From an optimization exercise on the open Yosys and OpenROAD flow, aimed at small area; shortcuts taken in it are not production practice.
The RTL was checked by simulation tests, not by an equivalence proof against the original design.
Not every run is shown, and edits may drop behaviour that the tests do not exercise.
No activity file was given, so power comes from the tool's default toggle rates.

$ cat flow/design.v
module	square_object	(	
					input		logic	clk,
					input		logic	resetN,
					input 	logic signed	[10:0] pixelX, 
					input 	logic signed	[10:0] pixelY,
					input 	logic signed	[10:0] topLeftX,  
					input 	logic	signed [10:0] topLeftY,    
					output 	logic	[10:0] offsetX, 
					output 	logic	[10:0] offsetY,
					output	logic	drawingRequest,  
					output	logic	[7:0]	 RGBout  
);
parameter  int OBJECT_WIDTH_X = 100;
parameter  int OBJECT_HEIGHT_Y = 100;
parameter  logic [7:0] OBJECT_COLOR = 8'h5b ; 
localparam logic [7:0] TRANSPARENT_ENCODING = 8'hFF ; 
int rightX ;  
int bottomY ;
logic insideBracket ; 
assign rightX	= (topLeftX + OBJECT_WIDTH_X);
assign bottomY	= (topLeftY + OBJECT_HEIGHT_Y);
assign	insideBracket  = 	 ( (pixelX  >= topLeftX) &&  (pixelX < rightX)  
						   && (pixelY  >= topLeftY) &&  (pixelY < bottomY) )  ;  
always_ff@(posedge clk or negedge resetN)
begin
	if(!resetN) begin
		RGBout			<=	8'b0;
		drawingRequest	<=	1'b0;
		offsetX	<= 0;
		offsetY	<= 0;
	end
	else begin 
	      RGBout <= TRANSPARENT_ENCODING ;  
			drawingRequest <= 1'b0 ; 
			offsetX	<= 0;  
			offsetY	<= 0;  
		if (insideBracket)  
		begin 
			RGBout  <= OBJECT_COLOR ;	 
			drawingRequest <= 1'b1 ;
			offsetX	<= (pixelX - topLeftX);  
			offsetY	<= (pixelY - topLeftY);
		end 
	end
end 
endmodule 
module	WallsMatrixBitMap	(	
					input	logic	clk,
					input	logic	resetN,
					input logic startOfFrame,
					input logic	[10:0] offsetX, 
					input logic	[10:0] offsetY,
					input	logic	InsideRectangle,  
					input logic Wall_bomb_Collision,
					output	logic	wallsDrawingRequest, 
					output	logic	BreakablesDrawingRequest, 
					output	logic	[7:0] RGBout,  
					output	logic block_broke
 ) ;
localparam logic [7:0] TRANSPARENT_ENCODING = 8'hFF ; 
 logic BrokenFlag;
 logic collisionInFrame;
logic [0:12] [0:17] [3:0]  MazeBiMapMask;  
logic [7:0] object_colors [0:5119];
initial $readmemh("walls_colors.hex", object_colors);
logic [3:0] tileCode;
assign tileCode = MazeBiMapMask[offsetY[8:5]][offsetX[9:5]];
always_ff@(posedge clk or negedge resetN)
begin
	if(!resetN) begin
		RGBout <=	8'h00;
		BrokenFlag <= 1'b0;
		collisionInFrame <= 1'b0;
		MazeBiMapMask <= 
		{
		{4'h00, 4'h00, 4'h00, 4'h00, 4'h00, 4'h00, 4'h00, 4'h00, 4'h00, 4'h00, 4'h00, 4'h00, 4'h00, 4'h00, 4'h00, 4'h00, 4'h00, 4'h00},
		{4'h00, 4'h00, 4'h00, 4'h00, 4'h00, 4'h00, 4'h00, 4'h00, 4'h00, 4'h00, 4'h00, 4'h00, 4'h00, 4'h00, 4'h00, 4'h00, 4'h00, 4'h00},
		{4'h00, 4'h00, 4'h00, 4'h00, 4'h00, 4'h00, 4'h00, 4'h00, 4'h00, 4'h00, 4'h00, 4'h00, 4'h00, 4'h00, 4'h00, 4'h00, 4'h00, 4'h00},
		{4'h01, 4'h00, 4'h01, 4'h00, 4'h01, 4'h00, 4'h01, 4'h00, 4'h01, 4'h00, 4'h01, 4'h00, 4'h01, 4'h00, 4'h01, 4'h00, 4'h01, 4'h00},
		{4'h00, 4'h00, 4'h03, 4'h02, 4'h00, 4'h02, 4'h00, 4'h00, 4'h00, 4'h02, 4'h00, 4'h02, 4'h00, 4'h04, 4'h03, 4'h02, 4'h00, 4'h00},
		{4'h01, 4'h00, 4'h01, 4'h00, 4'h01, 4'h00, 4'h01, 4'h00, 4'h01, 4'h00, 4'h01, 4'h00, 4'h01, 4'h00, 4'h01, 4'h04, 4'h01, 4'h00},
		{4'h00, 4'h02, 4'h02, 4'h02, 4'h00, 4'h00, 4'h00, 4'h00, 4'h00, 4'h02, 4'h00, 4'h02, 4'h02, 4'h00, 4'h00, 4'h03, 4'h00, 4'h00},
		{4'h01, 4'h03, 4'h01, 4'h04, 4'h01, 4'h00, 4'h01, 4'h02, 4'h01, 4'h00, 4'h01, 4'h00, 4'h01, 4'h00, 4'h01, 4'h00, 4'h01, 4'h00},
		{4'h00, 4'h00, 4'h04, 4'h00, 4'h00, 4'h00, 4'h03, 4'h00, 4'h00, 4'h00, 4'h02, 4'h02, 4'h00, 4'h03, 4'h00, 4'h00, 4'h00, 4'h00},
		{4'h01, 4'h00, 4'h01, 4'h02, 4'h01, 4'h02, 4'h01, 4'h00, 4'h01, 4'h00, 4'h01, 4'h00, 4'h01, 4'h00, 4'h01, 4'h02, 4'h01, 4'h00},
		{4'h00, 4'h00, 4'h02, 4'h03, 4'h02, 4'h00, 4'h00, 4'h02, 4'h03, 4'h03, 4'h00, 4'h00, 4'h00, 4'h03, 4'h00, 4'h00, 4'h00, 4'h00},
		{4'h01, 4'h03, 4'h01, 4'h00, 4'h01, 4'h00, 4'h01, 4'h00, 4'h01, 4'h00, 4'h01, 4'h00, 4'h01, 4'h00, 4'h01, 4'h00, 4'h01, 4'h00},
		{4'h00, 4'h00, 4'h00, 4'h00, 4'h00, 4'h00, 4'h00, 4'h00, 4'h00, 4'h00, 4'h00, 4'h00, 4'h00, 4'h00, 4'h00, 4'h00, 4'h00, 4'h00}}; 
		end
	else begin
		RGBout <= TRANSPARENT_ENCODING ;  
		if ((InsideRectangle == 1'b1 )		& 	 
		   (tileCode == 4'h01 ))  
						RGBout <= object_colors[{3'd0, offsetY[4:0], offsetX[4:0]}] ;
		else if ((InsideRectangle == 1'b1 )		& 	 
		   (tileCode == 4'h02 ))
						RGBout <= object_colors[{3'd1, offsetY[4:0], offsetX[4:0]}] ;
		else if ((InsideRectangle == 1'b1 )		& 	 
		   (tileCode == 4'h03 ))
						RGBout <= object_colors[{3'd2, offsetY[4:0], offsetX[4:0]}] ;
		else if ((InsideRectangle == 1'b1 )		& 	 
		   (tileCode == 4'h04 ))
						RGBout <= object_colors[{3'd3, offsetY[4:0], offsetX[4:0]}] ;
		else if ((InsideRectangle == 1'b1 )		& 	 
		   (tileCode == 4'h05 ))
						RGBout <= object_colors[{3'd4, offsetY[4:0], offsetX[4:0]}] ;
			if ((InsideRectangle == 1'b1 )	& (tileCode >= 4'h02) & (tileCode <= 4'h05) &
				(Wall_bomb_Collision) & (!BrokenFlag))
					begin
					MazeBiMapMask[offsetY[8:5] ][offsetX[9:5]] <= (tileCode == 4'h05) ? 4'h00 : tileCode + 4'h01 ;
					BrokenFlag <= 1'b1;
					end
			if(Wall_bomb_Collision) begin  
				collisionInFrame <= 1'b1;
				BrokenFlag <= 1'b1;
			end
			if(startOfFrame && !collisionInFrame) 
				BrokenFlag <= 1'b0;
			if (startOfFrame)
				collisionInFrame <= 1'b0;
	end
end
assign block_broke = !BrokenFlag ;
assign wallsDrawingRequest = ((RGBout != TRANSPARENT_ENCODING) && (tileCode == 4'h01));  
assign BreakablesDrawingRequest =  ((tileCode == 4'h02) ||  
												(tileCode == 4'h03) || 
												(tileCode == 4'h04));  
endmodule
module WALL_DISPLAY (
	input  logic        clk,
	input  logic        resetN,
	input  logic [10:0] pixelX,
	input  logic [10:0] pixelY,
	input  logic [10:0] topLeftX,
	input  logic [10:0] topLeftY,
	input  logic        Wall_Bomb_collision,
	input  logic        startOfFrame,
	output logic        wallsDrawingRequest,
	output logic        BreakablesDrawingRequest,
	output logic [7:0]  WallsRGB,
	output logic        block_broke
);
logic [10:0] offsetX;
logic [10:0] offsetY;
logic        insideRectangle;
logic [7:0]  squareRGB;  
square_object #(
	.OBJECT_WIDTH_X(576),
	.OBJECT_HEIGHT_Y(416),
	.OBJECT_COLOR(8'b01011011)
) inst11 (
	.clk(clk),
	.resetN(resetN),
	.pixelX(pixelX),
	.pixelY(pixelY),
	.topLeftX(topLeftX),
	.topLeftY(topLeftY),
	.offsetX(offsetX),
	.offsetY(offsetY),
	.drawingRequest(insideRectangle),
	.RGBout(squareRGB)
);
WallsMatrixBitMap inst (
	.clk(clk),
	.resetN(resetN),
	.startOfFrame(startOfFrame),
	.offsetX(offsetX),
	.offsetY(offsetY),
	.InsideRectangle(insideRectangle),
	.Wall_bomb_Collision(Wall_Bomb_collision),
	.wallsDrawingRequest(wallsDrawingRequest),
	.BreakablesDrawingRequest(BreakablesDrawingRequest),
	.RGBout(WallsRGB),
	.block_broke(block_broke)
);
endmodule
$ cat flow/walls_colors.hex
fd
fd
fd
fd
fd
fd
fd
fd
fd
fd
fd
fd
fd
fd
fd
fd
fd
fd
fd
fd
fd
fd
fd
fd
fd
fd
fd
fd
b4
b4
00
00
fd
fd
fd
fd
fd
fd
fd
fd
fd
fd
fd
fd
fd
fd
fd
fd
fd
fd
fd
fd
fd
fd
fd
fd
fd
fd
fd
fd
b4
b4
00
00
fd
fd
fc
fc
fc
fc
fc
fc
fc
fc
fc
fc
fc
fc
fc
fc
fc
fc
fc
fc
fc
fc
fc
fc
fc
fc
fc
fc
b4
b4
00
00
fd
fd
fc
fc
fc
fc
fc
fc
fc
fc
fc
fc
fc
fc
fc
fc
fc
fc
fc
fc
fc
fc
fc
fc
fc
fc
fc
fc
b4
b4
00
00
fd
fd
fc
fc
fc
fc
fc
fc
fc
fc
fc
fc
fc
fc
fc
fc
fc
fc
fc
fc
fc
fc
fc
fc
fc
fc
fc
fc
b4
b4
00
00
fd
fd
fc
fc
fc
fc
fc
fc
fc
fc
fc
fc
fc
fc
fc
fc
fc
fc
fc
fc
fc
fc
fc
fc
fc
fc
fc
fc
b4
b4
00
00
fd
fd
fc
fc
fc
fc
fc
fc
fc
fc
fc
fc
fc
fc
fc
fc
fc
fc
fc
fc
fc
fc
fc
fc
fc
fc
fc
fc
b4
b4
00
00
fd
fd
fc
fc
fc
fc
fc
fc
fc
fc
fc
fc
fc
fc
fc
fc
fc
fc
fc
fc
fc
fc
fc
fc
fc
fc
fc
fc
b4
b4
00
00
fd
fd
fc
fc
fc
fc
fc
fc
fc
fc
fc
fc
fc
fc
fc
fc
fc
fc
fc
fc
fc
fc
fc
fc
fc
fc
fc
fc
b4
b4
00
00
fd
fd
fc
fc
fc
fc
fc
fc
fc
fc
fc
fc
fc
fc
fc
fc
fc
fc
fc
fc
fc
fc
fc
fc
fc
fc
fc
fc
b4
b4
00
00
fd
fd
fc
fc
fc
fc
fc
fc
fc
fc
fc
fc
fc
fc
fc
fc
fc
fc
fc
fc
fc
fc
fc
fc
fc
fc
fc
fc
b4
b4
00
00
fd
fd
fc
fc
fc
fc
fc
fc
fc
fc
fc
fc
fc
fc
fc
fc
fc
fc
fc
fc
fc
fc
fc
fc
fc
fc
fc
fc
b4
b4
00
00
fd
fd
fc
fc
fc
fc
fc
fc
fc
fc
fc
fc
fc
fc
fc
fc
fc
fc
fc
fc
fc
fc
fc
fc
fc
fc
fc
fc
b4
b4
00
00
fd
fd
fc
fc
fc
fc
fc
fc
fc
fc
fc
fc
fc
fc
fc
fc
fc
fc
fc
fc
fc
fc
fc
fc
fc
fc
fc
fc
b4
b4
00
00
fd
fd
fc
fc
fc
fc
fc
fc
fc
fc
fc
fc
fc
fc
fc
fc
fc
fc
fc
fc
fc
fc
fc
fc
fc
fc
fc
fc
b4
b4
00
00
fd
fd
fc
fc
fc
fc
fc
fc
fc
fc
fc
fc
fc
fc
fc
fc
fc
fc
fc
fc
fc
fc
fc
fc
fc
fc
fc
fc
b4
b4
00
00
fd
fd
fc
fc
fc
fc
fc
fc
fc
fc
fc
fc
fc
fc
fc
fc
fc
fc
fc
fc
fc
fc
fc
fc
fc
fc
fc
fc
b4
b4
00
00
fd
fd
fc
fc
fc
fc
fc
fc
fc
fc
fc
fc
fc
fc
fc
fc
fc
fc
fc
fc
fc
fc
fc
fc
fc
fc
fc
fc
b4
b4
00
00
fd
fd
fc
fc
fc
fc
fc
fc
fc
fc
fc
fc
fc
fc
fc
fc
fc
fc
fc
fc
fc
fc
fc
fc
fc
fc
fc
fc
b4
b4
00
00
fd
fd
fc
fc
fc
fc
fc
fc
fc
fc
fc
fc
fc
fc
fc
fc
fc
fc
fc
fc
fc
fc
fc
fc
fc
fc
fc
fc
b4
b4
00
00
fd
fd
fc
fc
fc
fc
fc
fc
fc
fc
fc
fc
fc
fc
fc
fc
fc
fc
fc
fc
fc
fc
fc
fc
fc
fc
fc
fc
b4
b4
00
00
fd
fd
fc
fc
fc
fc
fc
fc
fc
fc
fc
fc
fc
fc
fc
fc
fc
fc
fc
fc
fc
fc
fc
fc
fc
fc
fc
fc
b4
b4
00
00
fd
fd
fc
fc
fc
fc
fc
fc
fc
fc
fc
fc
fc
fc
fc
fc
fc
fc
fc
fc
fc
fc
fc
fc
fc
fc
fc
fc
b4
b4
00
00
fd
fd
fc
fc
fc
fc
fc
fc
fc
fc
fc
fc
fc
fc
fc
fc
fc
fc
fc
fc
fc
fc
fc
fc
fc
fc
fc
fc
b4
b4
00
00
fd
fd
fc
fc
fc
fc
fc
fc
fc
fc
fc
fc
fc
fc
fc
fc
fc
fc
fc
fc
fc
fc
fc
fc
fc
fc
fc
fc
b4
b4
00
00
fd
fd
fc
fc
fc
fc
fc
fc
fc
fc
fc
fc
fc
fc
fc
fc
fc
fc
fc
fc
fc
fc
fc
fc
fc
fc
fc
fc
b4
b4
00
00
fd
fd
fc
fc
fc
fc
fc
fc
fc
fc
fc
fc
fc
fc
fc
fc
fc
fc
fc
fc
fc
fc
fc
fc
fc
fc
fc
fc
b4
b4
00
00
fd
fd
fc
fc
fc
fc
fc
fc
fc
fc
fc
fc
fc
fc
fc
fc
fc
fc
fc
fc
fc
fc
fc
fc
fc
fc
fc
fc
b4
b4
00
00
fd
fd
fc
fc
fc
fc
fc
fc
fc
fc
fc
fc
fc
fc
fc
fc
fc
fc
fc
fc
fc
fc
fc
fc
fc
fc
fc
fc
b4
b4
00
00
fd
fd
24
24
24
24
24
24
24
24
24
24
24
24
24
24
24
24
24
24
24
24
24
24
24
24
24
24
24
24
00
00
fd
24
24
24
24
24
24
24
24
24
24
24
24
24
24
24
24
24
24
24
24
24
24
24
24
24
24
24
24
24
24
24
24
24
24
24
24
24
24
24
24
24
24
24
24
24
24
24
24
24
24
24
24
24
24
24
24
24
24
24
24
24
24
24
00
00
00
00
00
00
00
00
00
00
00
00
00
00
00
00
00
00
00
00
00
00
00
00
00
00
00
00
00
00
00
00
00
b5
fc
fc
fc
fc
fc
fc
fc
fc
fc
fc
fc
fc
00
00
d8
d8
d8
d8
d8
d8
d8
d8
d8
d8
d8
d8
d8
d8
00
00
00
fc
fc
fc
fc
fc
fc
fc
fc
fc
fc
fc
fc
fc
00
d8
d8
d8
d8
d8
d8
d8
d8
d8
d8
d8
d8
d8
d8
d8
00
00
00
fc
fc
fc
fc
fc
fc
fc
fc
fc
fc
fc
fc
fc
00
d8
d8
d8
d8
d8
d8
d8
d8
d8
d8
d8
d8
d8
d8
d8
00
00
00
fc
fc
fc
fc
fc
fc
fc
fc
fc
fc
fc
fc
fc
00
d8
d8
d8
d8
d8
d8
d8
d8
d8
d8
d8
d8
d8
d8
d8
00
00
00
00
00
00
00
00
00
00
00
00
00
00
00
00
00
00
00
00
00
00
00
00
00
00
00
00
00
00
00
00
00
00
00
00
00
00
00
00
00
00
00
00
00
00
00
00
00
00
00
00
00
00
00
00
00
00
00
00
00
00
00
00
00
00
00
00
fc
fc
fc
00
00
fd
fd
fd
fd
fd
fd
fd
fd
fd
fd
fd
fd
fd
fd
fd
fd
fd
00
00
fc
fc
fc
fc
00
00
00
00
fc
fc
fc
00
00
fd
fd
fd
fd
fd
fd
fd
fd
fd
fd
fd
fd
fd
fd
fd
fd
fd
00
00
fc
fc
fc
fc
00
00
00
00
fc
fc
fc
00
00
fd
fd
fd
fd
fd
fd
fd
fd
fd
fd
fd
fd
fd
fd
fd
fd
fd
00
00
fc
fc
fc
fc
00
00
00
00
fc
fc
fc
00
00
fd
fd
fd
fd
fd
fd
fd
fd
fd
fd
fd
fd
fd
fd
fd
fd
fd
00
00
fc
fc
fc
fc
00
00
00
00
fc
fc
fc
00
00
fd
fd
fd
fd
fd
fd
fd
fd
fd
fd
fd
fd
fd
fd
fd
fd
fd
00
00
fc
fc
fc
fc
00
00
00
00
fc
fc
fc
00
00
fd
fd
fd
fd
fd
fd
fd
fd
fd
fd
fd
fd
fd
fd
fd
fd
fd
00
00
fc
fc
fc
fc
00
00
00
00
00
00
00
00
00
00
00
00
00
00
00
00
00
00
00
00
00
00
00
00
00
00
00
00
00
00
00
00
00
00
00
00
00
00
00
00
00
00
00
00
00
00
00
00
00
00
00
00
00
00
00
00
00
00
00
00
00
00
00
00
00
00
00
00
d8
d8
d8
d8
d8
d8
d8
d8
d8
d8
d8
d8
d8
00
00
fc
fc
fc
fc
fc
fc
fc
fc
fc
fc
fc
fc
fc
00
00
00
00
d8
d8
d8
d8
d8
d8
d8
d8
d8
d8
d8
d8
d8
00
00
fc
fc
fc
fc
fc
fc
fc
fc
fc
fc
fc
fc
fc
00
00
00
00
d8
d8
d8
d8
d8
d8
d8
d8
d8
d8
d8
d8
d8
00
00
fc
fc
fc
fc
fc
fc
fc
fc
fc
fc
fc
fc
fc
00
00
00
00
d8
d8
d8
d8
d8
d8
d8
d8
d8
d8
d8
d8
d8
00
00
fc
fc
fc
fc
fc
fc
fc
fc
fc
fc
fc
fc
fc
00
00
00
00
d8
d8
d8
d8
d8
d8
d8
d8
d8
d8
d8
d8
d8
00
00
fc
fc
fc
fc
fc
fc
fc
fc
fc
fc
fc
fc
fc
00
00
00
00
d8
d8
d8
d8
d8
d8
d8
d8
d8
d8
d8
d8
d8
00
00
fc
fc
fc
fc
fc
fc
fc
fc
fc
fc
fc
fc
fc
00
00
00
00
00
00
00
00
00
00
00
00
00
00
00
00
00
00
00
00
00
00
00
00
00
00
00
00
00
00
00
00
00
00
00
00
00
00
00
00
00
00
00
00
00
00
00
00
00
00
00
00
00
00
00
00
00
00
00
00
00
00
00
00
00
00
00
00
d8
d8
d8
d8
d8
00
fc
fc
fc
fc
fc
fc
fc
fc
fc
fc
fc
fc
fc
fc
fc
fc
fc
fc
00
fd
fd
fd
00
00
00
00
d8
d8
d8
d8
d8
00
fc
fc
fc
fc
fc
fc
fc
fc
fc
fc
fc
fc
fc
fc
fc
fc
fc
fc
00
fd
fd
fd
00
00
00
00
d8
d8
d8
d8
d8
00
fc
fc
fc
fc
fc
fc
fc
fc
fc
fc
fc
fc
fc
fc
fc
fc
fc
fc
00
fd
fd
fd
00
00
00
00
d8
d8
d8
d8
d8
00
fc
fc
fc
fc
fc
fc
fc
fc
fc
fc
fc
fc
fc
fc
fc
fc
fc
fc
00
fd
fd
fd
00
00
00
00
d8
d8
d8
d8
d8
00
fc
fc
fc
fc
fc
fc
fc
fc
fc
fc
fc
fc
fc
fc
fc
fc
fc
fc
00
fd
fd
fd
00
00
00
00
d8
d8
d8
d8
d8
00
fc
fc
fc
fc
fc
fc
fc
fc
fc
fc
fc
fc
fc
fc
fc
fc
fc
fc
00
fd
fd
fd
00
00
00
00
d8
d8
d8
d8
d8
00
fc
fc
fc
fc
fc
fc
fc
fc
fc
fc
fc
fc
fc
fc
fc
fc
fc
fc
00
90
fd
fd
00
00
00
00
00
00
00
00
00
00
00
00
00
00
00
00
00
00
00
00
00
00
00
00
00
00
00
00
00
00
00
00
00
00
00
00
00
00
00
00
00
00
00
00
00
00
00
00
00
00
00
00
00
00
00
00
00
00
00
00
00
00
00
00
00
00
00
00
00
00
00
00
00
00
00
00
00
00
00
00
00
00
00
00
00
00
00
00
00
00
00
00
00
00
00
00
00
00
00
d8
fc
fc
00
00
00
fc
fc
fc
fc
fc
fc
00
00
00
00
00
00
00
00
00
00
00
00
00
00
00
00
00
00
00
00
fc
fc
fc
fc
00
00
00
fc
fc
fc
fc
fc
fc
00
00
00
d8
d8
d8
d8
d8
d8
d8
00
00
00
00
d8
d8
d8
00
00
fc
fc
fc
fc
fc
fc
00
00
00
fc
fc
fc
fc
00
d8
d8
00
d8
d8
d8
d8
d8
00
00
00
00
d8
d8
d8
d8
00
00
fc
fc
fc
fc
fc
fc
fc
00
00
00
fc
fc
fc
00
d8
d8
d8
d8
d8
d8
d8
00
00
00
00
d8
d8
d8
d8
d8
00
00
00
00
00
00
00
00
00
00
00
00
00
00
00
00
00
00
00
00
00
00
00
00
00
00
00
00
00
00
00
00
00
00
00
00
00
00
00
00
00
00
00
00
00
00
00
00
00
00
00
00
00
00
00
00
00
00
00
00
00
00
00
00
00
00
c4
fc
fc
fc
00
d5
fd
fd
fd
fd
00
00
fd
fd
fd
fd
fd
fd
fd
00
00
fd
fd
00
00
fc
fc
fc
fc
00
00
00
c4
fc
fc
fc
00
fe
fd
fd
fd
fd
00
00
fe
fd
fd
fd
fd
fd
fd
00
00
fd
fd
fe
00
fc
fc
fc
fc
fc
00
00
c4
fd
fc
fc
00
fe
fd
fd
00
00
00
00
fd
fd
fd
00
fd
fd
fd
00
00
fd
fd
fe
00
fc
fc
fc
fc
fc
00
00
c4
fc
00
fc
00
fe
fd
fd
00
00
00
00
fd
fd
fd
fd
fd
fd
00
00
00
fd
fd
fe
00
fc
fc
00
fc
fc
00
00
c4
fc
fc
00
00
fe
fd
fd
fd
fd
00
00
00
fd
00
fd
00
00
00
00
fd
fd
fd
fe
00
fc
00
fc
fc
fc
00
00
ec
fc
fc
fc
00
fd
fd
fd
fd
fd
fd
00
00
00
00
00
00
00
00
fd
fd
fd
fd
6c
00
00
fc
fc
fc
fd
00
00
00
00
00
00
00
00
00
00
00
00
00
00
00
00
00
00
00
00
00
00
00
00
00
00
00
00
00
00
00
00
00
00
00
00
00
00
00
00
00
00
00
00
00
00
00
00
00
00
00
00
00
00
00
00
00
00
00
00
00
00
00
00
00
00
f8
d8
00
d8
d8
d8
d8
d8
d8
d8
d8
00
00
00
00
00
00
00
00
00
00
fc
fc
fc
fc
fc
fc
fc
fc
fc
00
00
d8
00
00
00
d8
d8
d8
d8
d8
d8
00
00
00
d8
00
00
fc
00
00
00
00
00
00
fc
fc
fc
fc
fc
fc
fc
00
00
00
00
00
00
00
00
d8
d8
d8
d8
d9
00
d8
d8
00
00
fc
fc
fc
00
00
00
00
fc
fc
fd
00
00
fd
fc
00
00
00
00
d8
d8
d8
00
d8
d8
d8
d8
d8
00
d8
d8
00
00
fc
fc
fc
00
00
00
fc
fc
00
00
fc
fc
00
00
00
00
00
d8
d8
d8
d8
d8
d8
d8
d8
d8
00
00
00
d8
00
00
fc
fc
00
00
00
fc
fc
fc
fc
fc
fc
fc
fc
fc
00
00
f8
d8
d8
d8
d8
d8
d8
d8
d8
00
00
24
d8
d8
00
00
fc
fc
fc
00
00
00
fc
fc
fc
fc
fc
fc
fc
fd
00
00
00
00
00
00
00
00
00
00
00
00
00
00
00
00
00
00
00
00
00
00
00
00
00
00
00
00
00
00
00
00
00
00
00
00
00
00
00
00
00
00
00
00
00
00
00
00
00
00
00
00
00
00
00
00
00
00
00
00
00
00
00
00
00
00
d8
d8
d8
d8
00
00
00
fc
fc
00
00
fc
fc
fc
fc
fc
fc
fc
fc
fc
fc
fc
fc
00
00
00
d9
fd
fd
fe
00
00
d8
d8
00
00
00
24
00
fc
fc
00
00
fc
fc
fc
fc
fc
fc
fc
fc
fc
fc
00
00
00
00
00
d9
fd
fd
fe
00
00
d8
d8
00
90
d8
24
00
fc
fc
fc
00
00
fc
fc
fc
00
fc
fc
fc
fc
00
00
00
00
fc
00
d9
fd
fd
fe
00
00
d8
d8
00
00
d8
24
00
fc
fc
fc
00
00
fc
fc
fc
00
fc
fc
fc
fc
00
00
fc
fc
fc
00
d9
fd
fd
fe
00
00
d8
d8
d8
00
00
24
00
fc
fc
fc
00
00
fc
fc
fc
fc
24
fc
fc
fc
00
00
fd
fc
fc
00
d9
fd
fd
fe
00
00
d8
d8
d8
00
00
24
00
fc
fc
00
00
fc
fc
fc
fc
00
fc
fc
fc
fc
fc
00
00
fc
fc
00
d9
fd
fd
fe
00
00
d8
00
00
00
d8
24
00
fc
fc
00
fd
fc
fc
fc
fc
00
fc
fc
fc
fc
fc
00
00
fc
fc
00
00
fd
fd
00
00
00
00
00
00
d8
d8
00
00
00
00
00
00
00
00
00
00
00
00
00
00
00
00
00
00
00
00
00
00
00
00
00
00
00
00
00
00
00
00
00
00
00
00
00
00
00
00
00
00
00
00
00
00
00
00
00
00
00
00
00
00
00
00
00
00
00
00
00
00
00
00
00
00
00
00
00
00
00
00
00
00
00
00
00
00
00
00
00
00
00
00
00
00
00
00
00
00
00
00
00
fc
fc
00
00
fd
fc
fc
fc
fc
fc
fd
00
00
00
00
00
00
00
00
00
00
00
00
00
00
00
00
00
00
00
00
fc
fc
fc
fc
00
00
00
fc
fc
fc
fc
fc
00
d8
00
d8
d8
d8
d8
d8
d8
d8
00
00
00
00
00
00
d8
00
00
00
00
00
00
fc
fc
00
00
00
fc
fc
fc
fc
00
d8
d8
00
6c
d8
d8
d8
d8
00
00
00
00
d8
90
00
d8
00
00
fc
fc
fc
00
fc
fc
fc
00
e2
00
fc
fc
fc
00
d8
d8
00
00
d8
d8
d8
00
00
00
00
d8
d8
d8
00
d8
00
00
00
00
00
00
00
00
00
00
00
e1
00
00
00
00
00
00
e1
00
00
00
00
00
e2
00
00
00
00
00
00
00
00
00
00
00
00
00
00
00
00
00
00
e1
00
00
00
00
00
e2
e2
00
00
00
00
e1
c1
00
00
00
00
00
00
00
00
00
00
fc
fc
fc
00
00
fd
fd
00
e2
e2
00
fd
fd
20
e2
e2
00
fd
00
00
e2
00
fd
00
fc
fc
fc
00
fc
00
00
00
fc
fc
fc
00
00
fd
fd
00
e2
e2
e2
00
00
e2
e2
e2
00
fd
00
e2
e2
00
fd
00
fc
fc
00
00
fc
00
00
00
fc
00
fc
00
00
fd
fd
00
e2
e2
e2
e2
e2
e2
e2
e2
e2
e2
e2
e2
00
fd
fd
00
fc
fc
00
00
fc
00
00
00
fc
00
fc
00
00
fd
fd
e1
e2
e2
e2
e2
e2
e2
e2
e2
e2
e2
e2
e2
00
fe
00
00
80
e2
00
00
00
00
00
00
fc
fc
00
00
00
00
00
e2
e2
e2
e2
e2
e2
e2
e2
e2
e2
e2
e2
e2
e2
e2
e2
e2
e2
00
00
fc
00
00
00
00
fc
fc
fc
00
00
e2
e2
e2
e2
e2
e2
e2
e2
e2
e2
e2
e2
e2
e2
e2
e2
e2
e2
e2
00
fc
fc
fc
fc
00
00
00
00
00
00
e1
e2
e2
e2
e2
e2
e2
e2
e2
e2
e2
e2
e2
e2
e2
e2
e2
e2
e2
00
00
00
00
00
00
00
00
00
00
00
00
00
00
00
e2
e2
e2
e2
e2
e2
e2
e2
e2
e2
e2
e2
e2
e2
e2
e2
00
00
00
00
00
00
00
00
00
00
00
d8
b4
d8
d8
00
e2
e2
e2
e2
e2
e2
e2
e2
e2
e2
e2
e2
e2
e2
e2
e2
00
fc
fc
fc
fc
fc
fc
fc
00
00
00
00
00
00
00
e2
e2
e2
e2
e2
e2
e2
e2
e2
e2
e2
e2
e2
e2
e2
e2
e2
e2
00
fc
fc
fc
fc
fc
fc
00
00
00
00
00
00
e2
e2
e2
e2
e2
e2
e2
e2
e2
e2
e2
e2
e2
e2
e2
e2
e2
e2
e2
00
24
00
00
00
24
fc
00
00
00
00
d8
d8
00
00
e2
e2
e2
e2
e2
e2
e2
e2
e2
e2
e2
e2
e2
e2
e2
e2
e2
e2
e2
e2
e2
00
00
00
00
00
00
d8
d8
d8
d8
d8
e2
e2
e2
e2
e2
e2
e2
e2
e2
e2
e2
e2
e2
e2
e2
e2
e2
e2
e1
00
00
fc
fc
fc
00
00
00
d8
d8
d8
d8
00
e2
e2
e2
e2
e2
e2
e2
e2
e2
e2
e2
e2
e2
e2
e2
e2
00
00
00
fc
fc
fc
fc
fc
00
00
00
00
00
00
00
e2
e2
e2
e2
e2
e2
e2
e2
e2
e2
e1
e2
e2
e2
e2
e2
e2
e2
60
00
00
00
00
00
00
00
00
00
00
00
00
e1
e2
e2
e2
e2
e2
00
00
e2
e2
00
00
00
e2
e2
a1
00
00
e2
e2
e1
00
00
00
00
00
00
00
00
d8
d8
00
e2
e1
00
00
e2
00
00
fc
00
e2
00
fc
00
e2
e2
00
fc
00
e2
e2
e2
00
00
fd
fd
fd
00
00
00
d8
d8
00
00
d8
00
fd
00
00
00
fc
00
e2
00
fc
00
e2
e1
00
fc
00
e2
e2
00
00
00
fd
fd
fe
00
00
00
d8
00
00
d8
d8
00
fc
00
fc
00
00
00
e2
00
00
fc
00
e1
00
90
00
00
00
fc
fd
00
fd
fd
00
00
00
00
d8
00
00
d8
d8
00
fc
00
fc
00
00
fc
00
00
00
fc
fc
00
00
00
00
00
fc
fc
fd
00
fd
00
00
00
00
00
00
00
00
00
d8
00
fc
fc
fc
00
00
fc
fd
fc
fc
00
00
00
00
00
00
00
fc
fc
fd
00
00
00
fd
00
00
00
00
00
00
00
d8
00
fc
fc
fc
00
fc
fc
fc
fc
00
00
00
fc
00
00
00
00
fc
fc
fd
00
00
00
fd
00
00
00
00
00
00
00
d8
00
fc
fc
00
00
fc
fc
fc
fc
00
00
00
fc
fc
fc
00
00
fc
fc
fd
00
00
00
00
00
00
00
00
00
d8
d8
24
00
20
00
00
20
20
20
20
00
00
00
20
20
20
20
20
00
00
20
00
00
20
20
00
00
00
00
00
00
00
00
00
00
00
00
00
00
00
00
00
00
00
00
00
00
00
00
00
00
00
00
00
00
00
00
00
00
ff
ff
ff
ff
ff
ff
ff
ff
ff
ff
ff
ff
ff
ff
ff
ff
ff
ff
ff
ff
ff
ff
ff
ff
ff
ff
ff
ff
ff
ff
ff
ff
ff
ff
ff
ff
ff
ff
ff
ff
ff
ff
ff
ff
ff
ff
ff
ff
ff
ff
ff
ff
ff
ff
ff
ff
ff
ff
ff
ff
ff
ff
ff
ff
ff
ff
ff
ff
ff
ff
ff
ff
ff
ff
ff
ff
ff
ff
ff
ff
ff
ff
ff
ff
ff
ff
ff
ff
ff
ff
ff
ff
ff
ff
ff
ff
ff
ff
ff
ff
ff
ff
ff
ff
ff
ff
ff
ff
ff
ff
ff
ff
ff
ff
ff
ff
ff
ff
ff
ff
ff
ff
ff
ff
ff
ff
ff
ff
ff
ff
ff
ff
ff
ff
ff
ff
ff
ff
ff
ff
ff
ff
ff
ff
ff
ff
ff
ff
ff
ff
ff
ff
ff
ff
ff
ff
ff
ff
ff
ff
ff
ff
ff
ff
ff
ff
ff
ff
ff
ff
ff
ff
ff
ff
ff
ff
ff
ff
ff
ff
ff
ff
ff
ff
ff
ff
ff
ff
ff
ff
ff
ff
ff
ff
ff
ff
ff
ff
ff
ff
ff
ff
ff
ff
ff
ff
ff
ff
ff
ff
ff
ff
ff
ff
ff
ff
ff
ff
ff
ff
ff
ff
ff
ff
ff
ff
ff
ff
ff
ff
ff
ff
ff
ff
ff
ff
ff
ff
ff
ff
ff
ff
ff
ff
ff
ff
ff
ff
ff
ff
ff
ff
ff
ff
ff
ff
ff
ff
ff
ff
ff
ff
ff
ff
ff
ff
ff
ff
ff
ff
ff
ff
ff
ff
ff
ff
ff
ff
ff
ff
ff
ff
ff
ff
ff
ff
ff
ff
ff
ff
ff
ff
ff
ff
ff
ff
ff
ff
ff
ff
ff
ff
ff
ff
ff
ff
ff
ff
ff
ff
ff
ff
ff
ff
ff
ff
ff
ff
ff
ff
ff
ff
ff
ff
ff
ff
ff
ff
ff
ff
ff
ff
ff
ff
ff
ff
ff
ff
ff
ff
ff
ff
ff
ff
ff
ff
ff
ff
ff
ff
ff
ff
ff
ff
ff
ff
ff
ff
ff
ff
ff
ff
ff
ff
ff
ff
ff
ff
ff
ff
ff
ff
ff
ff
ff
ff
ff
ff
ff
ff
ff
ff
ff
ff
ff
ff
ff
ff
ff
ff
ff
ff
ff
ff
ff
ff
ff
ff
ff
ff
ff
ff
ff
ff
ff
ff
ff
ff
ff
ff
ff
ff
ff
ff
ff
ff
ff
ff
ff
ff
ff
ff
ff
ff
ff
ff
ff
ff
ff
ff
ff
ff
ff
ff
ff
ff
ff
ff
ff
ff
ff
ff
ff
ff
ff
ff
ff
ff
ff
ff
ff
ff
ff
ff
ff
ff
ff
ff
ff
ff
ff
ff
ff
ff
ff
ff
ff
ff
ff
ff
ff
ff
ff
ff
ff
ff
ff
ff
ff
ff
ff
ff
ff
ff
ff
ff
ff
ff
ff
ff
ff
ff
ff
ff
ff
ff
ff
ff
ff
ff
ff
ff
ff
ff
ff
ff
ff
ff
ff
ff
ff
ff
ff
ff
ff
ff
ff
ff
ff
ff
ff
ff
ff
ff
ff
ff
ff
ff
ff
ff
ff
ff
ff
ff
ff
ff
ff
ff
ff
ff
ff
ff
ff
ff
ff
ff
ff
ff
ff
ff
ff
ff
ff
ff
ff
ff
ff
ff
ff
ff
ff
ff
ff
ff
ff
ff
ff
ff
ff
ff
ff
ff
ff
ff
ff
ff
ff
ff
ff
ff
ff
ff
ff
ff
ff
ff
ff
ff
ff
ff
ff
ff
ff
ff
ff
ff
ff
ff
ff
ff
ff
ff
ff
ff
ff
ff
ff
ff
ff
ff
ff
ff
ff
ff
ff
ff
ff
ff
ff
ff
ff
ff
ff
ff
ff
ff
ff
ff
ff
ff
ff
ff
ff
ff
ff
ff
ff
ff
ff
ff
ff
ff
ff
ff
ff
ff
ff
ff
ff
ff
ff
ff
ff
ff
ff
ff
ff
ff
ff
ff
ff
ff
ff
ff
ff
ff
ff
ff
ff
ff
ff
ff
ff
ff
ff
ff
ff
ff
ff
ff
ff
ff
ff
ff
ff
ff
ff
ff
ff
ff
ff
ff
ff
ff
ff
ff
ff
ff
ff
ff
ff
ff
ff
ff
ff
ff
ff
ff
ff
ff
ff
ff
ff
ff
ff
ff
ff
ff
ff
ff
ff
ff
ff
ff
ff
ff
ff
ff
ff
ff
ff
ff
ff
ff
ff
ff
ff
ff
ff
ff
ff
ff
ff
ff
ff
ff
ff
ff
ff
ff
ff
ff
ff
ff
ff
ff
ff
ff
ff
ff
ff
ff
ff
ff
ff
ff
ff
ff
ff
ff
ff
ff
ff
ff
ff
ff
ff
ff
ff
ff
ff
ff
ff
ff
ff
ff
ff
ff
ff
ff
ff
ff
ff
ff
ff
ff
ff
ff
ff
ff
ff
ff
ff
ff
ff
ff
ff
ff
ff
ff
ff
ff
ff
ff
ff
ff
ff
ff
ff
ff
ff
ff
ff
ff
ff
ff
ff
ff
ff
ff
ff
ff
ff
ff
ff
ff
ff
ff
ff
ff
ff
ff
ff
ff
ff
ff
ff
ff
ff
ff
ff
ff
ff
ff
ff
ff
ff
ff
ff
ff
ff
ff
ff
ff
ff
ff
ff
ff
ff
ff
ff
ff
ff
ff
ff
ff
ff
ff
ff
ff
ff
ff
ff
ff
ff
ff
ff
ff
ff
ff
ff
ff
ff
ff
ff
ff
ff
ff
ff
ff
ff
ff
ff
ff
ff
ff
ff
ff
ff
ff
ff
ff
ff
ff
ff
ff
ff
ff
ff
ff
ff
ff
ff
ff
ff
ff
ff
ff
ff
ff
ff
ff
ff
ff
ff
ff
ff
ff
ff
ff
ff
ff
ff
ff
ff
ff
ff
ff
ff
ff
ff
ff
ff
ff
ff
ff
ff
ff
ff
ff
ff
ff
ff
ff
ff
ff
ff
ff
ff
ff
ff
ff
ff
ff
ff
ff
ff
ff
ff
ff
ff
ff
ff
ff
ff
ff
ff
ff
ff
ff
ff
ff
ff
ff
ff
ff
ff
ff
ff
ff
ff
ff
ff
ff
ff
ff
ff
ff
ff
ff
ff
ff
ff
ff
ff
ff
ff
ff
ff
ff
ff
ff
ff
ff
$ cat flow/run.sh
#!/bin/bash
# synth_recipe.tcl (not shown) runs the flow's synth.tcl, then flattens the netlist and writes it again
# the make line also repeats each setting of config.mk as NAME=value (left out here)
make -C /OpenROAD-flow-scripts/flow DESIGN_CONFIG=/design/flow/config.mk WORK_HOME=/design/flow/orfs CLKGATE_MAP_FILE= SYNTH_SCRIPT=/design/flow/synth_recipe.tcl finish
$ cat flow/config.mk
export PLATFORM = sky130hd
export DESIGN_NAME = WALL_DISPLAY
export DESIGN_NICKNAME = WALL_DISPLAY
export VERILOG_FILES = /design/flow/design.v
export SDC_FILE = /design/flow/constraint.sdc
export NUM_CORES = 4
export LEC_CHECK = 0
export CAP_MARGIN = 20
export CORE_MARGIN = 2
export CORE_UTILIZATION = 40
export SLEW_MARGIN = 20
export SYNTH_MEMORY_MAX_BITS = 65536
$ cat flow/constraint.sdc
create_clock -name core_clock -period 12.0 [get_ports {clk}]
set_input_delay 2.4000 -clock core_clock [delete_from_list [all_inputs] [get_ports {clk}]]
set_output_delay 2.4000 -clock core_clock [all_outputs]
set_load 0.01 [all_outputs]
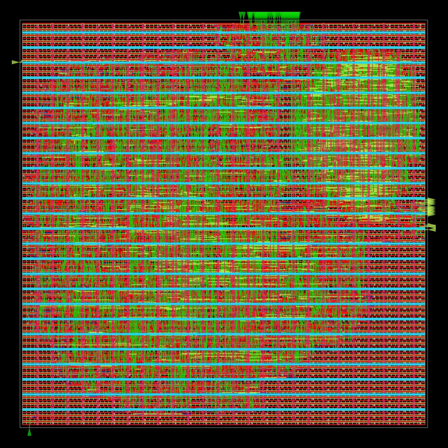
Fig. 1. Final layout (run 1).
Final Cell Area: 0.0590 mm²
final core utilization: 0.449

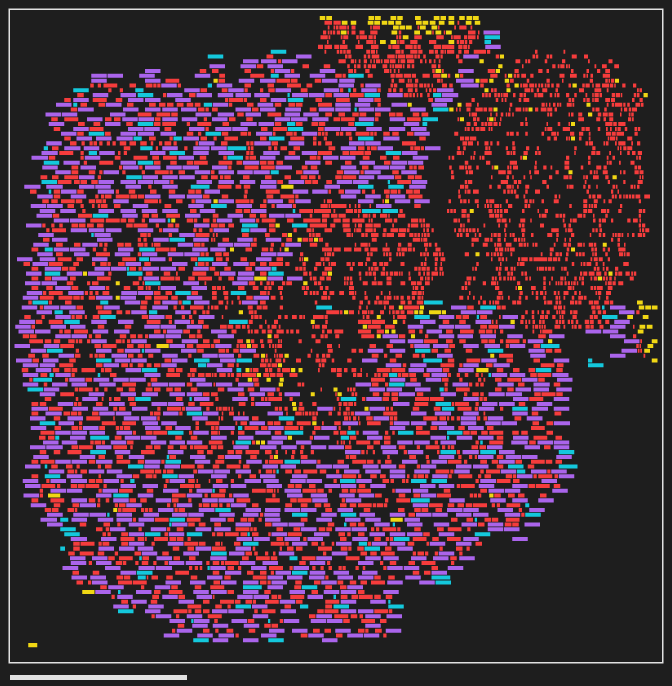
Fig. 2. Placed cells, one color a class (run 1).
Scale bar: 100 µm.
- all other logic: red (cells 3156; share of their area 48%)
- other buffers and delay cells: yellow (cells 164; share of their area 2.6%)
- clock drivers and dummy loads: cyan (cells 199; share of their area 6.7%)
- flip-flops: purple (cells 966; share of their area 43%)

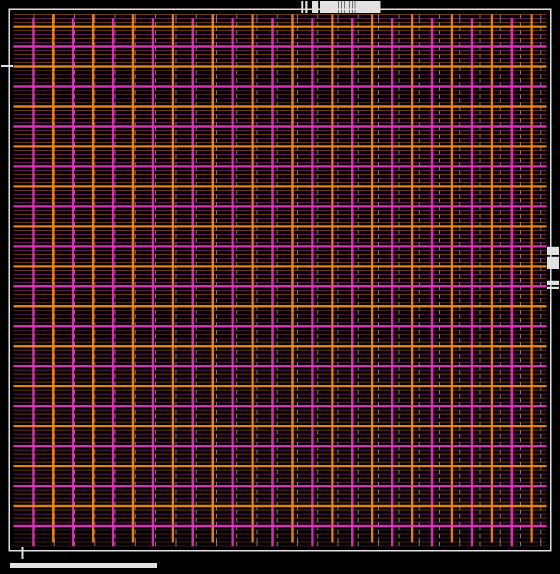
Fig. 3. Floorplan with the power grid (run 1).
Scale bar: 100 µm. Pins as bars on the die edge. Tap cells in gray.
- VSS: magenta
- VDD: orange
- rows: 133
- met1 rails: 134
- tap cells: 1755
- signal pins: 59
- met4 straps: 26

-- run 1: state kept, by name (all words and copies together), names as in the netlist --
register / count
inst.collisionInFrame: 1
inst.MazeBiMapMask: 936
inst.BrokenFlag: 1
inst11.drawingRequest: 1
inst11.offsetY: 9
inst.RGBout: 8
inst11.offsetX: 10
-- run 1: worst max path at each step --
stage | endpoint | slack, ps
after floorplan | BreakablesDrawingRequest | 4800
after global placement | BreakablesDrawingRequest | 3020
after detailed placement | wallsDrawingRequest | 3190
after CTS | wallsDrawingRequest | 2460
after global routing | wallsDrawingRequest | 2090
final | wallsDrawingRequest | 2440
-- run 1: placed cells by master (no fill, tap or decap), drive strengths merged, types with 23 or more instances in the layout --
master	synthesis	layout
xnor2	33	33
clkbuf	235	147
a211oi	38	38
a21oi	197	197
nor4	36	36
and2	255	255
clkdlybuf4s50	0	57
nor3	65	65
a31oi	36	36
a22oi	23	23
dfrtp	875	875
nor2	173	173
o211ai	30	30
nand2	205	205
o21ai	152	152
and3	24	24
nand3	106	106
dfstp	91	91
nor2b	29	29
mux4	221	221
nand4	204	204
buf	142	107
o22ai	27	27
mux2i	91	91
nand2b	28	28
ha	87	87
mux2	722	722
o31ai	25	25
clkinv	3	27
inv	80	86
-- run 1: critical path, stage by stage (launching register included) --
cell             delay (ps)
dfrtp_1                 430
inv_1                    70
ha_1                    200
nand2b_1                220
nor2_1                  240
ha_1                    180
ha_1                    160
inv_1                    60
fa_1                    490
inv_1                    50
ha_1                    440
nand2_1                 110
o31ai_2                 550
xnor2_1                 400
nand2_1                 240
nor3_1                  100
nor4_1                  540
nand3_4                 520
or2_2                   570
nor3_1                  320
clkdlybuf4s50_1         620
-- run 1: per-stage QoR --
stage                     cell area [µm²]   util  setup slack (ps)  total power [mW]  std cells
final                               59000  0.449              2440              9.59       6240
after global routing                59000  0.449              2090              9.99       6240
after CTS                           59000  0.449              2460              9.65       6240
after detailed placement            55200  0.420              3190              6.17       6041
after global placement              55200  0.420              3020              6.16       6041
after floorplan                     52900      -              4800              5.06       4499
-- run 1: cell type report --
class	instances	area (µm²)	share of cell area
Tap cell	1755	2200	0.0372
Inverter	83	312	0.00528
Clock buffer	147	3060	0.0518
Multi-Input combinational cell	3073	26900	0.456
Clock inverter	52	723	0.0123
Timing Repair Buffer	164	1480	0.0251
Sequential cell	966	24300	0.412
-- run 1: synthesized netlist by cell type (28+ instances only) --
library cell / n / area (µm²)
dfrtp_1: 875 / 21900
mux2_2: 680 / 7660
and2_1: 255 / 1600
clkbuf_1: 235 / 882
mux4_2: 221 / 4980
nand2_1: 205 / 769
nand4_1: 203 / 1270
a21oi_1: 197 / 986
nor2_1: 171 / 642
o21ai_0: 148 / 741
nand3_1: 105 / 526
dfstp_2: 91 / 2390
mux2i_1: 91 / 911
ha_1: 87 / 1090
buf_2: 85 / 425
inv_1: 80 / 300
nor3_1: 65 / 325
mux2_1: 42 / 473
a211oi_1: 38 / 285
a31oi_1: 36 / 225
buf_1: 33 / 124
xnor2_1: 32 / 280
nor4_1: 30 / 188
o211ai_1: 30 / 225
nor2b_1: 29 / 181
nand2b_1: 28 / 175
-- run 1: routing by layer --
metal / up-vias / GRT usage
li1: 16667 / -
met1: 20143 / 0.355
met2: 1524 / 0.386
met3: 415 / 0.0412
met4: 0 / 0.113
met5: - / 0
-- run 1: where the power goes --
| group | internal, mW | leakage (nW) | total, mW | switching (mW) |
|---|---|---|---|---|
| Combinational | 0.587 | 11.3 | 2.82 | 2.23 |
| Sequential | 3.28 | 13.1 | 3.31 | 0.0232 |
| Clock | 2.05 | 1.83 | 3.47 | 1.41 |
| Total | 5.92 | 26.2 | 9.59 | 3.67 |
-- run 1: kinds of logic (layout without fill, tap and decap cells) --
group,Yosys count,in the layout,share of synthesized area
DFF,966,966,0.459
muxes,1034,1034,0.265
xor gates and xnor gates,47,47,0.00821
AOI/OAI and AO/OA,718,718,0.0880
adders and majority gates,91,91,0.0221
and+or+nand+nor,1183,1183,0.121
buffers and inverters,460,446,0.0367
==> impl_metrics.env, run 1 <==
export IMPL_rsz0062_at_grt="false"
export IMPL_r2r_start="inst11.offsetY[5]"
export IMPL_wl_per_cell_um=27.6
export IMPL_async_flop_share=1.00
export IMPL_viasPerCell=6.21
export IMPL_worstSetupStartpoint="inst11.offsetY[5]"
export IMPL_yosysWarnings=2
export IMPL_firstDrtPassIters=6
export IMPL_wirelength_mm=172
export IMPL_clkLatencyLatePin_ps=730
export IMPL_cp_data_arrival_time_ps=7160
export IMPL_vias=38749
export IMPL_p_leak_nw=26.2
export IMPL_worst_setup_path_start_kind="flop"
export IMPL_worstMarginPinSlew_ps=1230
export IMPL_cts_root_buf="clkbuf_16"
export IMPL_clock_path_buffers=3
export IMPL_holdPathStages=0
export IMPL_powerDensity_mw_per_mm2=163
export IMPL_yosysSeqAreaShare=0.459
export IMPL_min_from="inst.MazeBiMapMask[935]"
export IMPL_postCtsSetupRepairBufs=0
export IMPL_clock_sinks=966
export IMPL_ys_seq_elements=966
export IMPL_start_util=0.403
export IMPL_design_core_area_mm2=0.131
export IMPL_slew_headroom=0.180
export IMPL_finalSetupViolCount=0
export IMPL_antenna_found_initial=1
export IMPL_grt_max_degree=184
export IMPL_crit_required_ps=9600
export IMPL_met2_length_mm=77.6
export IMPL_grt_use_total=0.253
export IMPL_postCtsHoldBufs=0
export IMPL_drive_gt1_frac=0.303
export IMPL_wl_met1_mm=74.5
export IMPL_finClkSkew_ps=70.5
export IMPL_wl_met3_mm=11.7
export IMPL_drv_slew=0
export IMPL_drc_errors=0
export IMPL_netlist_area_mm2=0.0529
export IMPL_worst_r2r_path_depth=27
export IMPL_gp_congestion=1.01
export IMPL_die_x_um=368
export IMPL_num_rows=133
export IMPL_synth_nets=4638
export IMPL_syn_inst=4499
export IMPL_path_max_fanout=41
export IMPL_clk_pin_slew_ps=60
export IMPL_die_y_um=368
export IMPL_cts_resized=0
export IMPL_routed_top_layer="met4"
export IMPL_drv_cap=0
export IMPL_grt_ovfl_total=0
export IMPL_worstReg2RegEnd="inst.MazeBiMapMask[577]"
export IMPL_cts_tree="built"
export IMPL_clock_fmax_ghz=0.105
export IMPL_synth_flop_cell="dfrtp_1"
export IMPL_criticalPathCategory="reg2out"
export IMPL_areaGrowthSynthToFinish_pct=11.5
export IMPL_whs_endpoint="inst.MazeBiMapMask[935]"
export IMPL_period_needed_ps=9560
export IMPL_outcome="complete, no violations"
export IMPL_setup_tns_ps=0
export IMPL_fin_crit_sh=0.797
export IMPL_cp_end_kind="output pin"
export IMPL_io_pins=59
export IMPL_r2r_slack_ps=3910
export IMPL_irDropWorstVdd_uv=464
export IMPL_place_hpwl_mm=114
export IMPL_htree_levels=3
export IMPL_hold_slack_ps=378
export IMPL_synthDistinctLibCells=88
export IMPL_avgSynthCellArea_um2=11.8
export IMPL_hold_viol_final=0
export IMPL_fill_cells=12061
export IMPL_final_nets=4532
export IMPL_hold_path_class="reg2reg"
export IMPL_synth_enable_flop_cells=0
export IMPL_antenna_left=0
export IMPL_numCtsBuffers=105
export IMPL_grt_pass1_vias=38903
export IMPL_die_area_mm2=0.135
export IMPL_grt_pass1_wl_mm=261
export IMPL_antennaDiodeCount=0
export IMPL_drt_iter0_markers=4123
export IMPL_numPortBuffers=58
## Run 2: what changed since run 1
==> flow/design.v (replaced) <==
module square_object (
	input  logic        clk,
	input  logic        resetN,
	input  logic [10:0] pixelX,
	input  logic [10:0] pixelY,
	input  logic [10:0] topLeftX,
	input  logic [10:0] topLeftY,
	output logic [9:0]  offsetX,
	output logic [8:0]  offsetY
);
logic [11:0] dx, dy;
logic inBoard;
assign dx = {pixelX[10], pixelX} - {topLeftX[10], topLeftX};
assign dy = {pixelY[10], pixelY} - {topLeftY[10], topLeftY};
assign inBoard = (dx[11:10] == 2'b00) & (!dx[9] | (dx[8:6] == 3'b000)) &
                (dy[11:9] == 3'b000) & !(dy[8] & dy[7] & (dy[6] | dy[5]));
always_ff @(posedge clk or negedge resetN)
	if (!resetN) begin
		offsetX <= '0;
		offsetY <= '0;
	end else begin
		offsetX <= inBoard ? dx[9:0] : 10'd0;
		offsetY <= inBoard ? dy[8:0] : 9'd0;
	end
endmodule
module WallsMatrixBitMap (
	input  logic        clk,
	input  logic        resetN,
	input  logic        startOfFrame,
	input  logic [9:0]  offsetX,
	input  logic [8:0]  offsetY,
	input  logic        Wall_bomb_Collision,
	output logic        wallsDrawingRequest,
	output logic        BreakablesDrawingRequest,
	output logic [7:0]  RGBout,
	output logic        block_broke
);
logic [7:0] object_colors [0:5119];
initial $readmemh("walls_colors.hex", object_colors);
logic BrokenFlag, collisionInFrame;
logic [3:0] ty;
logic [4:0] tx;
assign ty = offsetY[8:5];
assign tx = offsetX[9:5];
logic isWall;
assign isWall = ty[0] & (ty >= 4'd3) & (ty <= 4'd11) & !tx[0] & (tx <= 5'd16);
logic [34:0] sel;
logic [104:0] st;
assign sel[0] = (ty == 4'd4) & (tx == 5'd2);
assign sel[1] = (ty == 4'd4) & (tx == 5'd3);
assign sel[2] = (ty == 4'd4) & (tx == 5'd5);
assign sel[3] = (ty == 4'd4) & (tx == 5'd9);
assign sel[4] = (ty == 4'd4) & (tx == 5'd11);
assign sel[5] = (ty == 4'd4) & (tx == 5'd13);
assign sel[6] = (ty == 4'd4) & (tx == 5'd14);
assign sel[7] = (ty == 4'd4) & (tx == 5'd15);
assign sel[8] = (ty == 4'd5) & (tx == 5'd15);
assign sel[9] = (ty == 4'd6) & (tx == 5'd1);
assign sel[10] = (ty == 4'd6) & (tx == 5'd2);
assign sel[11] = (ty == 4'd6) & (tx == 5'd3);
assign sel[12] = (ty == 4'd6) & (tx == 5'd9);
assign sel[13] = (ty == 4'd6) & (tx == 5'd11);
assign sel[14] = (ty == 4'd6) & (tx == 5'd12);
assign sel[15] = (ty == 4'd6) & (tx == 5'd15);
assign sel[16] = (ty == 4'd7) & (tx == 5'd1);
assign sel[17] = (ty == 4'd7) & (tx == 5'd3);
assign sel[18] = (ty == 4'd7) & (tx == 5'd7);
assign sel[19] = (ty == 4'd8) & (tx == 5'd2);
assign sel[20] = (ty == 4'd8) & (tx == 5'd6);
assign sel[21] = (ty == 4'd8) & (tx == 5'd10);
assign sel[22] = (ty == 4'd8) & (tx == 5'd11);
assign sel[23] = (ty == 4'd8) & (tx == 5'd13);
assign sel[24] = (ty == 4'd9) & (tx == 5'd3);
assign sel[25] = (ty == 4'd9) & (tx == 5'd5);
assign sel[26] = (ty == 4'd9) & (tx == 5'd15);
assign sel[27] = (ty == 4'd10) & (tx == 5'd2);
assign sel[28] = (ty == 4'd10) & (tx == 5'd3);
assign sel[29] = (ty == 4'd10) & (tx == 5'd4);
assign sel[30] = (ty == 4'd10) & (tx == 5'd7);
assign sel[31] = (ty == 4'd10) & (tx == 5'd8);
assign sel[32] = (ty == 4'd10) & (tx == 5'd9);
assign sel[33] = (ty == 4'd10) & (tx == 5'd13);
assign sel[34] = (ty == 4'd11) & (tx == 5'd1);
logic [2:0] cur;
always_comb begin
	cur = 3'd0;
	if (sel[0]) cur = st[2:0];
	if (sel[1]) cur = st[5:3];
	if (sel[2]) cur = st[8:6];
	if (sel[3]) cur = st[11:9];
	if (sel[4]) cur = st[14:12];
	if (sel[5]) cur = st[17:15];
	if (sel[6]) cur = st[20:18];
	if (sel[7]) cur = st[23:21];
	if (sel[8]) cur = st[26:24];
	if (sel[9]) cur = st[29:27];
	if (sel[10]) cur = st[32:30];
	if (sel[11]) cur = st[35:33];
	if (sel[12]) cur = st[38:36];
	if (sel[13]) cur = st[41:39];
	if (sel[14]) cur = st[44:42];
	if (sel[15]) cur = st[47:45];
	if (sel[16]) cur = st[50:48];
	if (sel[17]) cur = st[53:51];
	if (sel[18]) cur = st[56:54];
	if (sel[19]) cur = st[59:57];
	if (sel[20]) cur = st[62:60];
	if (sel[21]) cur = st[65:63];
	if (sel[22]) cur = st[68:66];
	if (sel[23]) cur = st[71:69];
	if (sel[24]) cur = st[74:72];
	if (sel[25]) cur = st[77:75];
	if (sel[26]) cur = st[80:78];
	if (sel[27]) cur = st[83:81];
	if (sel[28]) cur = st[86:84];
	if (sel[29]) cur = st[89:87];
	if (sel[30]) cur = st[92:90];
	if (sel[31]) cur = st[95:93];
	if (sel[32]) cur = st[98:96];
	if (sel[33]) cur = st[101:99];
	if (sel[34]) cur = st[104:102];
end
logic hit;
assign hit = (cur != 3'd0) & Wall_bomb_Collision & !BrokenFlag;
logic [2:0] nxt;
assign nxt = (cur == 3'd4) ? 3'd0 : cur + 3'd1;
always_ff @(posedge clk or negedge resetN)
	if (!resetN) st[2:0] <= 3'd2;
	else if (hit & sel[0]) st[2:0] <= nxt;
always_ff @(posedge clk or negedge resetN)
	if (!resetN) st[5:3] <= 3'd1;
	else if (hit & sel[1]) st[5:3] <= nxt;
always_ff @(posedge clk or negedge resetN)
	if (!resetN) st[8:6] <= 3'd1;
	else if (hit & sel[2]) st[8:6] <= nxt;
always_ff @(posedge clk or negedge resetN)
	if (!resetN) st[11:9] <= 3'd1;
	else if (hit & sel[3]) st[11:9] <= nxt;
always_ff @(posedge clk or negedge resetN)
	if (!resetN) st[14:12] <= 3'd1;
	else if (hit & sel[4]) st[14:12] <= nxt;
always_ff @(posedge clk or negedge resetN)
	if (!resetN) st[17:15] <= 3'd3;
	else if (hit & sel[5]) st[17:15] <= nxt;
always_ff @(posedge clk or negedge resetN)
	if (!resetN) st[20:18] <= 3'd2;
	else if (hit & sel[6]) st[20:18] <= nxt;
always_ff @(posedge clk or negedge resetN)
	if (!resetN) st[23:21] <= 3'd1;
	else if (hit & sel[7]) st[23:21] <= nxt;
always_ff @(posedge clk or negedge resetN)
	if (!resetN) st[26:24] <= 3'd3;
	else if (hit & sel[8]) st[26:24] <= nxt;
always_ff @(posedge clk or negedge resetN)
	if (!resetN) st[29:27] <= 3'd1;
	else if (hit & sel[9]) st[29:27] <= nxt;
always_ff @(posedge clk or negedge resetN)
	if (!resetN) st[32:30] <= 3'd1;
	else if (hit & sel[10]) st[32:30] <= nxt;
always_ff @(posedge clk or negedge resetN)
	if (!resetN) st[35:33] <= 3'd1;
	else if (hit & sel[11]) st[35:33] <= nxt;
always_ff @(posedge clk or negedge resetN)
	if (!resetN) st[38:36] <= 3'd1;
	else if (hit & sel[12]) st[38:36] <= nxt;
always_ff @(posedge clk or negedge resetN)
	if (!resetN) st[41:39] <= 3'd1;
	else if (hit & sel[13]) st[41:39] <= nxt;
always_ff @(posedge clk or negedge resetN)
	if (!resetN) st[44:42] <= 3'd1;
	else if (hit & sel[14]) st[44:42] <= nxt;
always_ff @(posedge clk or negedge resetN)
	if (!resetN) st[47:45] <= 3'd2;
	else if (hit & sel[15]) st[47:45] <= nxt;
always_ff @(posedge clk or negedge resetN)
	if (!resetN) st[50:48] <= 3'd2;
	else if (hit & sel[16]) st[50:48] <= nxt;
always_ff @(posedge clk or negedge resetN)
	if (!resetN) st[53:51] <= 3'd3;
	else if (hit & sel[17]) st[53:51] <= nxt;
always_ff @(posedge clk or negedge resetN)
	if (!resetN) st[56:54] <= 3'd1;
	else if (hit & sel[18]) st[56:54] <= nxt;
always_ff @(posedge clk or negedge resetN)
	if (!resetN) st[59:57] <= 3'd3;
	else if (hit & sel[19]) st[59:57] <= nxt;
always_ff @(posedge clk or negedge resetN)
	if (!resetN) st[62:60] <= 3'd2;
	else if (hit & sel[20]) st[62:60] <= nxt;
always_ff @(posedge clk or negedge resetN)
	if (!resetN) st[65:63] <= 3'd1;
	else if (hit & sel[21]) st[65:63] <= nxt;
always_ff @(posedge clk or negedge resetN)
	if (!resetN) st[68:66] <= 3'd1;
	else if (hit & sel[22]) st[68:66] <= nxt;
always_ff @(posedge clk or negedge resetN)
	if (!resetN) st[71:69] <= 3'd2;
	else if (hit & sel[23]) st[71:69] <= nxt;
always_ff @(posedge clk or negedge resetN)
	if (!resetN) st[74:72] <= 3'd1;
	else if (hit & sel[24]) st[74:72] <= nxt;
always_ff @(posedge clk or negedge resetN)
	if (!resetN) st[77:75] <= 3'd1;
	else if (hit & sel[25]) st[77:75] <= nxt;
always_ff @(posedge clk or negedge resetN)
	if (!resetN) st[80:78] <= 3'd1;
	else if (hit & sel[26]) st[80:78] <= nxt;
always_ff @(posedge clk or negedge resetN)
	if (!resetN) st[83:81] <= 3'd1;
	else if (hit & sel[27]) st[83:81] <= nxt;
always_ff @(posedge clk or negedge resetN)
	if (!resetN) st[86:84] <= 3'd2;
	else if (hit & sel[28]) st[86:84] <= nxt;
always_ff @(posedge clk or negedge resetN)
	if (!resetN) st[89:87] <= 3'd1;
	else if (hit & sel[29]) st[89:87] <= nxt;
always_ff @(posedge clk or negedge resetN)
	if (!resetN) st[92:90] <= 3'd1;
	else if (hit & sel[30]) st[92:90] <= nxt;
always_ff @(posedge clk or negedge resetN)
	if (!resetN) st[95:93] <= 3'd2;
	else if (hit & sel[31]) st[95:93] <= nxt;
always_ff @(posedge clk or negedge resetN)
	if (!resetN) st[98:96] <= 3'd2;
	else if (hit & sel[32]) st[98:96] <= nxt;
always_ff @(posedge clk or negedge resetN)
	if (!resetN) st[101:99] <= 3'd2;
	else if (hit & sel[33]) st[101:99] <= nxt;
always_ff @(posedge clk or negedge resetN)
	if (!resetN) st[104:102] <= 3'd2;
	else if (hit & sel[34]) st[104:102] <= nxt;
logic [2:0] bm;
logic vis;
assign vis = isWall | (cur != 3'd0 && cur != 3'd4);
assign bm = isWall ? 3'd0 : cur;
always_ff @(posedge clk or negedge resetN)
	if (!resetN) RGBout <= 8'h00;
	else RGBout <= vis ? object_colors[{bm[1:0], offsetY[4:0], offsetX[4:0]}] : 8'hFF;
always_ff @(posedge clk or negedge resetN)
	if (!resetN) begin
		BrokenFlag <= 1'b0;
		collisionInFrame <= 1'b0;
	end else begin
		if (Wall_bomb_Collision) begin
			collisionInFrame <= 1'b1;
			BrokenFlag <= 1'b1;
		end
		if (startOfFrame && !collisionInFrame) BrokenFlag <= 1'b0;
		if (startOfFrame) collisionInFrame <= 1'b0;
	end
assign block_broke = !BrokenFlag;
assign wallsDrawingRequest = (RGBout != 8'hFF) & isWall;
assign BreakablesDrawingRequest = (cur == 3'd1) | (cur == 3'd2) | (cur == 3'd3);
endmodule
module WALL_DISPLAY (
	input  logic        clk,
	input  logic        resetN,
	input  logic [10:0] pixelX,
	input  logic [10:0] pixelY,
	input  logic [10:0] topLeftX,
	input  logic [10:0] topLeftY,
	input  logic        Wall_Bomb_collision,
	input  logic        startOfFrame,
	output logic        wallsDrawingRequest,
	output logic        BreakablesDrawingRequest,
	output logic [7:0]  WallsRGB,
	output logic        block_broke
);
logic [9:0] offsetX;
logic [8:0] offsetY;
square_object inst11 (
	.clk(clk),
	.resetN(resetN),
	.pixelX(pixelX),
	.pixelY(pixelY),
	.topLeftX(topLeftX),
	.topLeftY(topLeftY),
	.offsetX(offsetX),
	.offsetY(offsetY)
);
WallsMatrixBitMap inst (
	.clk(clk),
	.resetN(resetN),
	.startOfFrame(startOfFrame),
	.offsetX(offsetX),
	.offsetY(offsetY),
	.Wall_bomb_Collision(Wall_Bomb_collision),
	.wallsDrawingRequest(wallsDrawingRequest),
	.BreakablesDrawingRequest(BreakablesDrawingRequest),
	.RGBout(WallsRGB),
	.block_broke(block_broke)
);
endmodule
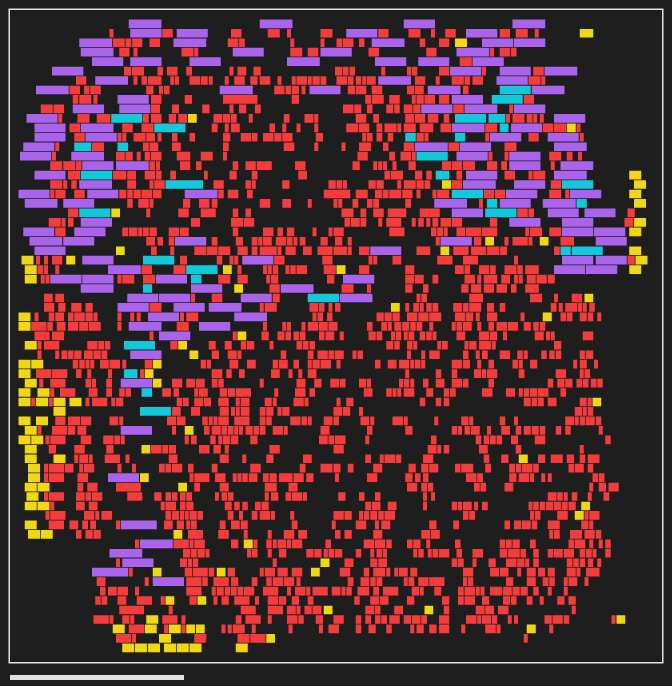
Fig. 4. Placed cells, one color a class (run 2).
Scale bar: 50 µm.
- flip-flops: purple (cells 134; share of their area 24%)
- all other logic: red (cells 1479; share of their area 66%)
- other buffers and delay cells: yellow (cells 102; share of their area 6.4%)
- clock drivers and dummy loads: cyan (cells 32; share of their area 4.1%)
Final Cell Area: 0.0148 mm²
row count: 67

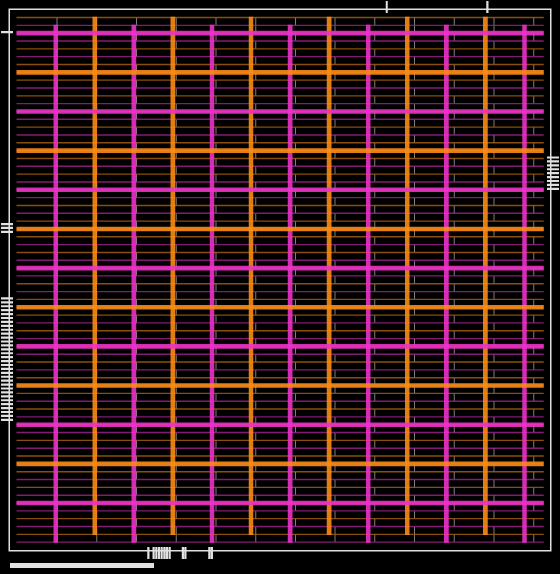
Fig. 5. Floorplan with the power grid (run 2).
Scale bar: 50 µm. Pins as bars on the die edge. Tap cells in gray.
- VDD: orange
- VSS: magenta
- signal pins: 59
- met5 straps: 13
- met4 straps: 13
Core Footprint: 0.0334 mm²
Die W: 188 µm
worst vdd ir: 94.0 µV
die height: 188 µm

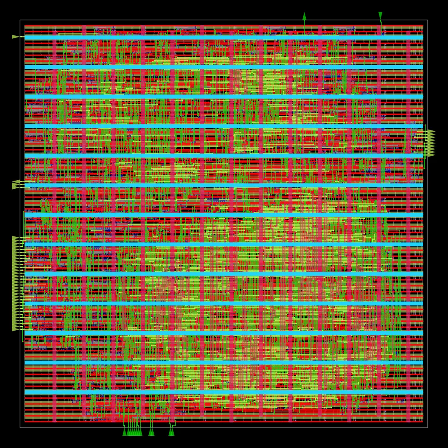
Fig. 6. Final layout (run 2).
Routed WL: 64.2 mm
Ports: 59
Finished Layout Cells: 2197
final core utilization: 0.445

==> impl_metrics.env, run 2 <==
export IMPL_outcome="complete, no violations"
export IMPL_wl_met3_mm=9.24
export IMPL_grt_use_total=0.359
export IMPL_p_leak_nw=5.78
export IMPL_finalSetupViolCount=0
export IMPL_hold_slack_ps=475
export IMPL_antenna_found_initial=4
export IMPL_synth_enable_flop_cells=0
export IMPL_worst_r2r_path_depth=14
export IMPL_synth_common_cells="140 x nor2_1, 130 x o21ai_0, 127 x a21oi_1, 127 x nand2_1, 98 x inv_1"
export IMPL_routed_top_layer="met4"
export IMPL_top_register="inst.st"
export IMPL_slew_headroom=0.221
export IMPL_firstDrtPassIters=8
export IMPL_drt_iter0_markers=2736
export IMPL_finClkSkew_ps=15.1
export IMPL_top_regs="inst.st: 105 flops, inst11.offsetX: 10 flops, inst11.offsetY: 9 flops"
export IMPL_grt_pass1_vias=14472
export IMPL_fin_crit_sh=0.642
export IMPL_final_nets=1830
export IMPL_wl_per_cell_um=29.2
export IMPL_grt_pass1_wl_mm=95.8
export IMPL_clock_sinks=134
export IMPL_power_frac_comb=0.225
export IMPL_cp_data_arrival_time_ps=5300
export IMPL_swShare=0.334
export IMPL_ys_seq_elements=134
export IMPL_cts_tree="built"
export IMPL_vias=15585
export IMPL_yosysSeqAreaShare=0.252
export IMPL_drive_gt1_frac=0.0950
export IMPL_drv_cap=0
export IMPL_clkLatencyLatePin_ps=440
export IMPL_p_switching_mw=0.428
export IMPL_syn_inst=1775
export IMPL_crit_required_ps=9600
export IMPL_p_int_mw=0.854
export IMPL_numPortBuffers=58
export IMPL_antenna_left=0
export IMPL_clock_path_buffers=2
export IMPL_areaGrowthSynthToFinish_pct=10.2
export IMPL_met2_length_mm=24.8
export IMPL_hold_path_class="reg2reg"
export IMPL_synth_largest_area_cell="dfrtp_1"
export IMPL_place_hpwl_mm=45.7
export IMPL_cts_root_buf="clkbuf_16"
export IMPL_powerDensity_mw_per_mm2=86.3
export IMPL_postCtsHoldBufs=0
export IMPL_fill_cells=3393
export IMPL_largest_register_ffs=105
export IMPL_yosysMostFrequentCell="nor2_1"
export IMPL_clkPwrFrac=0.412
export IMPL_synthDistinctLibCells=100
export IMPL_worstMarginPinSlew_ps=1150
export IMPL_htree_levels=4
export IMPL_clock_fmax_ghz=0.130
export IMPL_viasPerCell=7.09
export IMPL_avgSynthCellArea_um2=7.59
export IMPL_netlist_area_mm2=0.0135
export IMPL_layout_commonest_cell="nor2_1"
export IMPL_worst_setup_path_start_kind="flop"
export IMPL_postCtsSetupRepairBufs=0
export IMPL_synth_area_leaders="dfrtp_1 18%, dfstp_2 7.6%, o21ai_0 4.8%, a21oi_1 4.7%, ha_1 4.3%"
export IMPL_gp_congestion=1.07
export IMPL_hold_viol_final=0
export IMPL_layout_common_cells="140 x nor2_1, 130 x o21ai_0, 127 x a21oi_1, 127 x nand2_1, 98 x inv_1"
export IMPL_setup_tns_ps=0
export IMPL_wl_met1_mm=26.7
export IMPL_cts_resized=0
export IMPL_yosysTopAreaCellShare=0.176
export IMPL_grt_ovfl_total=0
export IMPL_clk_pin_slew_ps=70
export IMPL_power_frac_seq=0.363
export IMPL_numCtsBuffers=17
export IMPL_period_needed_ps=7700
## run 2: cell count changes after synthesis, moves of 41 or more
cell      delta
a22o_1      +50
buf_2       -43
dfstp_2     -52
mux2_1      -41
nand4_1    -187
mux2i_1     -48
and2_1     -247
dfrtp_1    -780
ha_1        -41
mux4_2     -221
clkbuf_1   -140
a21oi_1     -70
mux2_2     -675
nand2_1     -78
## run 2: final timing paths
kind | start | end | slack (ps)
max in group asynchronous | resetN | inst11.offsetX[3] | 8730
worst min register to register | inst.st[1] | inst.st[1] | 470
min in group asynchronous | resetN | inst.st[65] | 2000
worst max-delay path | inst11.offsetX[6] | BreakablesDrawingRequest | 4300
worst min-delay path | inst.st[1] | inst.st[1] | 470
worst max register to register | inst11.offsetX[6] | inst.st[17] | 6610
## run 2: metrics by stage
stage	area (µm²)	setup slack, ps	std cells	total power [mW]
after floorplan	13500	6710	1775	0.642
after global placement	14300	5090	2163	0.748
after detailed placement	14300	4930	2163	0.747
after CTS	14800	4420	2195	1.27
after global routing	14800	4050	2195	1.32
final	14800	4300	2197	1.28
## run 2: per-layer routing
| metal | track usage | vias to the layer above |
|---|---|---|
| met5 | 0 | - |
| li1 | - | 6618 |
| met3 | 0.126 | 262 |
| met2 | 0.482 | 1281 |
| met1 | 0.512 | 7424 |
| met4 | 0.161 | 0 |
## run 2: power groups by stage
stage	registers, mW	logic [mW]	clock network (mW)
3_5_place_dp	0.473	0.274	0
6_report	0.466	0.288	0.528
2_1_floorplan	0.465	0.177	0
4_1_cts	0.465	0.275	0.534
3_3_place_gp	0.473	0.276	0
5_1_grt	0.466	0.304	0.553
## run 2: cells by family after synthesis
group,after synthesis,share of synthesized area
AOI/OAI and AO/OA,667,0.348
and+or+nand+nor,602,0.228
buffers and inverters,263,0.0816
DFF,134,0.252
muxes,49,0.0369
adders and majority gates,48,0.0457
xor gates and xnor gates,12,0.00780
## run 2: worst max-delay path, stage by stage, from the launching register on
cell and delay [ps]:
dfrtp_1 910, nand3b_1 300, nor2_1 680, nand3_1 280
nor2_1 190, a211o_1 110, a21oi_1 110, nor2_1 860
inv_2 180, ha_1 260, or2_2 270, a21o_1 220
clkdlybuf4s50_1 480
## run 2: cell type report
type                    instances  area (µm²)  area share
clock buffers                  19         453      0.0305
well taps                     448         561      0.0377
multi-input cells            1378        8990       0.605
clock inverters                13         138     0.00927
inverters                     101         379      0.0255
diodes                          2        5.00    0.000337
repair buffers                102         912      0.0614
flip-flops and latches        134        3410       0.230
==> run 3: too many edits to list; what changed since run 2 <==
flow/design.v: 293 -> 1495 lines; modules unchanged: 0
  square_object: edited, 25 -> 17 lines
  WallsMatrixBitMap: edited, 229 -> 347 lines
  WallsColorTable: new, 1091 lines
  WALL_DISPLAY: edited, 39 -> 40 lines
==> module WALL_DISPLAY as of run 3 <==
module WALL_DISPLAY (
	input  logic        clk,
	input  logic        resetN,
	input  logic [10:0] pixelX,
	input  logic [10:0] pixelY,
	input  logic [10:0] topLeftX,
	input  logic [10:0] topLeftY,
	input  logic        Wall_Bomb_collision,
	input  logic        startOfFrame,
	output logic        wallsDrawingRequest,
	output logic        BreakablesDrawingRequest,
	output logic [7:0]  WallsRGB,
	output logic        block_broke
);
logic [9:0] offsetX;
logic [8:0] offsetY;
logic       inBoard;
square_object inst11 (
	.pixelX(pixelX),
	.pixelY(pixelY),
	.topLeftX(topLeftX),
	.topLeftY(topLeftY),
	.offsetX(offsetX),
	.offsetY(offsetY),
	.inBoard(inBoard)
);
WallsMatrixBitMap inst (
	.clk(clk),
	.resetN(resetN),
	.startOfFrame(startOfFrame),
	.offsetX(offsetX),
	.offsetY(offsetY),
	.inBoard(inBoard),
	.Wall_bomb_Collision(Wall_Bomb_collision),
	.wallsDrawingRequest(wallsDrawingRequest),
	.BreakablesDrawingRequest(BreakablesDrawingRequest),
	.RGBout(WallsRGB),
	.block_broke(block_broke)
);
endmodule
==> module square_object as of run 3 <==
module square_object (
	input  logic [10:0] pixelX,
	input  logic [10:0] pixelY,
	input  logic [10:0] topLeftX,
	input  logic [10:0] topLeftY,
	output logic [9:0]  offsetX,
	output logic [8:0]  offsetY,
	output logic        inBoard
);
logic [11:0] dx, dy;
assign dx = {pixelX[10], pixelX} - {topLeftX[10], topLeftX};
assign dy = {pixelY[10], pixelY} - {topLeftY[10], topLeftY};
assign inBoard = (dx[11:10] == 2'b00) & (!dx[9] | (dx[8:6] == 3'b000)) &
                 (dy[11:9] == 3'b000) & !(dy[8] & dy[7] & (dy[6] | dy[5]));
assign offsetX = dx[9:0];
assign offsetY = dy[8:0];
endmodule
--- a/flow/config.mk
+++ b/flow/config.mk
@@ -6,7 +6,10 @@
 export NUM_CORES = 4
 export LEC_CHECK = 0
+export ABC_AREA = 1
 export CAP_MARGIN = 20
 export CORE_MARGIN = 2
 export CORE_UTILIZATION = 40
+export CTS_BUF_LIST = sky130_fd_sc_hd__clkbuf_4 sky130_fd_sc_hd__clkbuf_8
+export CTS_CLUSTER_SIZE = 24
 export SLEW_MARGIN = 20
 export SYNTH_MEMORY_MAX_BITS = 65536
removed: flow/walls_colors.hex
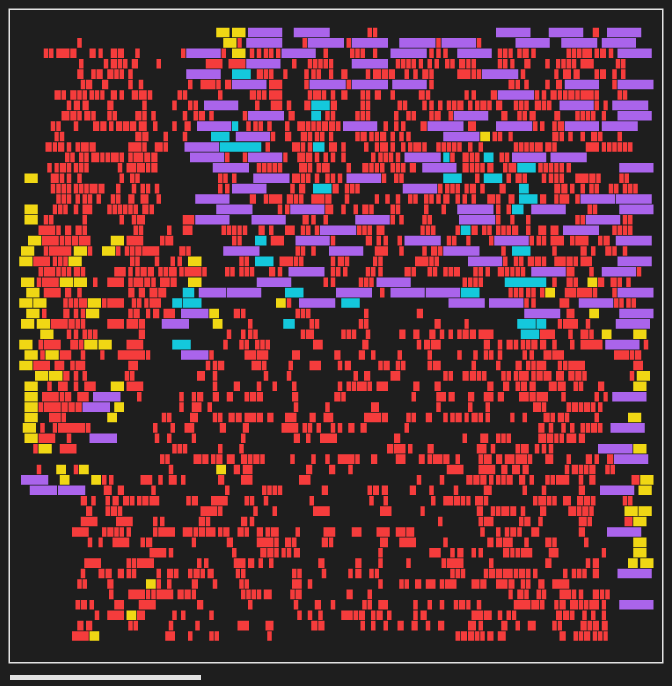
Fig. 7. Placed cells, one color a class (run 3).
Scale bar: 50 µm.
- other buffers and delay cells: yellow (cells 76; share of their area 6.0%)
- all other logic: red (cells 1667; share of their area 66%)
- clock drivers and dummy loads: cyan (cells 32; share of their area 3.3%)
- flip-flops: purple (cells 116; share of their area 24%)

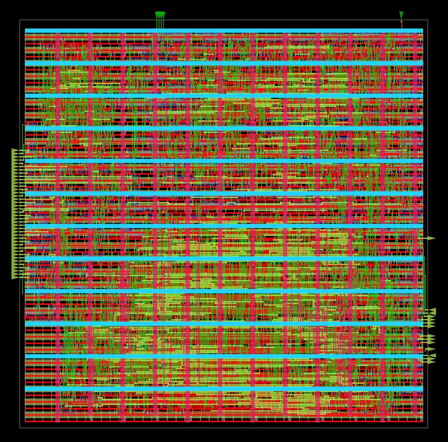
Fig. 8. Final layout (run 3).
row count: 60
die area: 0.0291 mm²
Routed WL: 49.1 mm
die height: 170 µm
Final Cell Area: 0.0124 mm²

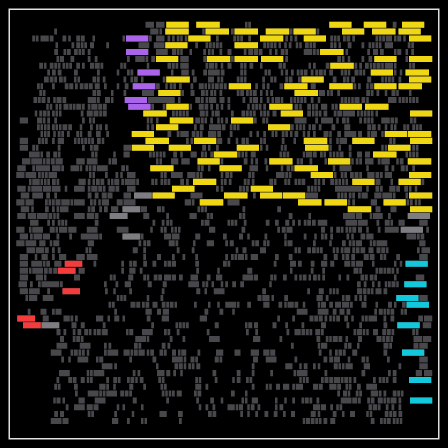
Fig. 9. Register map, names as in the netlist (run 3).
- inst.RGBout: cyan (flops 8)
- inst.st: yellow (flops 90)
- inst.px: red (flops 5)
- inst.tileId: purple (flops 6)
- not colored: 7

==> impl_metrics.env, run 3 <==
export IMPL_hold_slack_ps=471
export IMPL_layout_commonest_cell="nand2_1"
export IMPL_yosysWarnings=1
export IMPL_swShare=0.495
export IMPL_synth_enable_flop_cells=0
export IMPL_p_switching_mw=0.755
export IMPL_p_leak_nw=6.41
export IMPL_finalSetupViolCount=0
export IMPL_numCtsBuffers=17
export IMPL_antenna_left=0
export IMPL_period_needed_ps=6040
export IMPL_synth_nets=1932
export IMPL_instances_no_fill=2263
export IMPL_cts_resized=0
export IMPL_fill_cells=2881
export IMPL_worstMarginPinSlew_ps=1010
export IMPL_numPortBuffers=58
export IMPL_slew_headroom=0.325
export IMPL_layout_common_cells="620 x nand2_1, 220 x inv_1, 215 x nor2_1, 143 x nand3_1, 93 x o21ai_0"
export IMPL_netlist_area_mm2=0.0111
export IMPL_avgSynthCellArea_um2=6.05
export IMPL_drive_gt1_frac=0.0783
export IMPL_clock_fmax_ghz=0.165
export IMPL_outcome="complete, no violations"
export IMPL_firstDrtPassIters=7
export IMPL_criticalPathCategory="reg2out"
export IMPL_postCtsSetupRepairBufs=0
export IMPL_clkPwrFrac=0.241
export IMPL_cp_data_arrival_time_ps=3640
export IMPL_crit_chain="inv_2 -> nand2_2 -> inv_2 -> nand4_1 -> nand2_1 -> nor2_1 -> nand2_1 -> nor2_1 -> nand3_1 -> nor2_2 -> nor2_1 -> clkdlybuf4s50_1"
export IMPL_clkLatencyLatePin_ps=440
export IMPL_die_x_um=170
export IMPL_synth_common_cells="620 x nand2_1, 220 x inv_1, 216 x nor2_1"
export IMPL_top_regs="inst.st: 90 flops, inst.RGBout: 8 flops, inst.tileId: 6 flops"
export IMPL_syn_inst=1832
export IMPL_synth_largest_area_cell="nand2_1"
export IMPL_gp_congestion=1.05
export IMPL_finClkSkew_ps=20.5
export IMPL_async_flop_share=0.914
export IMPL_cts_tree="built"
export IMPL_largest_register_ffs=90
export IMPL_hold_path_class="reg2reg"
export IMPL_synthDistinctLibCells=63
export IMPL_drv_cap=0
export IMPL_clock_path_buffers=2
export IMPL_cts_root_buf="clkbuf_8"
export IMPL_crit_required_ps=9600
export IMPL_areaGrowthSynthToFinish_pct=12.0
export IMPL_antennaDiodeCount=0
export IMPL_power_frac_seq=0.266
export IMPL_cp_slowest_cell="clkdlybuf4s50_1"
export IMPL_design_core_area_mm2=0.0271
export IMPL_synth_area_leaders="nand2_1 21%, dfrtp_1 15%, dfstp_2 9.2%, inv_1 7.5%, nor2_1 7.3%"
export IMPL_htree_levels=4
export IMPL_rsz0062_at_grt="false"
export IMPL_powerDensity_mw_per_mm2=123
export IMPL_top_register="inst.st"
export IMPL_place_hpwl_mm=38.1
export IMPL_cp_end_kind="output pin"
export IMPL_ys_seq_elements=116
export IMPL_setup_tns_ps=0
export IMPL_final_nets=1978
-- run 3: power groups by stage --
stage | clock [mW] | sequential (mW) | combinational, mW
after detailed placement | 0 | 0.414 | 0.706
after floorplan | 0 | 0.413 | 0.421
after CTS | 0.375 | 0.407 | 0.709
final | 0.367 | 0.407 | 0.753
after global placement | 0 | 0.414 | 0.730
after global routing | 0.396 | 0.407 | 0.797
-- run 3: logic make-up after synthesis --
| kind of cell | synth area share |
|---|---|
| flops | 0.262 |
| buf+inv | 0.103 |
| simple gates | 0.431 |
| fa+ha+maj | 0.0601 |
| xor+xnor | 0.0102 |
| compound gates | 0.135 |
-- run 3: worst max-delay path: cells and delay by family, from the launching register on --
kind | cells | cell delay [ps]
buffers and inverters | 3 | 930
flip-flops | 1 | 430
AND/OR/NAND/NOR | 9 | 1840
-- run 3: stage by stage --
stage / area [µm²] / worst slack (ps) / total power [mW]
floorplan: 11100 / 7330 / 0.834
global placement: 12000 / 6210 / 1.14
detailed placement: 12000 / 6230 / 1.12
CTS: 12400 / 6040 / 1.49
global route: 12400 / 5780 / 1.60
finish: 12400 / 5960 / 1.53
-- run 3: path summary, 6_finish.rpt --
kind | end | cells after the start | slack, ps | startpoint
worst min-delay path | inst.st[42] | 2 | 470 | inst.st[42]
max in group asynchronous | inst.st[69] | 2 | 8830 | resetN
worst max-delay path | BreakablesDrawingRequest | 12 | 5960 | inst.tileId[4]
worst min register to register | inst.st[42] | 2 | 470 | inst.st[42]
min in group asynchronous | inst.RGBout[2] | 1 | 1960 | resetN
worst max register to register | inst.RGBout[4] | 14 | 7450 | inst.px[4]
-- run 3: final cells by class --
class | instances | area, µm² | share of cell area
flip-flops and latches | 116 | 2900 | 0.234
repair buffers | 76 | 713 | 0.0574
multi-input cells | 1430 | 7050 | 0.568
inverters | 237 | 890 | 0.0717
clock inverters | 14 | 151 | 0.0122
clock buffers | 18 | 241 | 0.0195
well taps | 372 | 465 | 0.0375
-- run 3: layer usage --
metal,GRT usage,part of all wire,up-vias
met5,0,0,-
met4,0.0925,0.026,0
met3,0.103,0.13,95
met2,0.496,0.40,829
met1,0.493,0.45,6137
li1,-,-,6054
## Run 4: what changed since run 3
--- a/flow/config.mk
+++ b/flow/config.mk
@@ -9,7 +9,5 @@
 export CAP_MARGIN = 20
 export CORE_MARGIN = 2
 export CORE_UTILIZATION = 40
-export CTS_BUF_LIST = sky130_fd_sc_hd__clkbuf_4 sky130_fd_sc_hd__clkbuf_8
-export CTS_CLUSTER_SIZE = 24
 export SLEW_MARGIN = 20
 export SYNTH_MEMORY_MAX_BITS = 65536
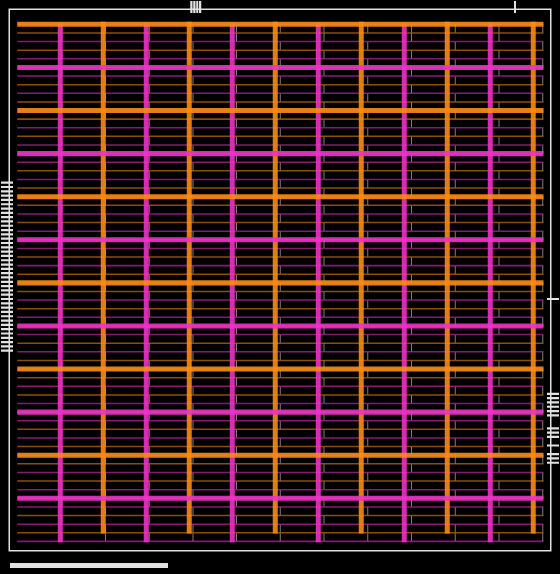
Fig. 10. Floorplan with the power grid (run 4).
Scale bar: 50 µm. Pins as bars on the die edge. Tap cells in gray.
- VSS: magenta
- VDD: orange
- tap cells: 372
- signal pins: 59
- met5 straps: 12

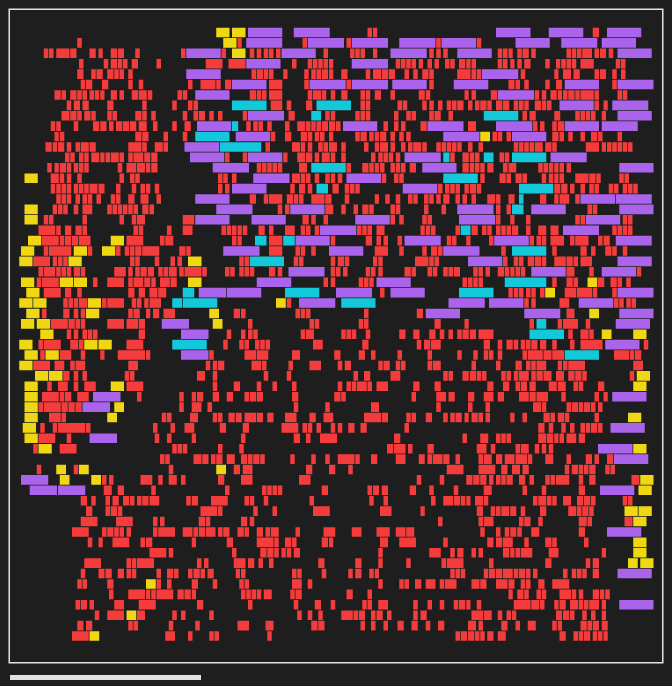
Fig. 11. Placed cells, one color a class (run 4).
Scale bar: 50 µm.
- all other logic: red (cells 1667; share of their area 65%)
- other buffers and delay cells: yellow (cells 76; share of their area 5.9%)
- flip-flops: purple (cells 116; share of their area 24%)
- clock drivers and dummy loads: cyan (cells 32; share of their area 4.8%)
sequential share of cell area: 0.230
Final Cell Area: 0.0126 mm²
final core utilization: 0.465
Core Footprint: 0.0271 mm²

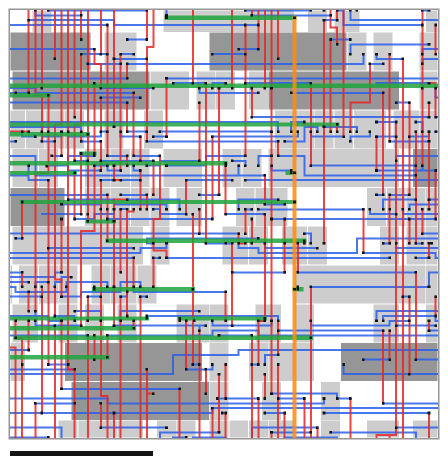
Fig. 12. Zoomed window (run 4).
Scale bar: 10 µm. Window x 113 to 143, y 113 to 143 µm. Cells in gray, sequential cells in the stronger gray; small squares are vias.
- met2: red
- met3: green
- met4: orange
- met1: blue
- cells with their middle in the window: 86
- sequential cells in the window: 7
- netlist names of flops here include: inst.st (7)
- most frequent: nand2_1 (36), nor2_1 (14), nand3_1 (11)

==> impl_metrics.env, run 4 <==
export IMPL_outcome="complete, no violations"
export IMPL_grt_use_total=0.345
export IMPL_hold_path_class="reg2reg"
export IMPL_synth_compound_area_frac=0.135
export IMPL_synth_top_family_by_area="simple AND/OR/NAND/NOR gates"
export IMPL_async_flop_share=0.914
export IMPL_synth_largest_area_cell="nand2_1"
export IMPL_p_switching_mw=0.776
export IMPL_die_x_um=170
export IMPL_largest_register_ffs=90
export IMPL_synth_area_leaders="nand2_1 21%, dfrtp_1 15%, dfstp_2 9.2%, inv_1 7.5%, nor2_1 7.3%"
export IMPL_max_stage_delay_ps=550
export IMPL_netlist_area_mm2=0.0111
export IMPL_worstMarginPinSlew_ps=1020
export IMPL_num_rows=60
export IMPL_viasPerCell=5.79
export IMPL_fill_cells=2851
export IMPL_crit_buf_inv=3
export IMPL_cp_slowest_cell="clkdlybuf4s50_1"
export IMPL_hold_viol_final=0
export IMPL_clk_pin_slew_ps=60
export IMPL_criticalPathCategory="reg2out"
export IMPL_synth_common_cells="620 x nand2_1, 220 x inv_1, 216 x nor2_1"
export IMPL_cts_resized=0
export IMPL_synthMuxAreaShare=0
export IMPL_gp_congestion=1.05
export IMPL_cp_top_family="simple AND/OR/NAND/NOR gates"
export IMPL_power_frac_comb=0.451
export IMPL_numPortBuffers=58
export IMPL_yosysTopAreaCellShare=0.210
export IMPL_cp_end_kind="output pin"
export IMPL_irDropWorstVdd_uv=97.5
export IMPL_top_regs="inst.st: 90 flops, inst.RGBout: 8 flops, inst.tileId: 6 flops"
export IMPL_cts_root_buf="clkbuf_16"
export IMPL_die_area_mm2=0.0291
export IMPL_power_mw=1.67
export IMPL_synth_fa_ha_area_frac=0.0601
export IMPL_wirelength_mm=49.4
export IMPL_layout_common_cells="620 x nand2_1, 220 x inv_1, 215 x nor2_1, 143 x nand3_1, 93 x o21ai_0"
export IMPL_drv_cap=0
export IMPL_synthDistinctLibCells=63
export IMPL_postCtsHoldBufs=0
export IMPL_swShare=0.466
export IMPL_yosysWarnings=1
export IMPL_worst_setup_path_start_kind="flop"
export IMPL_fin_crit_sh=0.498
export IMPL_firstDrtPassIters=6
export IMPL_p_int_mw=0.891
export IMPL_regArea_mm2=0.00290
export IMPL_clock_fmax_ghz=0.167
export IMPL_drt_iter0_markers=1835
export IMPL_top_register="inst.st"
export IMPL_numCtsBuffers=17
export IMPL_synth_nets=1932
export IMPL_cts_tree="built"
export IMPL_clkLatencyLatePin_ps=420
export IMPL_powerDensity_mw_per_mm2=132
export IMPL_period_needed_ps=5980
export IMPL_slew_headroom=0.319
export IMPL_crit_chain="nor2_1 -> buf_4 -> inv_2 -> nor2_1 -> nand2_1 -> nand2_1 -> nor2_1 -> nand2_1 -> nor2_1 -> nand3_1 -> nor2_2 -> nor2_1 -> clkdlybuf4s50_1"
export IMPL_clock_path_buffers=2
export IMPL_antenna_found_initial=1
export IMPL_multi_input_area_mm2=0.00705
export IMPL_cp_data_arrival_time_ps=3580
export IMPL_drc_errors=0
export IMPL_drive_gt1_frac=0.0777
export IMPL_yosysMostFrequentCell="nand2_1"
export IMPL_clkPwrFrac=0.304
export IMPL_synth_simple_area_share=0.431
export IMPL_clock_sinks=116
export IMPL_die_y_um=170
export IMPL_p_leak_nw=6.50
export IMPL_synth_flop_cell="dfrtp_1"
export IMPL_areaGrowthSynthToFinish_pct=13.7
export IMPL_final_nets=1978
export IMPL_synth_enable_flop_cells=0
export IMPL_rsz0062_at_grt="false"
export IMPL_place_hpwl_mm=38.1
export IMPL_synth_xor_area_frac=0.0102
export IMPL_syn_inst=1832
export IMPL_grt_pass1_vias=12431
export IMPL_vias=13095
export IMPL_layout_commonest_cell="nand2_1"
export IMPL_ys_seq_elements=116
export IMPL_postCtsSetupRepairBufs=0
==> run 4: cell counts after synthesis <==
No cell type changed its count.
==> run 4: path summary, 6_finish.rpt <==
kind,startpoint,end,slack [ps],depth (start not counted)
max in group asynchronous,resetN,inst.tileId[2],8800,2
max reg2reg,inst.px[4],inst.RGBout[4],7380,14
min reg2reg,inst.st[87],inst.st[87],470,2
min,inst.st[87],inst.st[87],470,2
min in group asynchronous,resetN,inst.RGBout[2],1980,1
max,inst.tileId[5],BreakablesDrawingRequest,6020,13
==> run 4: worst register-to-register path, cell delays in order, from the launching register on <==
cell and delay, ps:
dfxtp_1 310, buf_4 300, clkinv_1 590, ha_1 730
o21ai_0 780, a21oi_1 320, nor3_1 600, nand2_1 200
o21a_1 240, nand3_1 80, o211ai_1 110, nand2_1 90
nand3_1 70, nand2_1 60, inv_1 40
==> run 4: per-layer routing <==
layer	track usage	part of all wire	up-vias
met5	0	0.00016	-
met4	0.0925	0.028	2
met3	0.104	0.13	111
met2	0.500	0.40	823
met1	0.495	0.44	6100
li1	-	-	6059
==> run 4: kinds of logic after synthesis <==
family          count (synthesis)
simple gates                 1117
buf+inv                       286
xor+xnor                       12
flops                         116
fa+ha+maj                      52
compound gates                249
==> run 4: per-stage QoR <==
step | cell area (µm²) | std cells | hold WS [ps] | worst slack [ps]
after floorplan | 11100 | 1832 | 443 | 7330
after global placement | 12000 | 2231 | 454 | 6210
after detailed placement | 12000 | 2231 | 459 | 6230
after CTS | 12600 | 2263 | 469 | 6090
after global routing | 12600 | 2263 | 477 | 5810
final | 12600 | 2263 | 469 | 6020
==> run 4: power groups by stage <==
stage	Clock [mW]	Sequential (mW)	Combinational, mW
floorplan	0	0.413	0.421
global placement	0	0.414	0.730
detailed placement	0	0.414	0.706
CTS	0.514	0.407	0.709
global route	0.535	0.408	0.797
finish	0.507	0.408	0.752
==> run 4: cell type report <==
cell class                 instances  share of cell area
clock buffer                      18              0.0341
clock inverter                    14              0.0120
inverter                         237              0.0706
multi-input combinational       1430               0.560
sequential                       116               0.230
tap                              372              0.0369
timing repair buffer              76              0.0566
Fig. 13: run 4, final layout
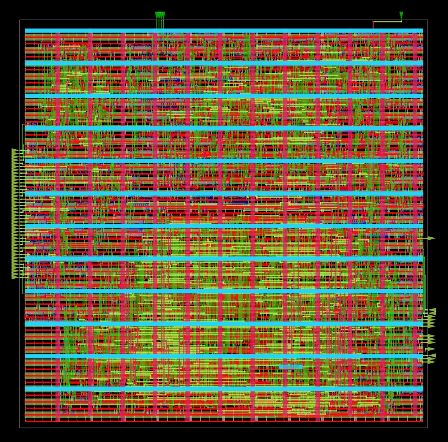

## Run 5: what changed since run 4
--- a/flow/config.mk
+++ b/flow/config.mk
@@ -9,5 +9,6 @@
 export CAP_MARGIN = 20
 export CORE_MARGIN = 2
 export CORE_UTILIZATION = 40
+export CTS_BUF_LIST = sky130_fd_sc_hd__clkbuf_8
 export SLEW_MARGIN = 20
 export SYNTH_MEMORY_MAX_BITS = 65536
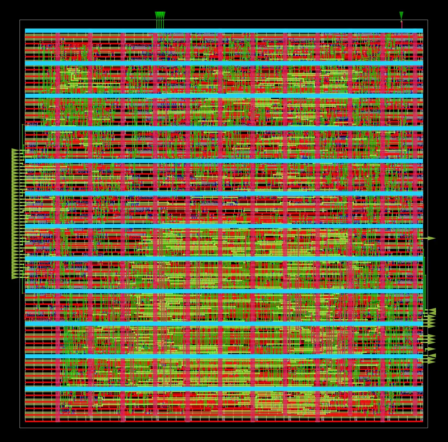
Fig. 14. Final layout (run 5).
final core utilization: 0.458
Die W: 170 µm
Finished Layout Cells: 2263
Final Cell Area: 0.0124 mm²
Routed WL: 49.0 mm

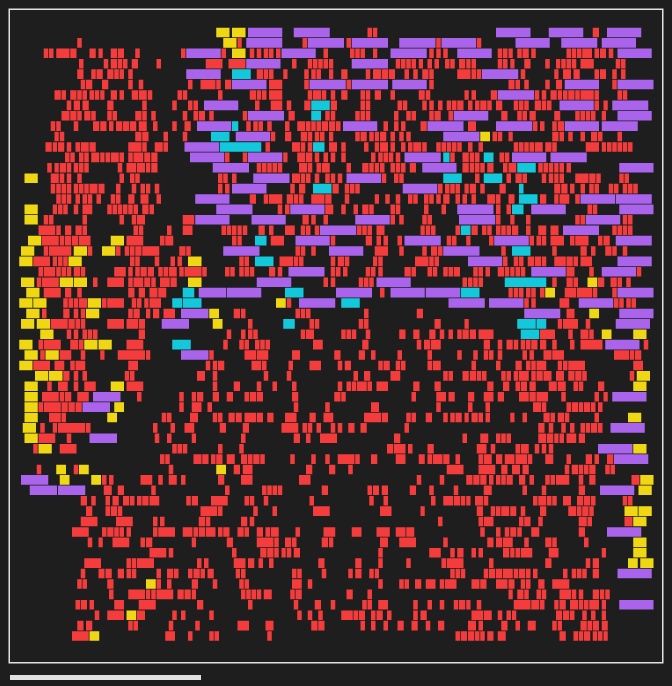
Fig. 15. Placed cells, one color a class (run 5).
Scale bar: 50 µm.
- flip-flops: purple (cells 116; share of their area 24%)
- all other logic: red (cells 1667; share of their area 66%)
- other buffers and delay cells: yellow (cells 76; share of their area 6.0%)
- clock drivers and dummy loads: cyan (cells 32; share of their area 3.3%)
sequential share of cell area: 0.234

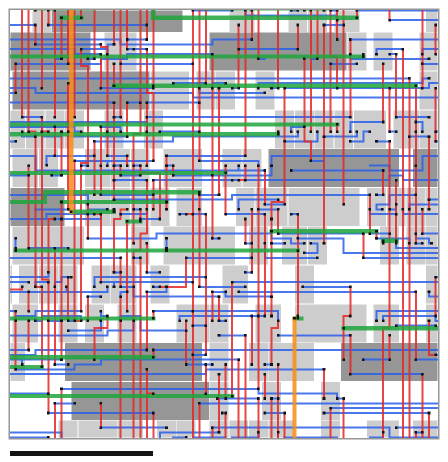
Fig. 16. Zoomed window (run 5).
Scale bar: 10 µm. Window x 113 to 143, y 113 to 143 µm. Cells in gray, sequential cells in the stronger gray; small squares are vias.
- met2: red
- met3: green
- met1: blue
- met4: orange
- sequential cells in the window: 8
- most frequent: nand2_1 (37), nor2_1 (14), nand3_1 (12)
- cells with their middle in the window: 89
- netlist names of flops here include: inst.st (8)

==> impl_metrics.env, run 5 <==
export IMPL_synth_area_leaders="nand2_1 21%, dfrtp_1 15%, dfstp_2 9.2%, inv_1 7.5%, nor2_1 7.3%"
export IMPL_antennaDiodeCount=0
export IMPL_grt_use_total=0.343
export IMPL_worst_r2r_path_depth=14
export IMPL_holdPathStages=2
export IMPL_synthDistinctLibCells=63
export IMPL_synth_flop_cell="dfrtp_1"
export IMPL_yosysMostFrequentCell="nand2_1"
export IMPL_num_rows=60
export IMPL_synth_largest_area_cell="nand2_1"
export IMPL_design_core_area_mm2=0.0271
export IMPL_die_area_mm2=0.0291
export IMPL_synth_nets=1932
export IMPL_clock_path_buffers=2
export IMPL_cts_root_buf="clkbuf_8"
export IMPL_postCtsHoldBufs=0
export IMPL_avgSynthCellArea_um2=6.05
export IMPL_p_int_mw=0.769
export IMPL_cts_resized=0
export IMPL_whs_endpoint="inst.st[45]"
export IMPL_grt_pass1_wl_mm=74.9
export IMPL_areaGrowthSynthToFinish_pct=12.0
export IMPL_worstSetupStartpoint="inst.tileId[4]"
export IMPL_io_pins=59
export IMPL_grtUsageMet1=0.493
export IMPL_htree_levels=4
export IMPL_netlist_area_mm2=0.0111
export IMPL_criticalPathCategory="reg2out"
export IMPL_worstMarginPinSlew_ps=1000
export IMPL_worstReg2RegEnd="inst.RGBout[4]"
export IMPL_async_flop_share=0.914
export IMPL_drv_cap=0
export IMPL_ys_seq_elements=116
export IMPL_swShare=0.495
export IMPL_firstDrtPassIters=6
export IMPL_top_usage_layer="met2"
export IMPL_finClkSkew_ps=21.1
export IMPL_min_from="inst.st[45]"
export IMPL_clock_sinks=116
export IMPL_drive_gt1_frac=0.0777
export IMPL_rsz0062_at_grt="false"
export IMPL_viasPerCell=5.80
export IMPL_postCtsSetupRepairBufs=0
export IMPL_hold_viol_final=0
export IMPL_cp_end_kind="output pin"
export IMPL_r2r_slack_ps=7520
export IMPL_drt_iter0_markers=1712
export IMPL_p_switching_mw=0.755
export IMPL_numPortBuffers=58
export IMPL_outcome="complete, no violations"
export IMPL_finalWorstSetupSlack_ps=5950
export IMPL_crit_required_ps=9600
export IMPL_wl_per_cell_um=21.7
export IMPL_worst_setup_path_start_kind="flop"
export IMPL_hold_path_class="reg2reg"
export IMPL_finalSetupViolCount=0
export IMPL_irDropWorstVdd_uv=69.7
export IMPL_powerDensity_mw_per_mm2=123
export IMPL_globalRouteMet3Util=0.103
export IMPL_drc_errors=0
export IMPL_drv_slew=0
export IMPL_numCtsBuffers=17
export IMPL_vias=13116
export IMPL_clk_pin_slew_ps=70
export IMPL_gp_congestion=1.05
export IMPL_cts_tree="built"
export IMPL_p_leak_nw=6.42
export IMPL_path_max_fanout=29
export IMPL_cp_data_arrival_time_ps=3650
export IMPL_layout_commonest_cell="nand2_1"
export IMPL_grt_util_met2=0.496
export IMPL_layout_common_cells="620 x nand2_1, 221 x inv_1, 215 x nor2_1, 143 x nand3_1, 93 x o21ai_0"
export IMPL_grt_ovfl_total=0
export IMPL_yosysTopAreaCellShare=0.210
export IMPL_yosysSeqAreaShare=0.262
export IMPL_place_ws_ps=6230
export IMPL_period_needed_ps=6050
export IMPL_clkPwrFrac=0.240
export IMPL_clock_fmax_ghz=0.165
export IMPL_synth_common_cells="620 x nand2_1, 220 x inv_1, 216 x nor2_1"
export IMPL_slew_headroom=0.331
export IMPL_antenna_found_initial=1
export IMPL_synth_enable_flop_cells=0
export IMPL_grt_max_degree=58
export IMPL_fin_crit_sh=0.504
export IMPL_top_register="inst.st"
export IMPL_place_hpwl_mm=38.1
export IMPL_r2r_start="inst.px[4]"
export IMPL_clkLatencyLatePin_ps=440
export IMPL_antenna_left=0
export IMPL_power_frac_comb=0.493
export IMPL_power_frac_seq=0.267
export IMPL_largest_register_ffs=90
export IMPL_start_util=0.409
export IMPL_top_regs="inst.st: 90 flops, inst.RGBout: 8 flops, inst.tileId: 6 flops"
export IMPL_grt_pass1_vias=12425
export IMPL_setup_tns_ps=0
export IMPL_syn_inst=1832
export IMPL_yosysWarnings=1
export IMPL_final_nets=1978
[run 5: cell counts after synthesis]
No cell type changed its count.
[run 5: per-stage QoR]
stage / std cells / power, mW / hold slack (ps) / utilization / area (µm²)
2_1_floorplan: 1832 / 0.834 / 443 / - / 11100
3_3_place_gp: 2231 / 1.14 / 454 / 0.444 / 12000
3_5_place_dp: 2231 / 1.12 / 459 / 0.444 / 12000
4_1_cts: 2263 / 1.49 / 471 / 0.458 / 12400
5_1_grt: 2263 / 1.60 / 479 / 0.458 / 12400
6_report: 2263 / 1.52 / 471 / 0.458 / 12400
[run 5: how the worst max path moves through the flow]
| stage | to | slack [ps] | depth (start not counted) |
|---|---|---|---|
| after global routing | BreakablesDrawingRequest | 5780 | 12 |
| after detailed placement | inst.tileId[1] | 6230 | 16 |
| final | BreakablesDrawingRequest | 5950 | 12 |
| after global placement | inst.tileId[3] | 6210 | 16 |
| after CTS | BreakablesDrawingRequest | 6040 | 12 |
| after floorplan | inst.tileId[5] | 7330 | 17 |
[run 5: layout make-up]
cell class              count  area [µm²]
well taps                 372         465
multi-input cells        1430        7050
flip-flops and latches    116        2900
clock inverters            15         155
clock buffers              17         234
repair buffers             76         713
inverters                 237         890
fillers                  2881       14700
[run 5: cell families (layout without fill, tap and decap cells)]
| family | Yosys count | in the layout | synth area share |
|---|---|---|---|
| AO/OA/AOI/OAI | 249 | 249 | 0.135 |
| AND/OR/NAND/NOR | 1117 | 1117 | 0.431 |
| adder cells (fa/ha/maj) | 52 | 52 | 0.0601 |
| XOR/XNOR | 12 | 12 | 0.0102 |
| flip-flops | 116 | 116 | 0.262 |
| buffers and inverters | 286 | 345 | 0.103 |
[run 5: power groups by stage]
stage | logic [mW] | registers, mW | clock network [mW]
floorplan | 0.421 | 0.413 | 0
global placement | 0.730 | 0.414 | 0
detailed placement | 0.706 | 0.414 | 0
CTS | 0.709 | 0.407 | 0.372
global route | 0.797 | 0.407 | 0.393
finish | 0.751 | 0.407 | 0.365
[run 5: critical path: stages, from the launching register on]
cell,delay (ps)
dfrtp_1,430
inv_2,80
nand2_2,350
inv_2,360
nand4_1,150
nand2_1,60
nor2_1,220
nand2_1,80
nor2_1,130
nand3_1,430
nor2_2,340
nor2_1,80
clkdlybuf4s50_1,490
[run 5: routing by layer]
| layer | part of all wire | up-vias |
|---|---|---|
| li1 | - | 6054 |
| met3 | 0.13 | 101 |
| met4 | 0.028 | 0 |
| met1 | 0.44 | 6140 |
| met2 | 0.40 | 821 |
| met5 | 0 | - |

==> gallery <==
Register map, names as in the netlist.
panel A
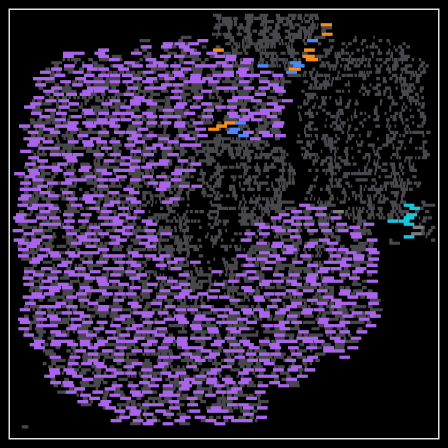
panel B
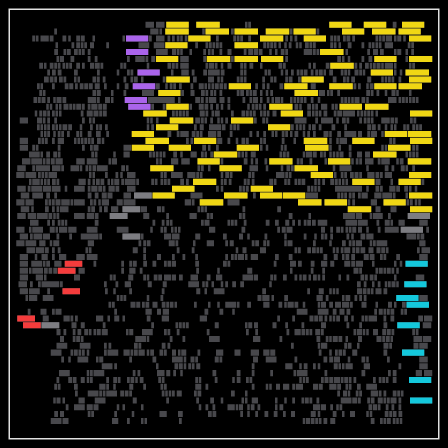
panel C
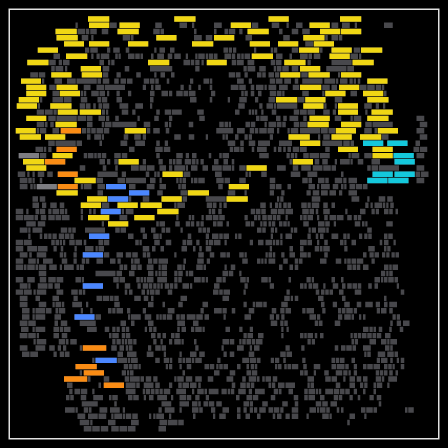
Panel C is run 2.
Panel B is run 5.
Panel A is run 1.
- most cells: panel A
- most sequential cells: panel A


==> gallery <==
Zoomed window.
shot_01.png
Scale bar: 10 µm. Window x 113 to 143, y 113 to 143 µm. Cells in gray, sequential cells in the stronger gray; small squares are vias.
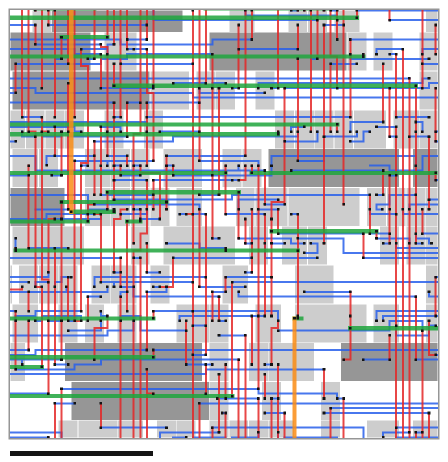
shot_02.png
Scale bar: 10 µm. Window x 261 to 291, y 261 to 291 µm. Cells in gray, sequential cells in the stronger gray; small squares are vias.
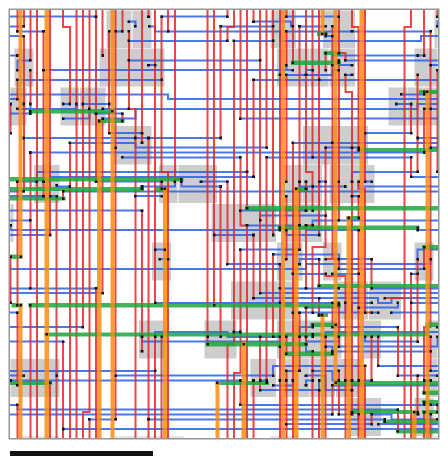
shot_03.png
Scale bar: 10 µm. Window x 126 to 156, y 126 to 156 µm. Cells in gray, sequential cells in the stronger gray; small squares are vias.
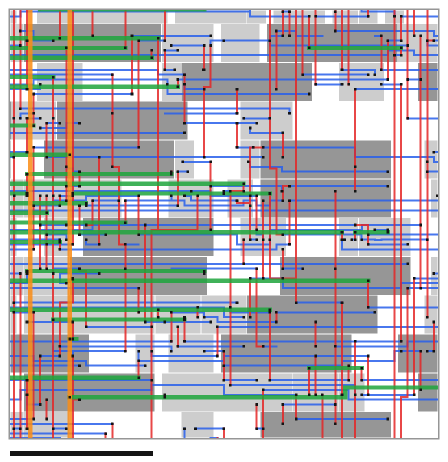
- largest die: shot_02.png
- smallest die: shot_01.png
run 3 -> shot_01.png
run 1 -> shot_02.png
run 2 -> shot_03.png

Key to shot_03.png:
- met4: orange
- met2: red
- met1: blue
- met3: green
- most frequent: dfrtp_1 (12), a22o_1 (6), o2bb2ai_1 (5)
- sequential cells in the window: 15
- cells with their middle in the window: 44
- netlist names of flops here include: inst.st (15)

## re-timing with driven ports
Ports are ideal in the flow. The routed layouts listed here were re-timed in OpenROAD.
Step 1, drivers: a clkbuf_16 drives clk and a buf_2 each remaining input, both assumed.
Step 2 adds t to the input delays and takes it off the output delays; t is the mean of the earliest and latest rising clock arrival at the registers after step 1. Input paths then give back, and output paths get back, about the clock's delay inside the block.
Three values: ideal ports, drivers, drivers and shift; two values: the first two.
| run | t (ns) | slack for setup (ns) | worst register clock-pin slew, ns | worst slew at a driven data input, ns |
|---|---|---|---|---|
| run 1 | 0.772 | 2.440 / 2.366 / 3.139 | 0.07 / 0.07 | 0.05 |
| run 2 | 0.482 | 4.299 / 4.247 / 4.730 | 0.07 / 0.07 | 0.06 |
| run 3 | 0.473 | 5.955 / 5.910 / 6.176 | 0.09 / 0.09 | 0.06 |
| run 4 | 0.463 | 6.024 / 5.975 / 6.165 | 0.06 / 0.06 | 0.06 |
| run 5 | 0.473 | 5.951 / 5.906 / 6.175 | 0.09 / 0.09 | 0.06 |
After both steps every run listed still meets setup and hold.
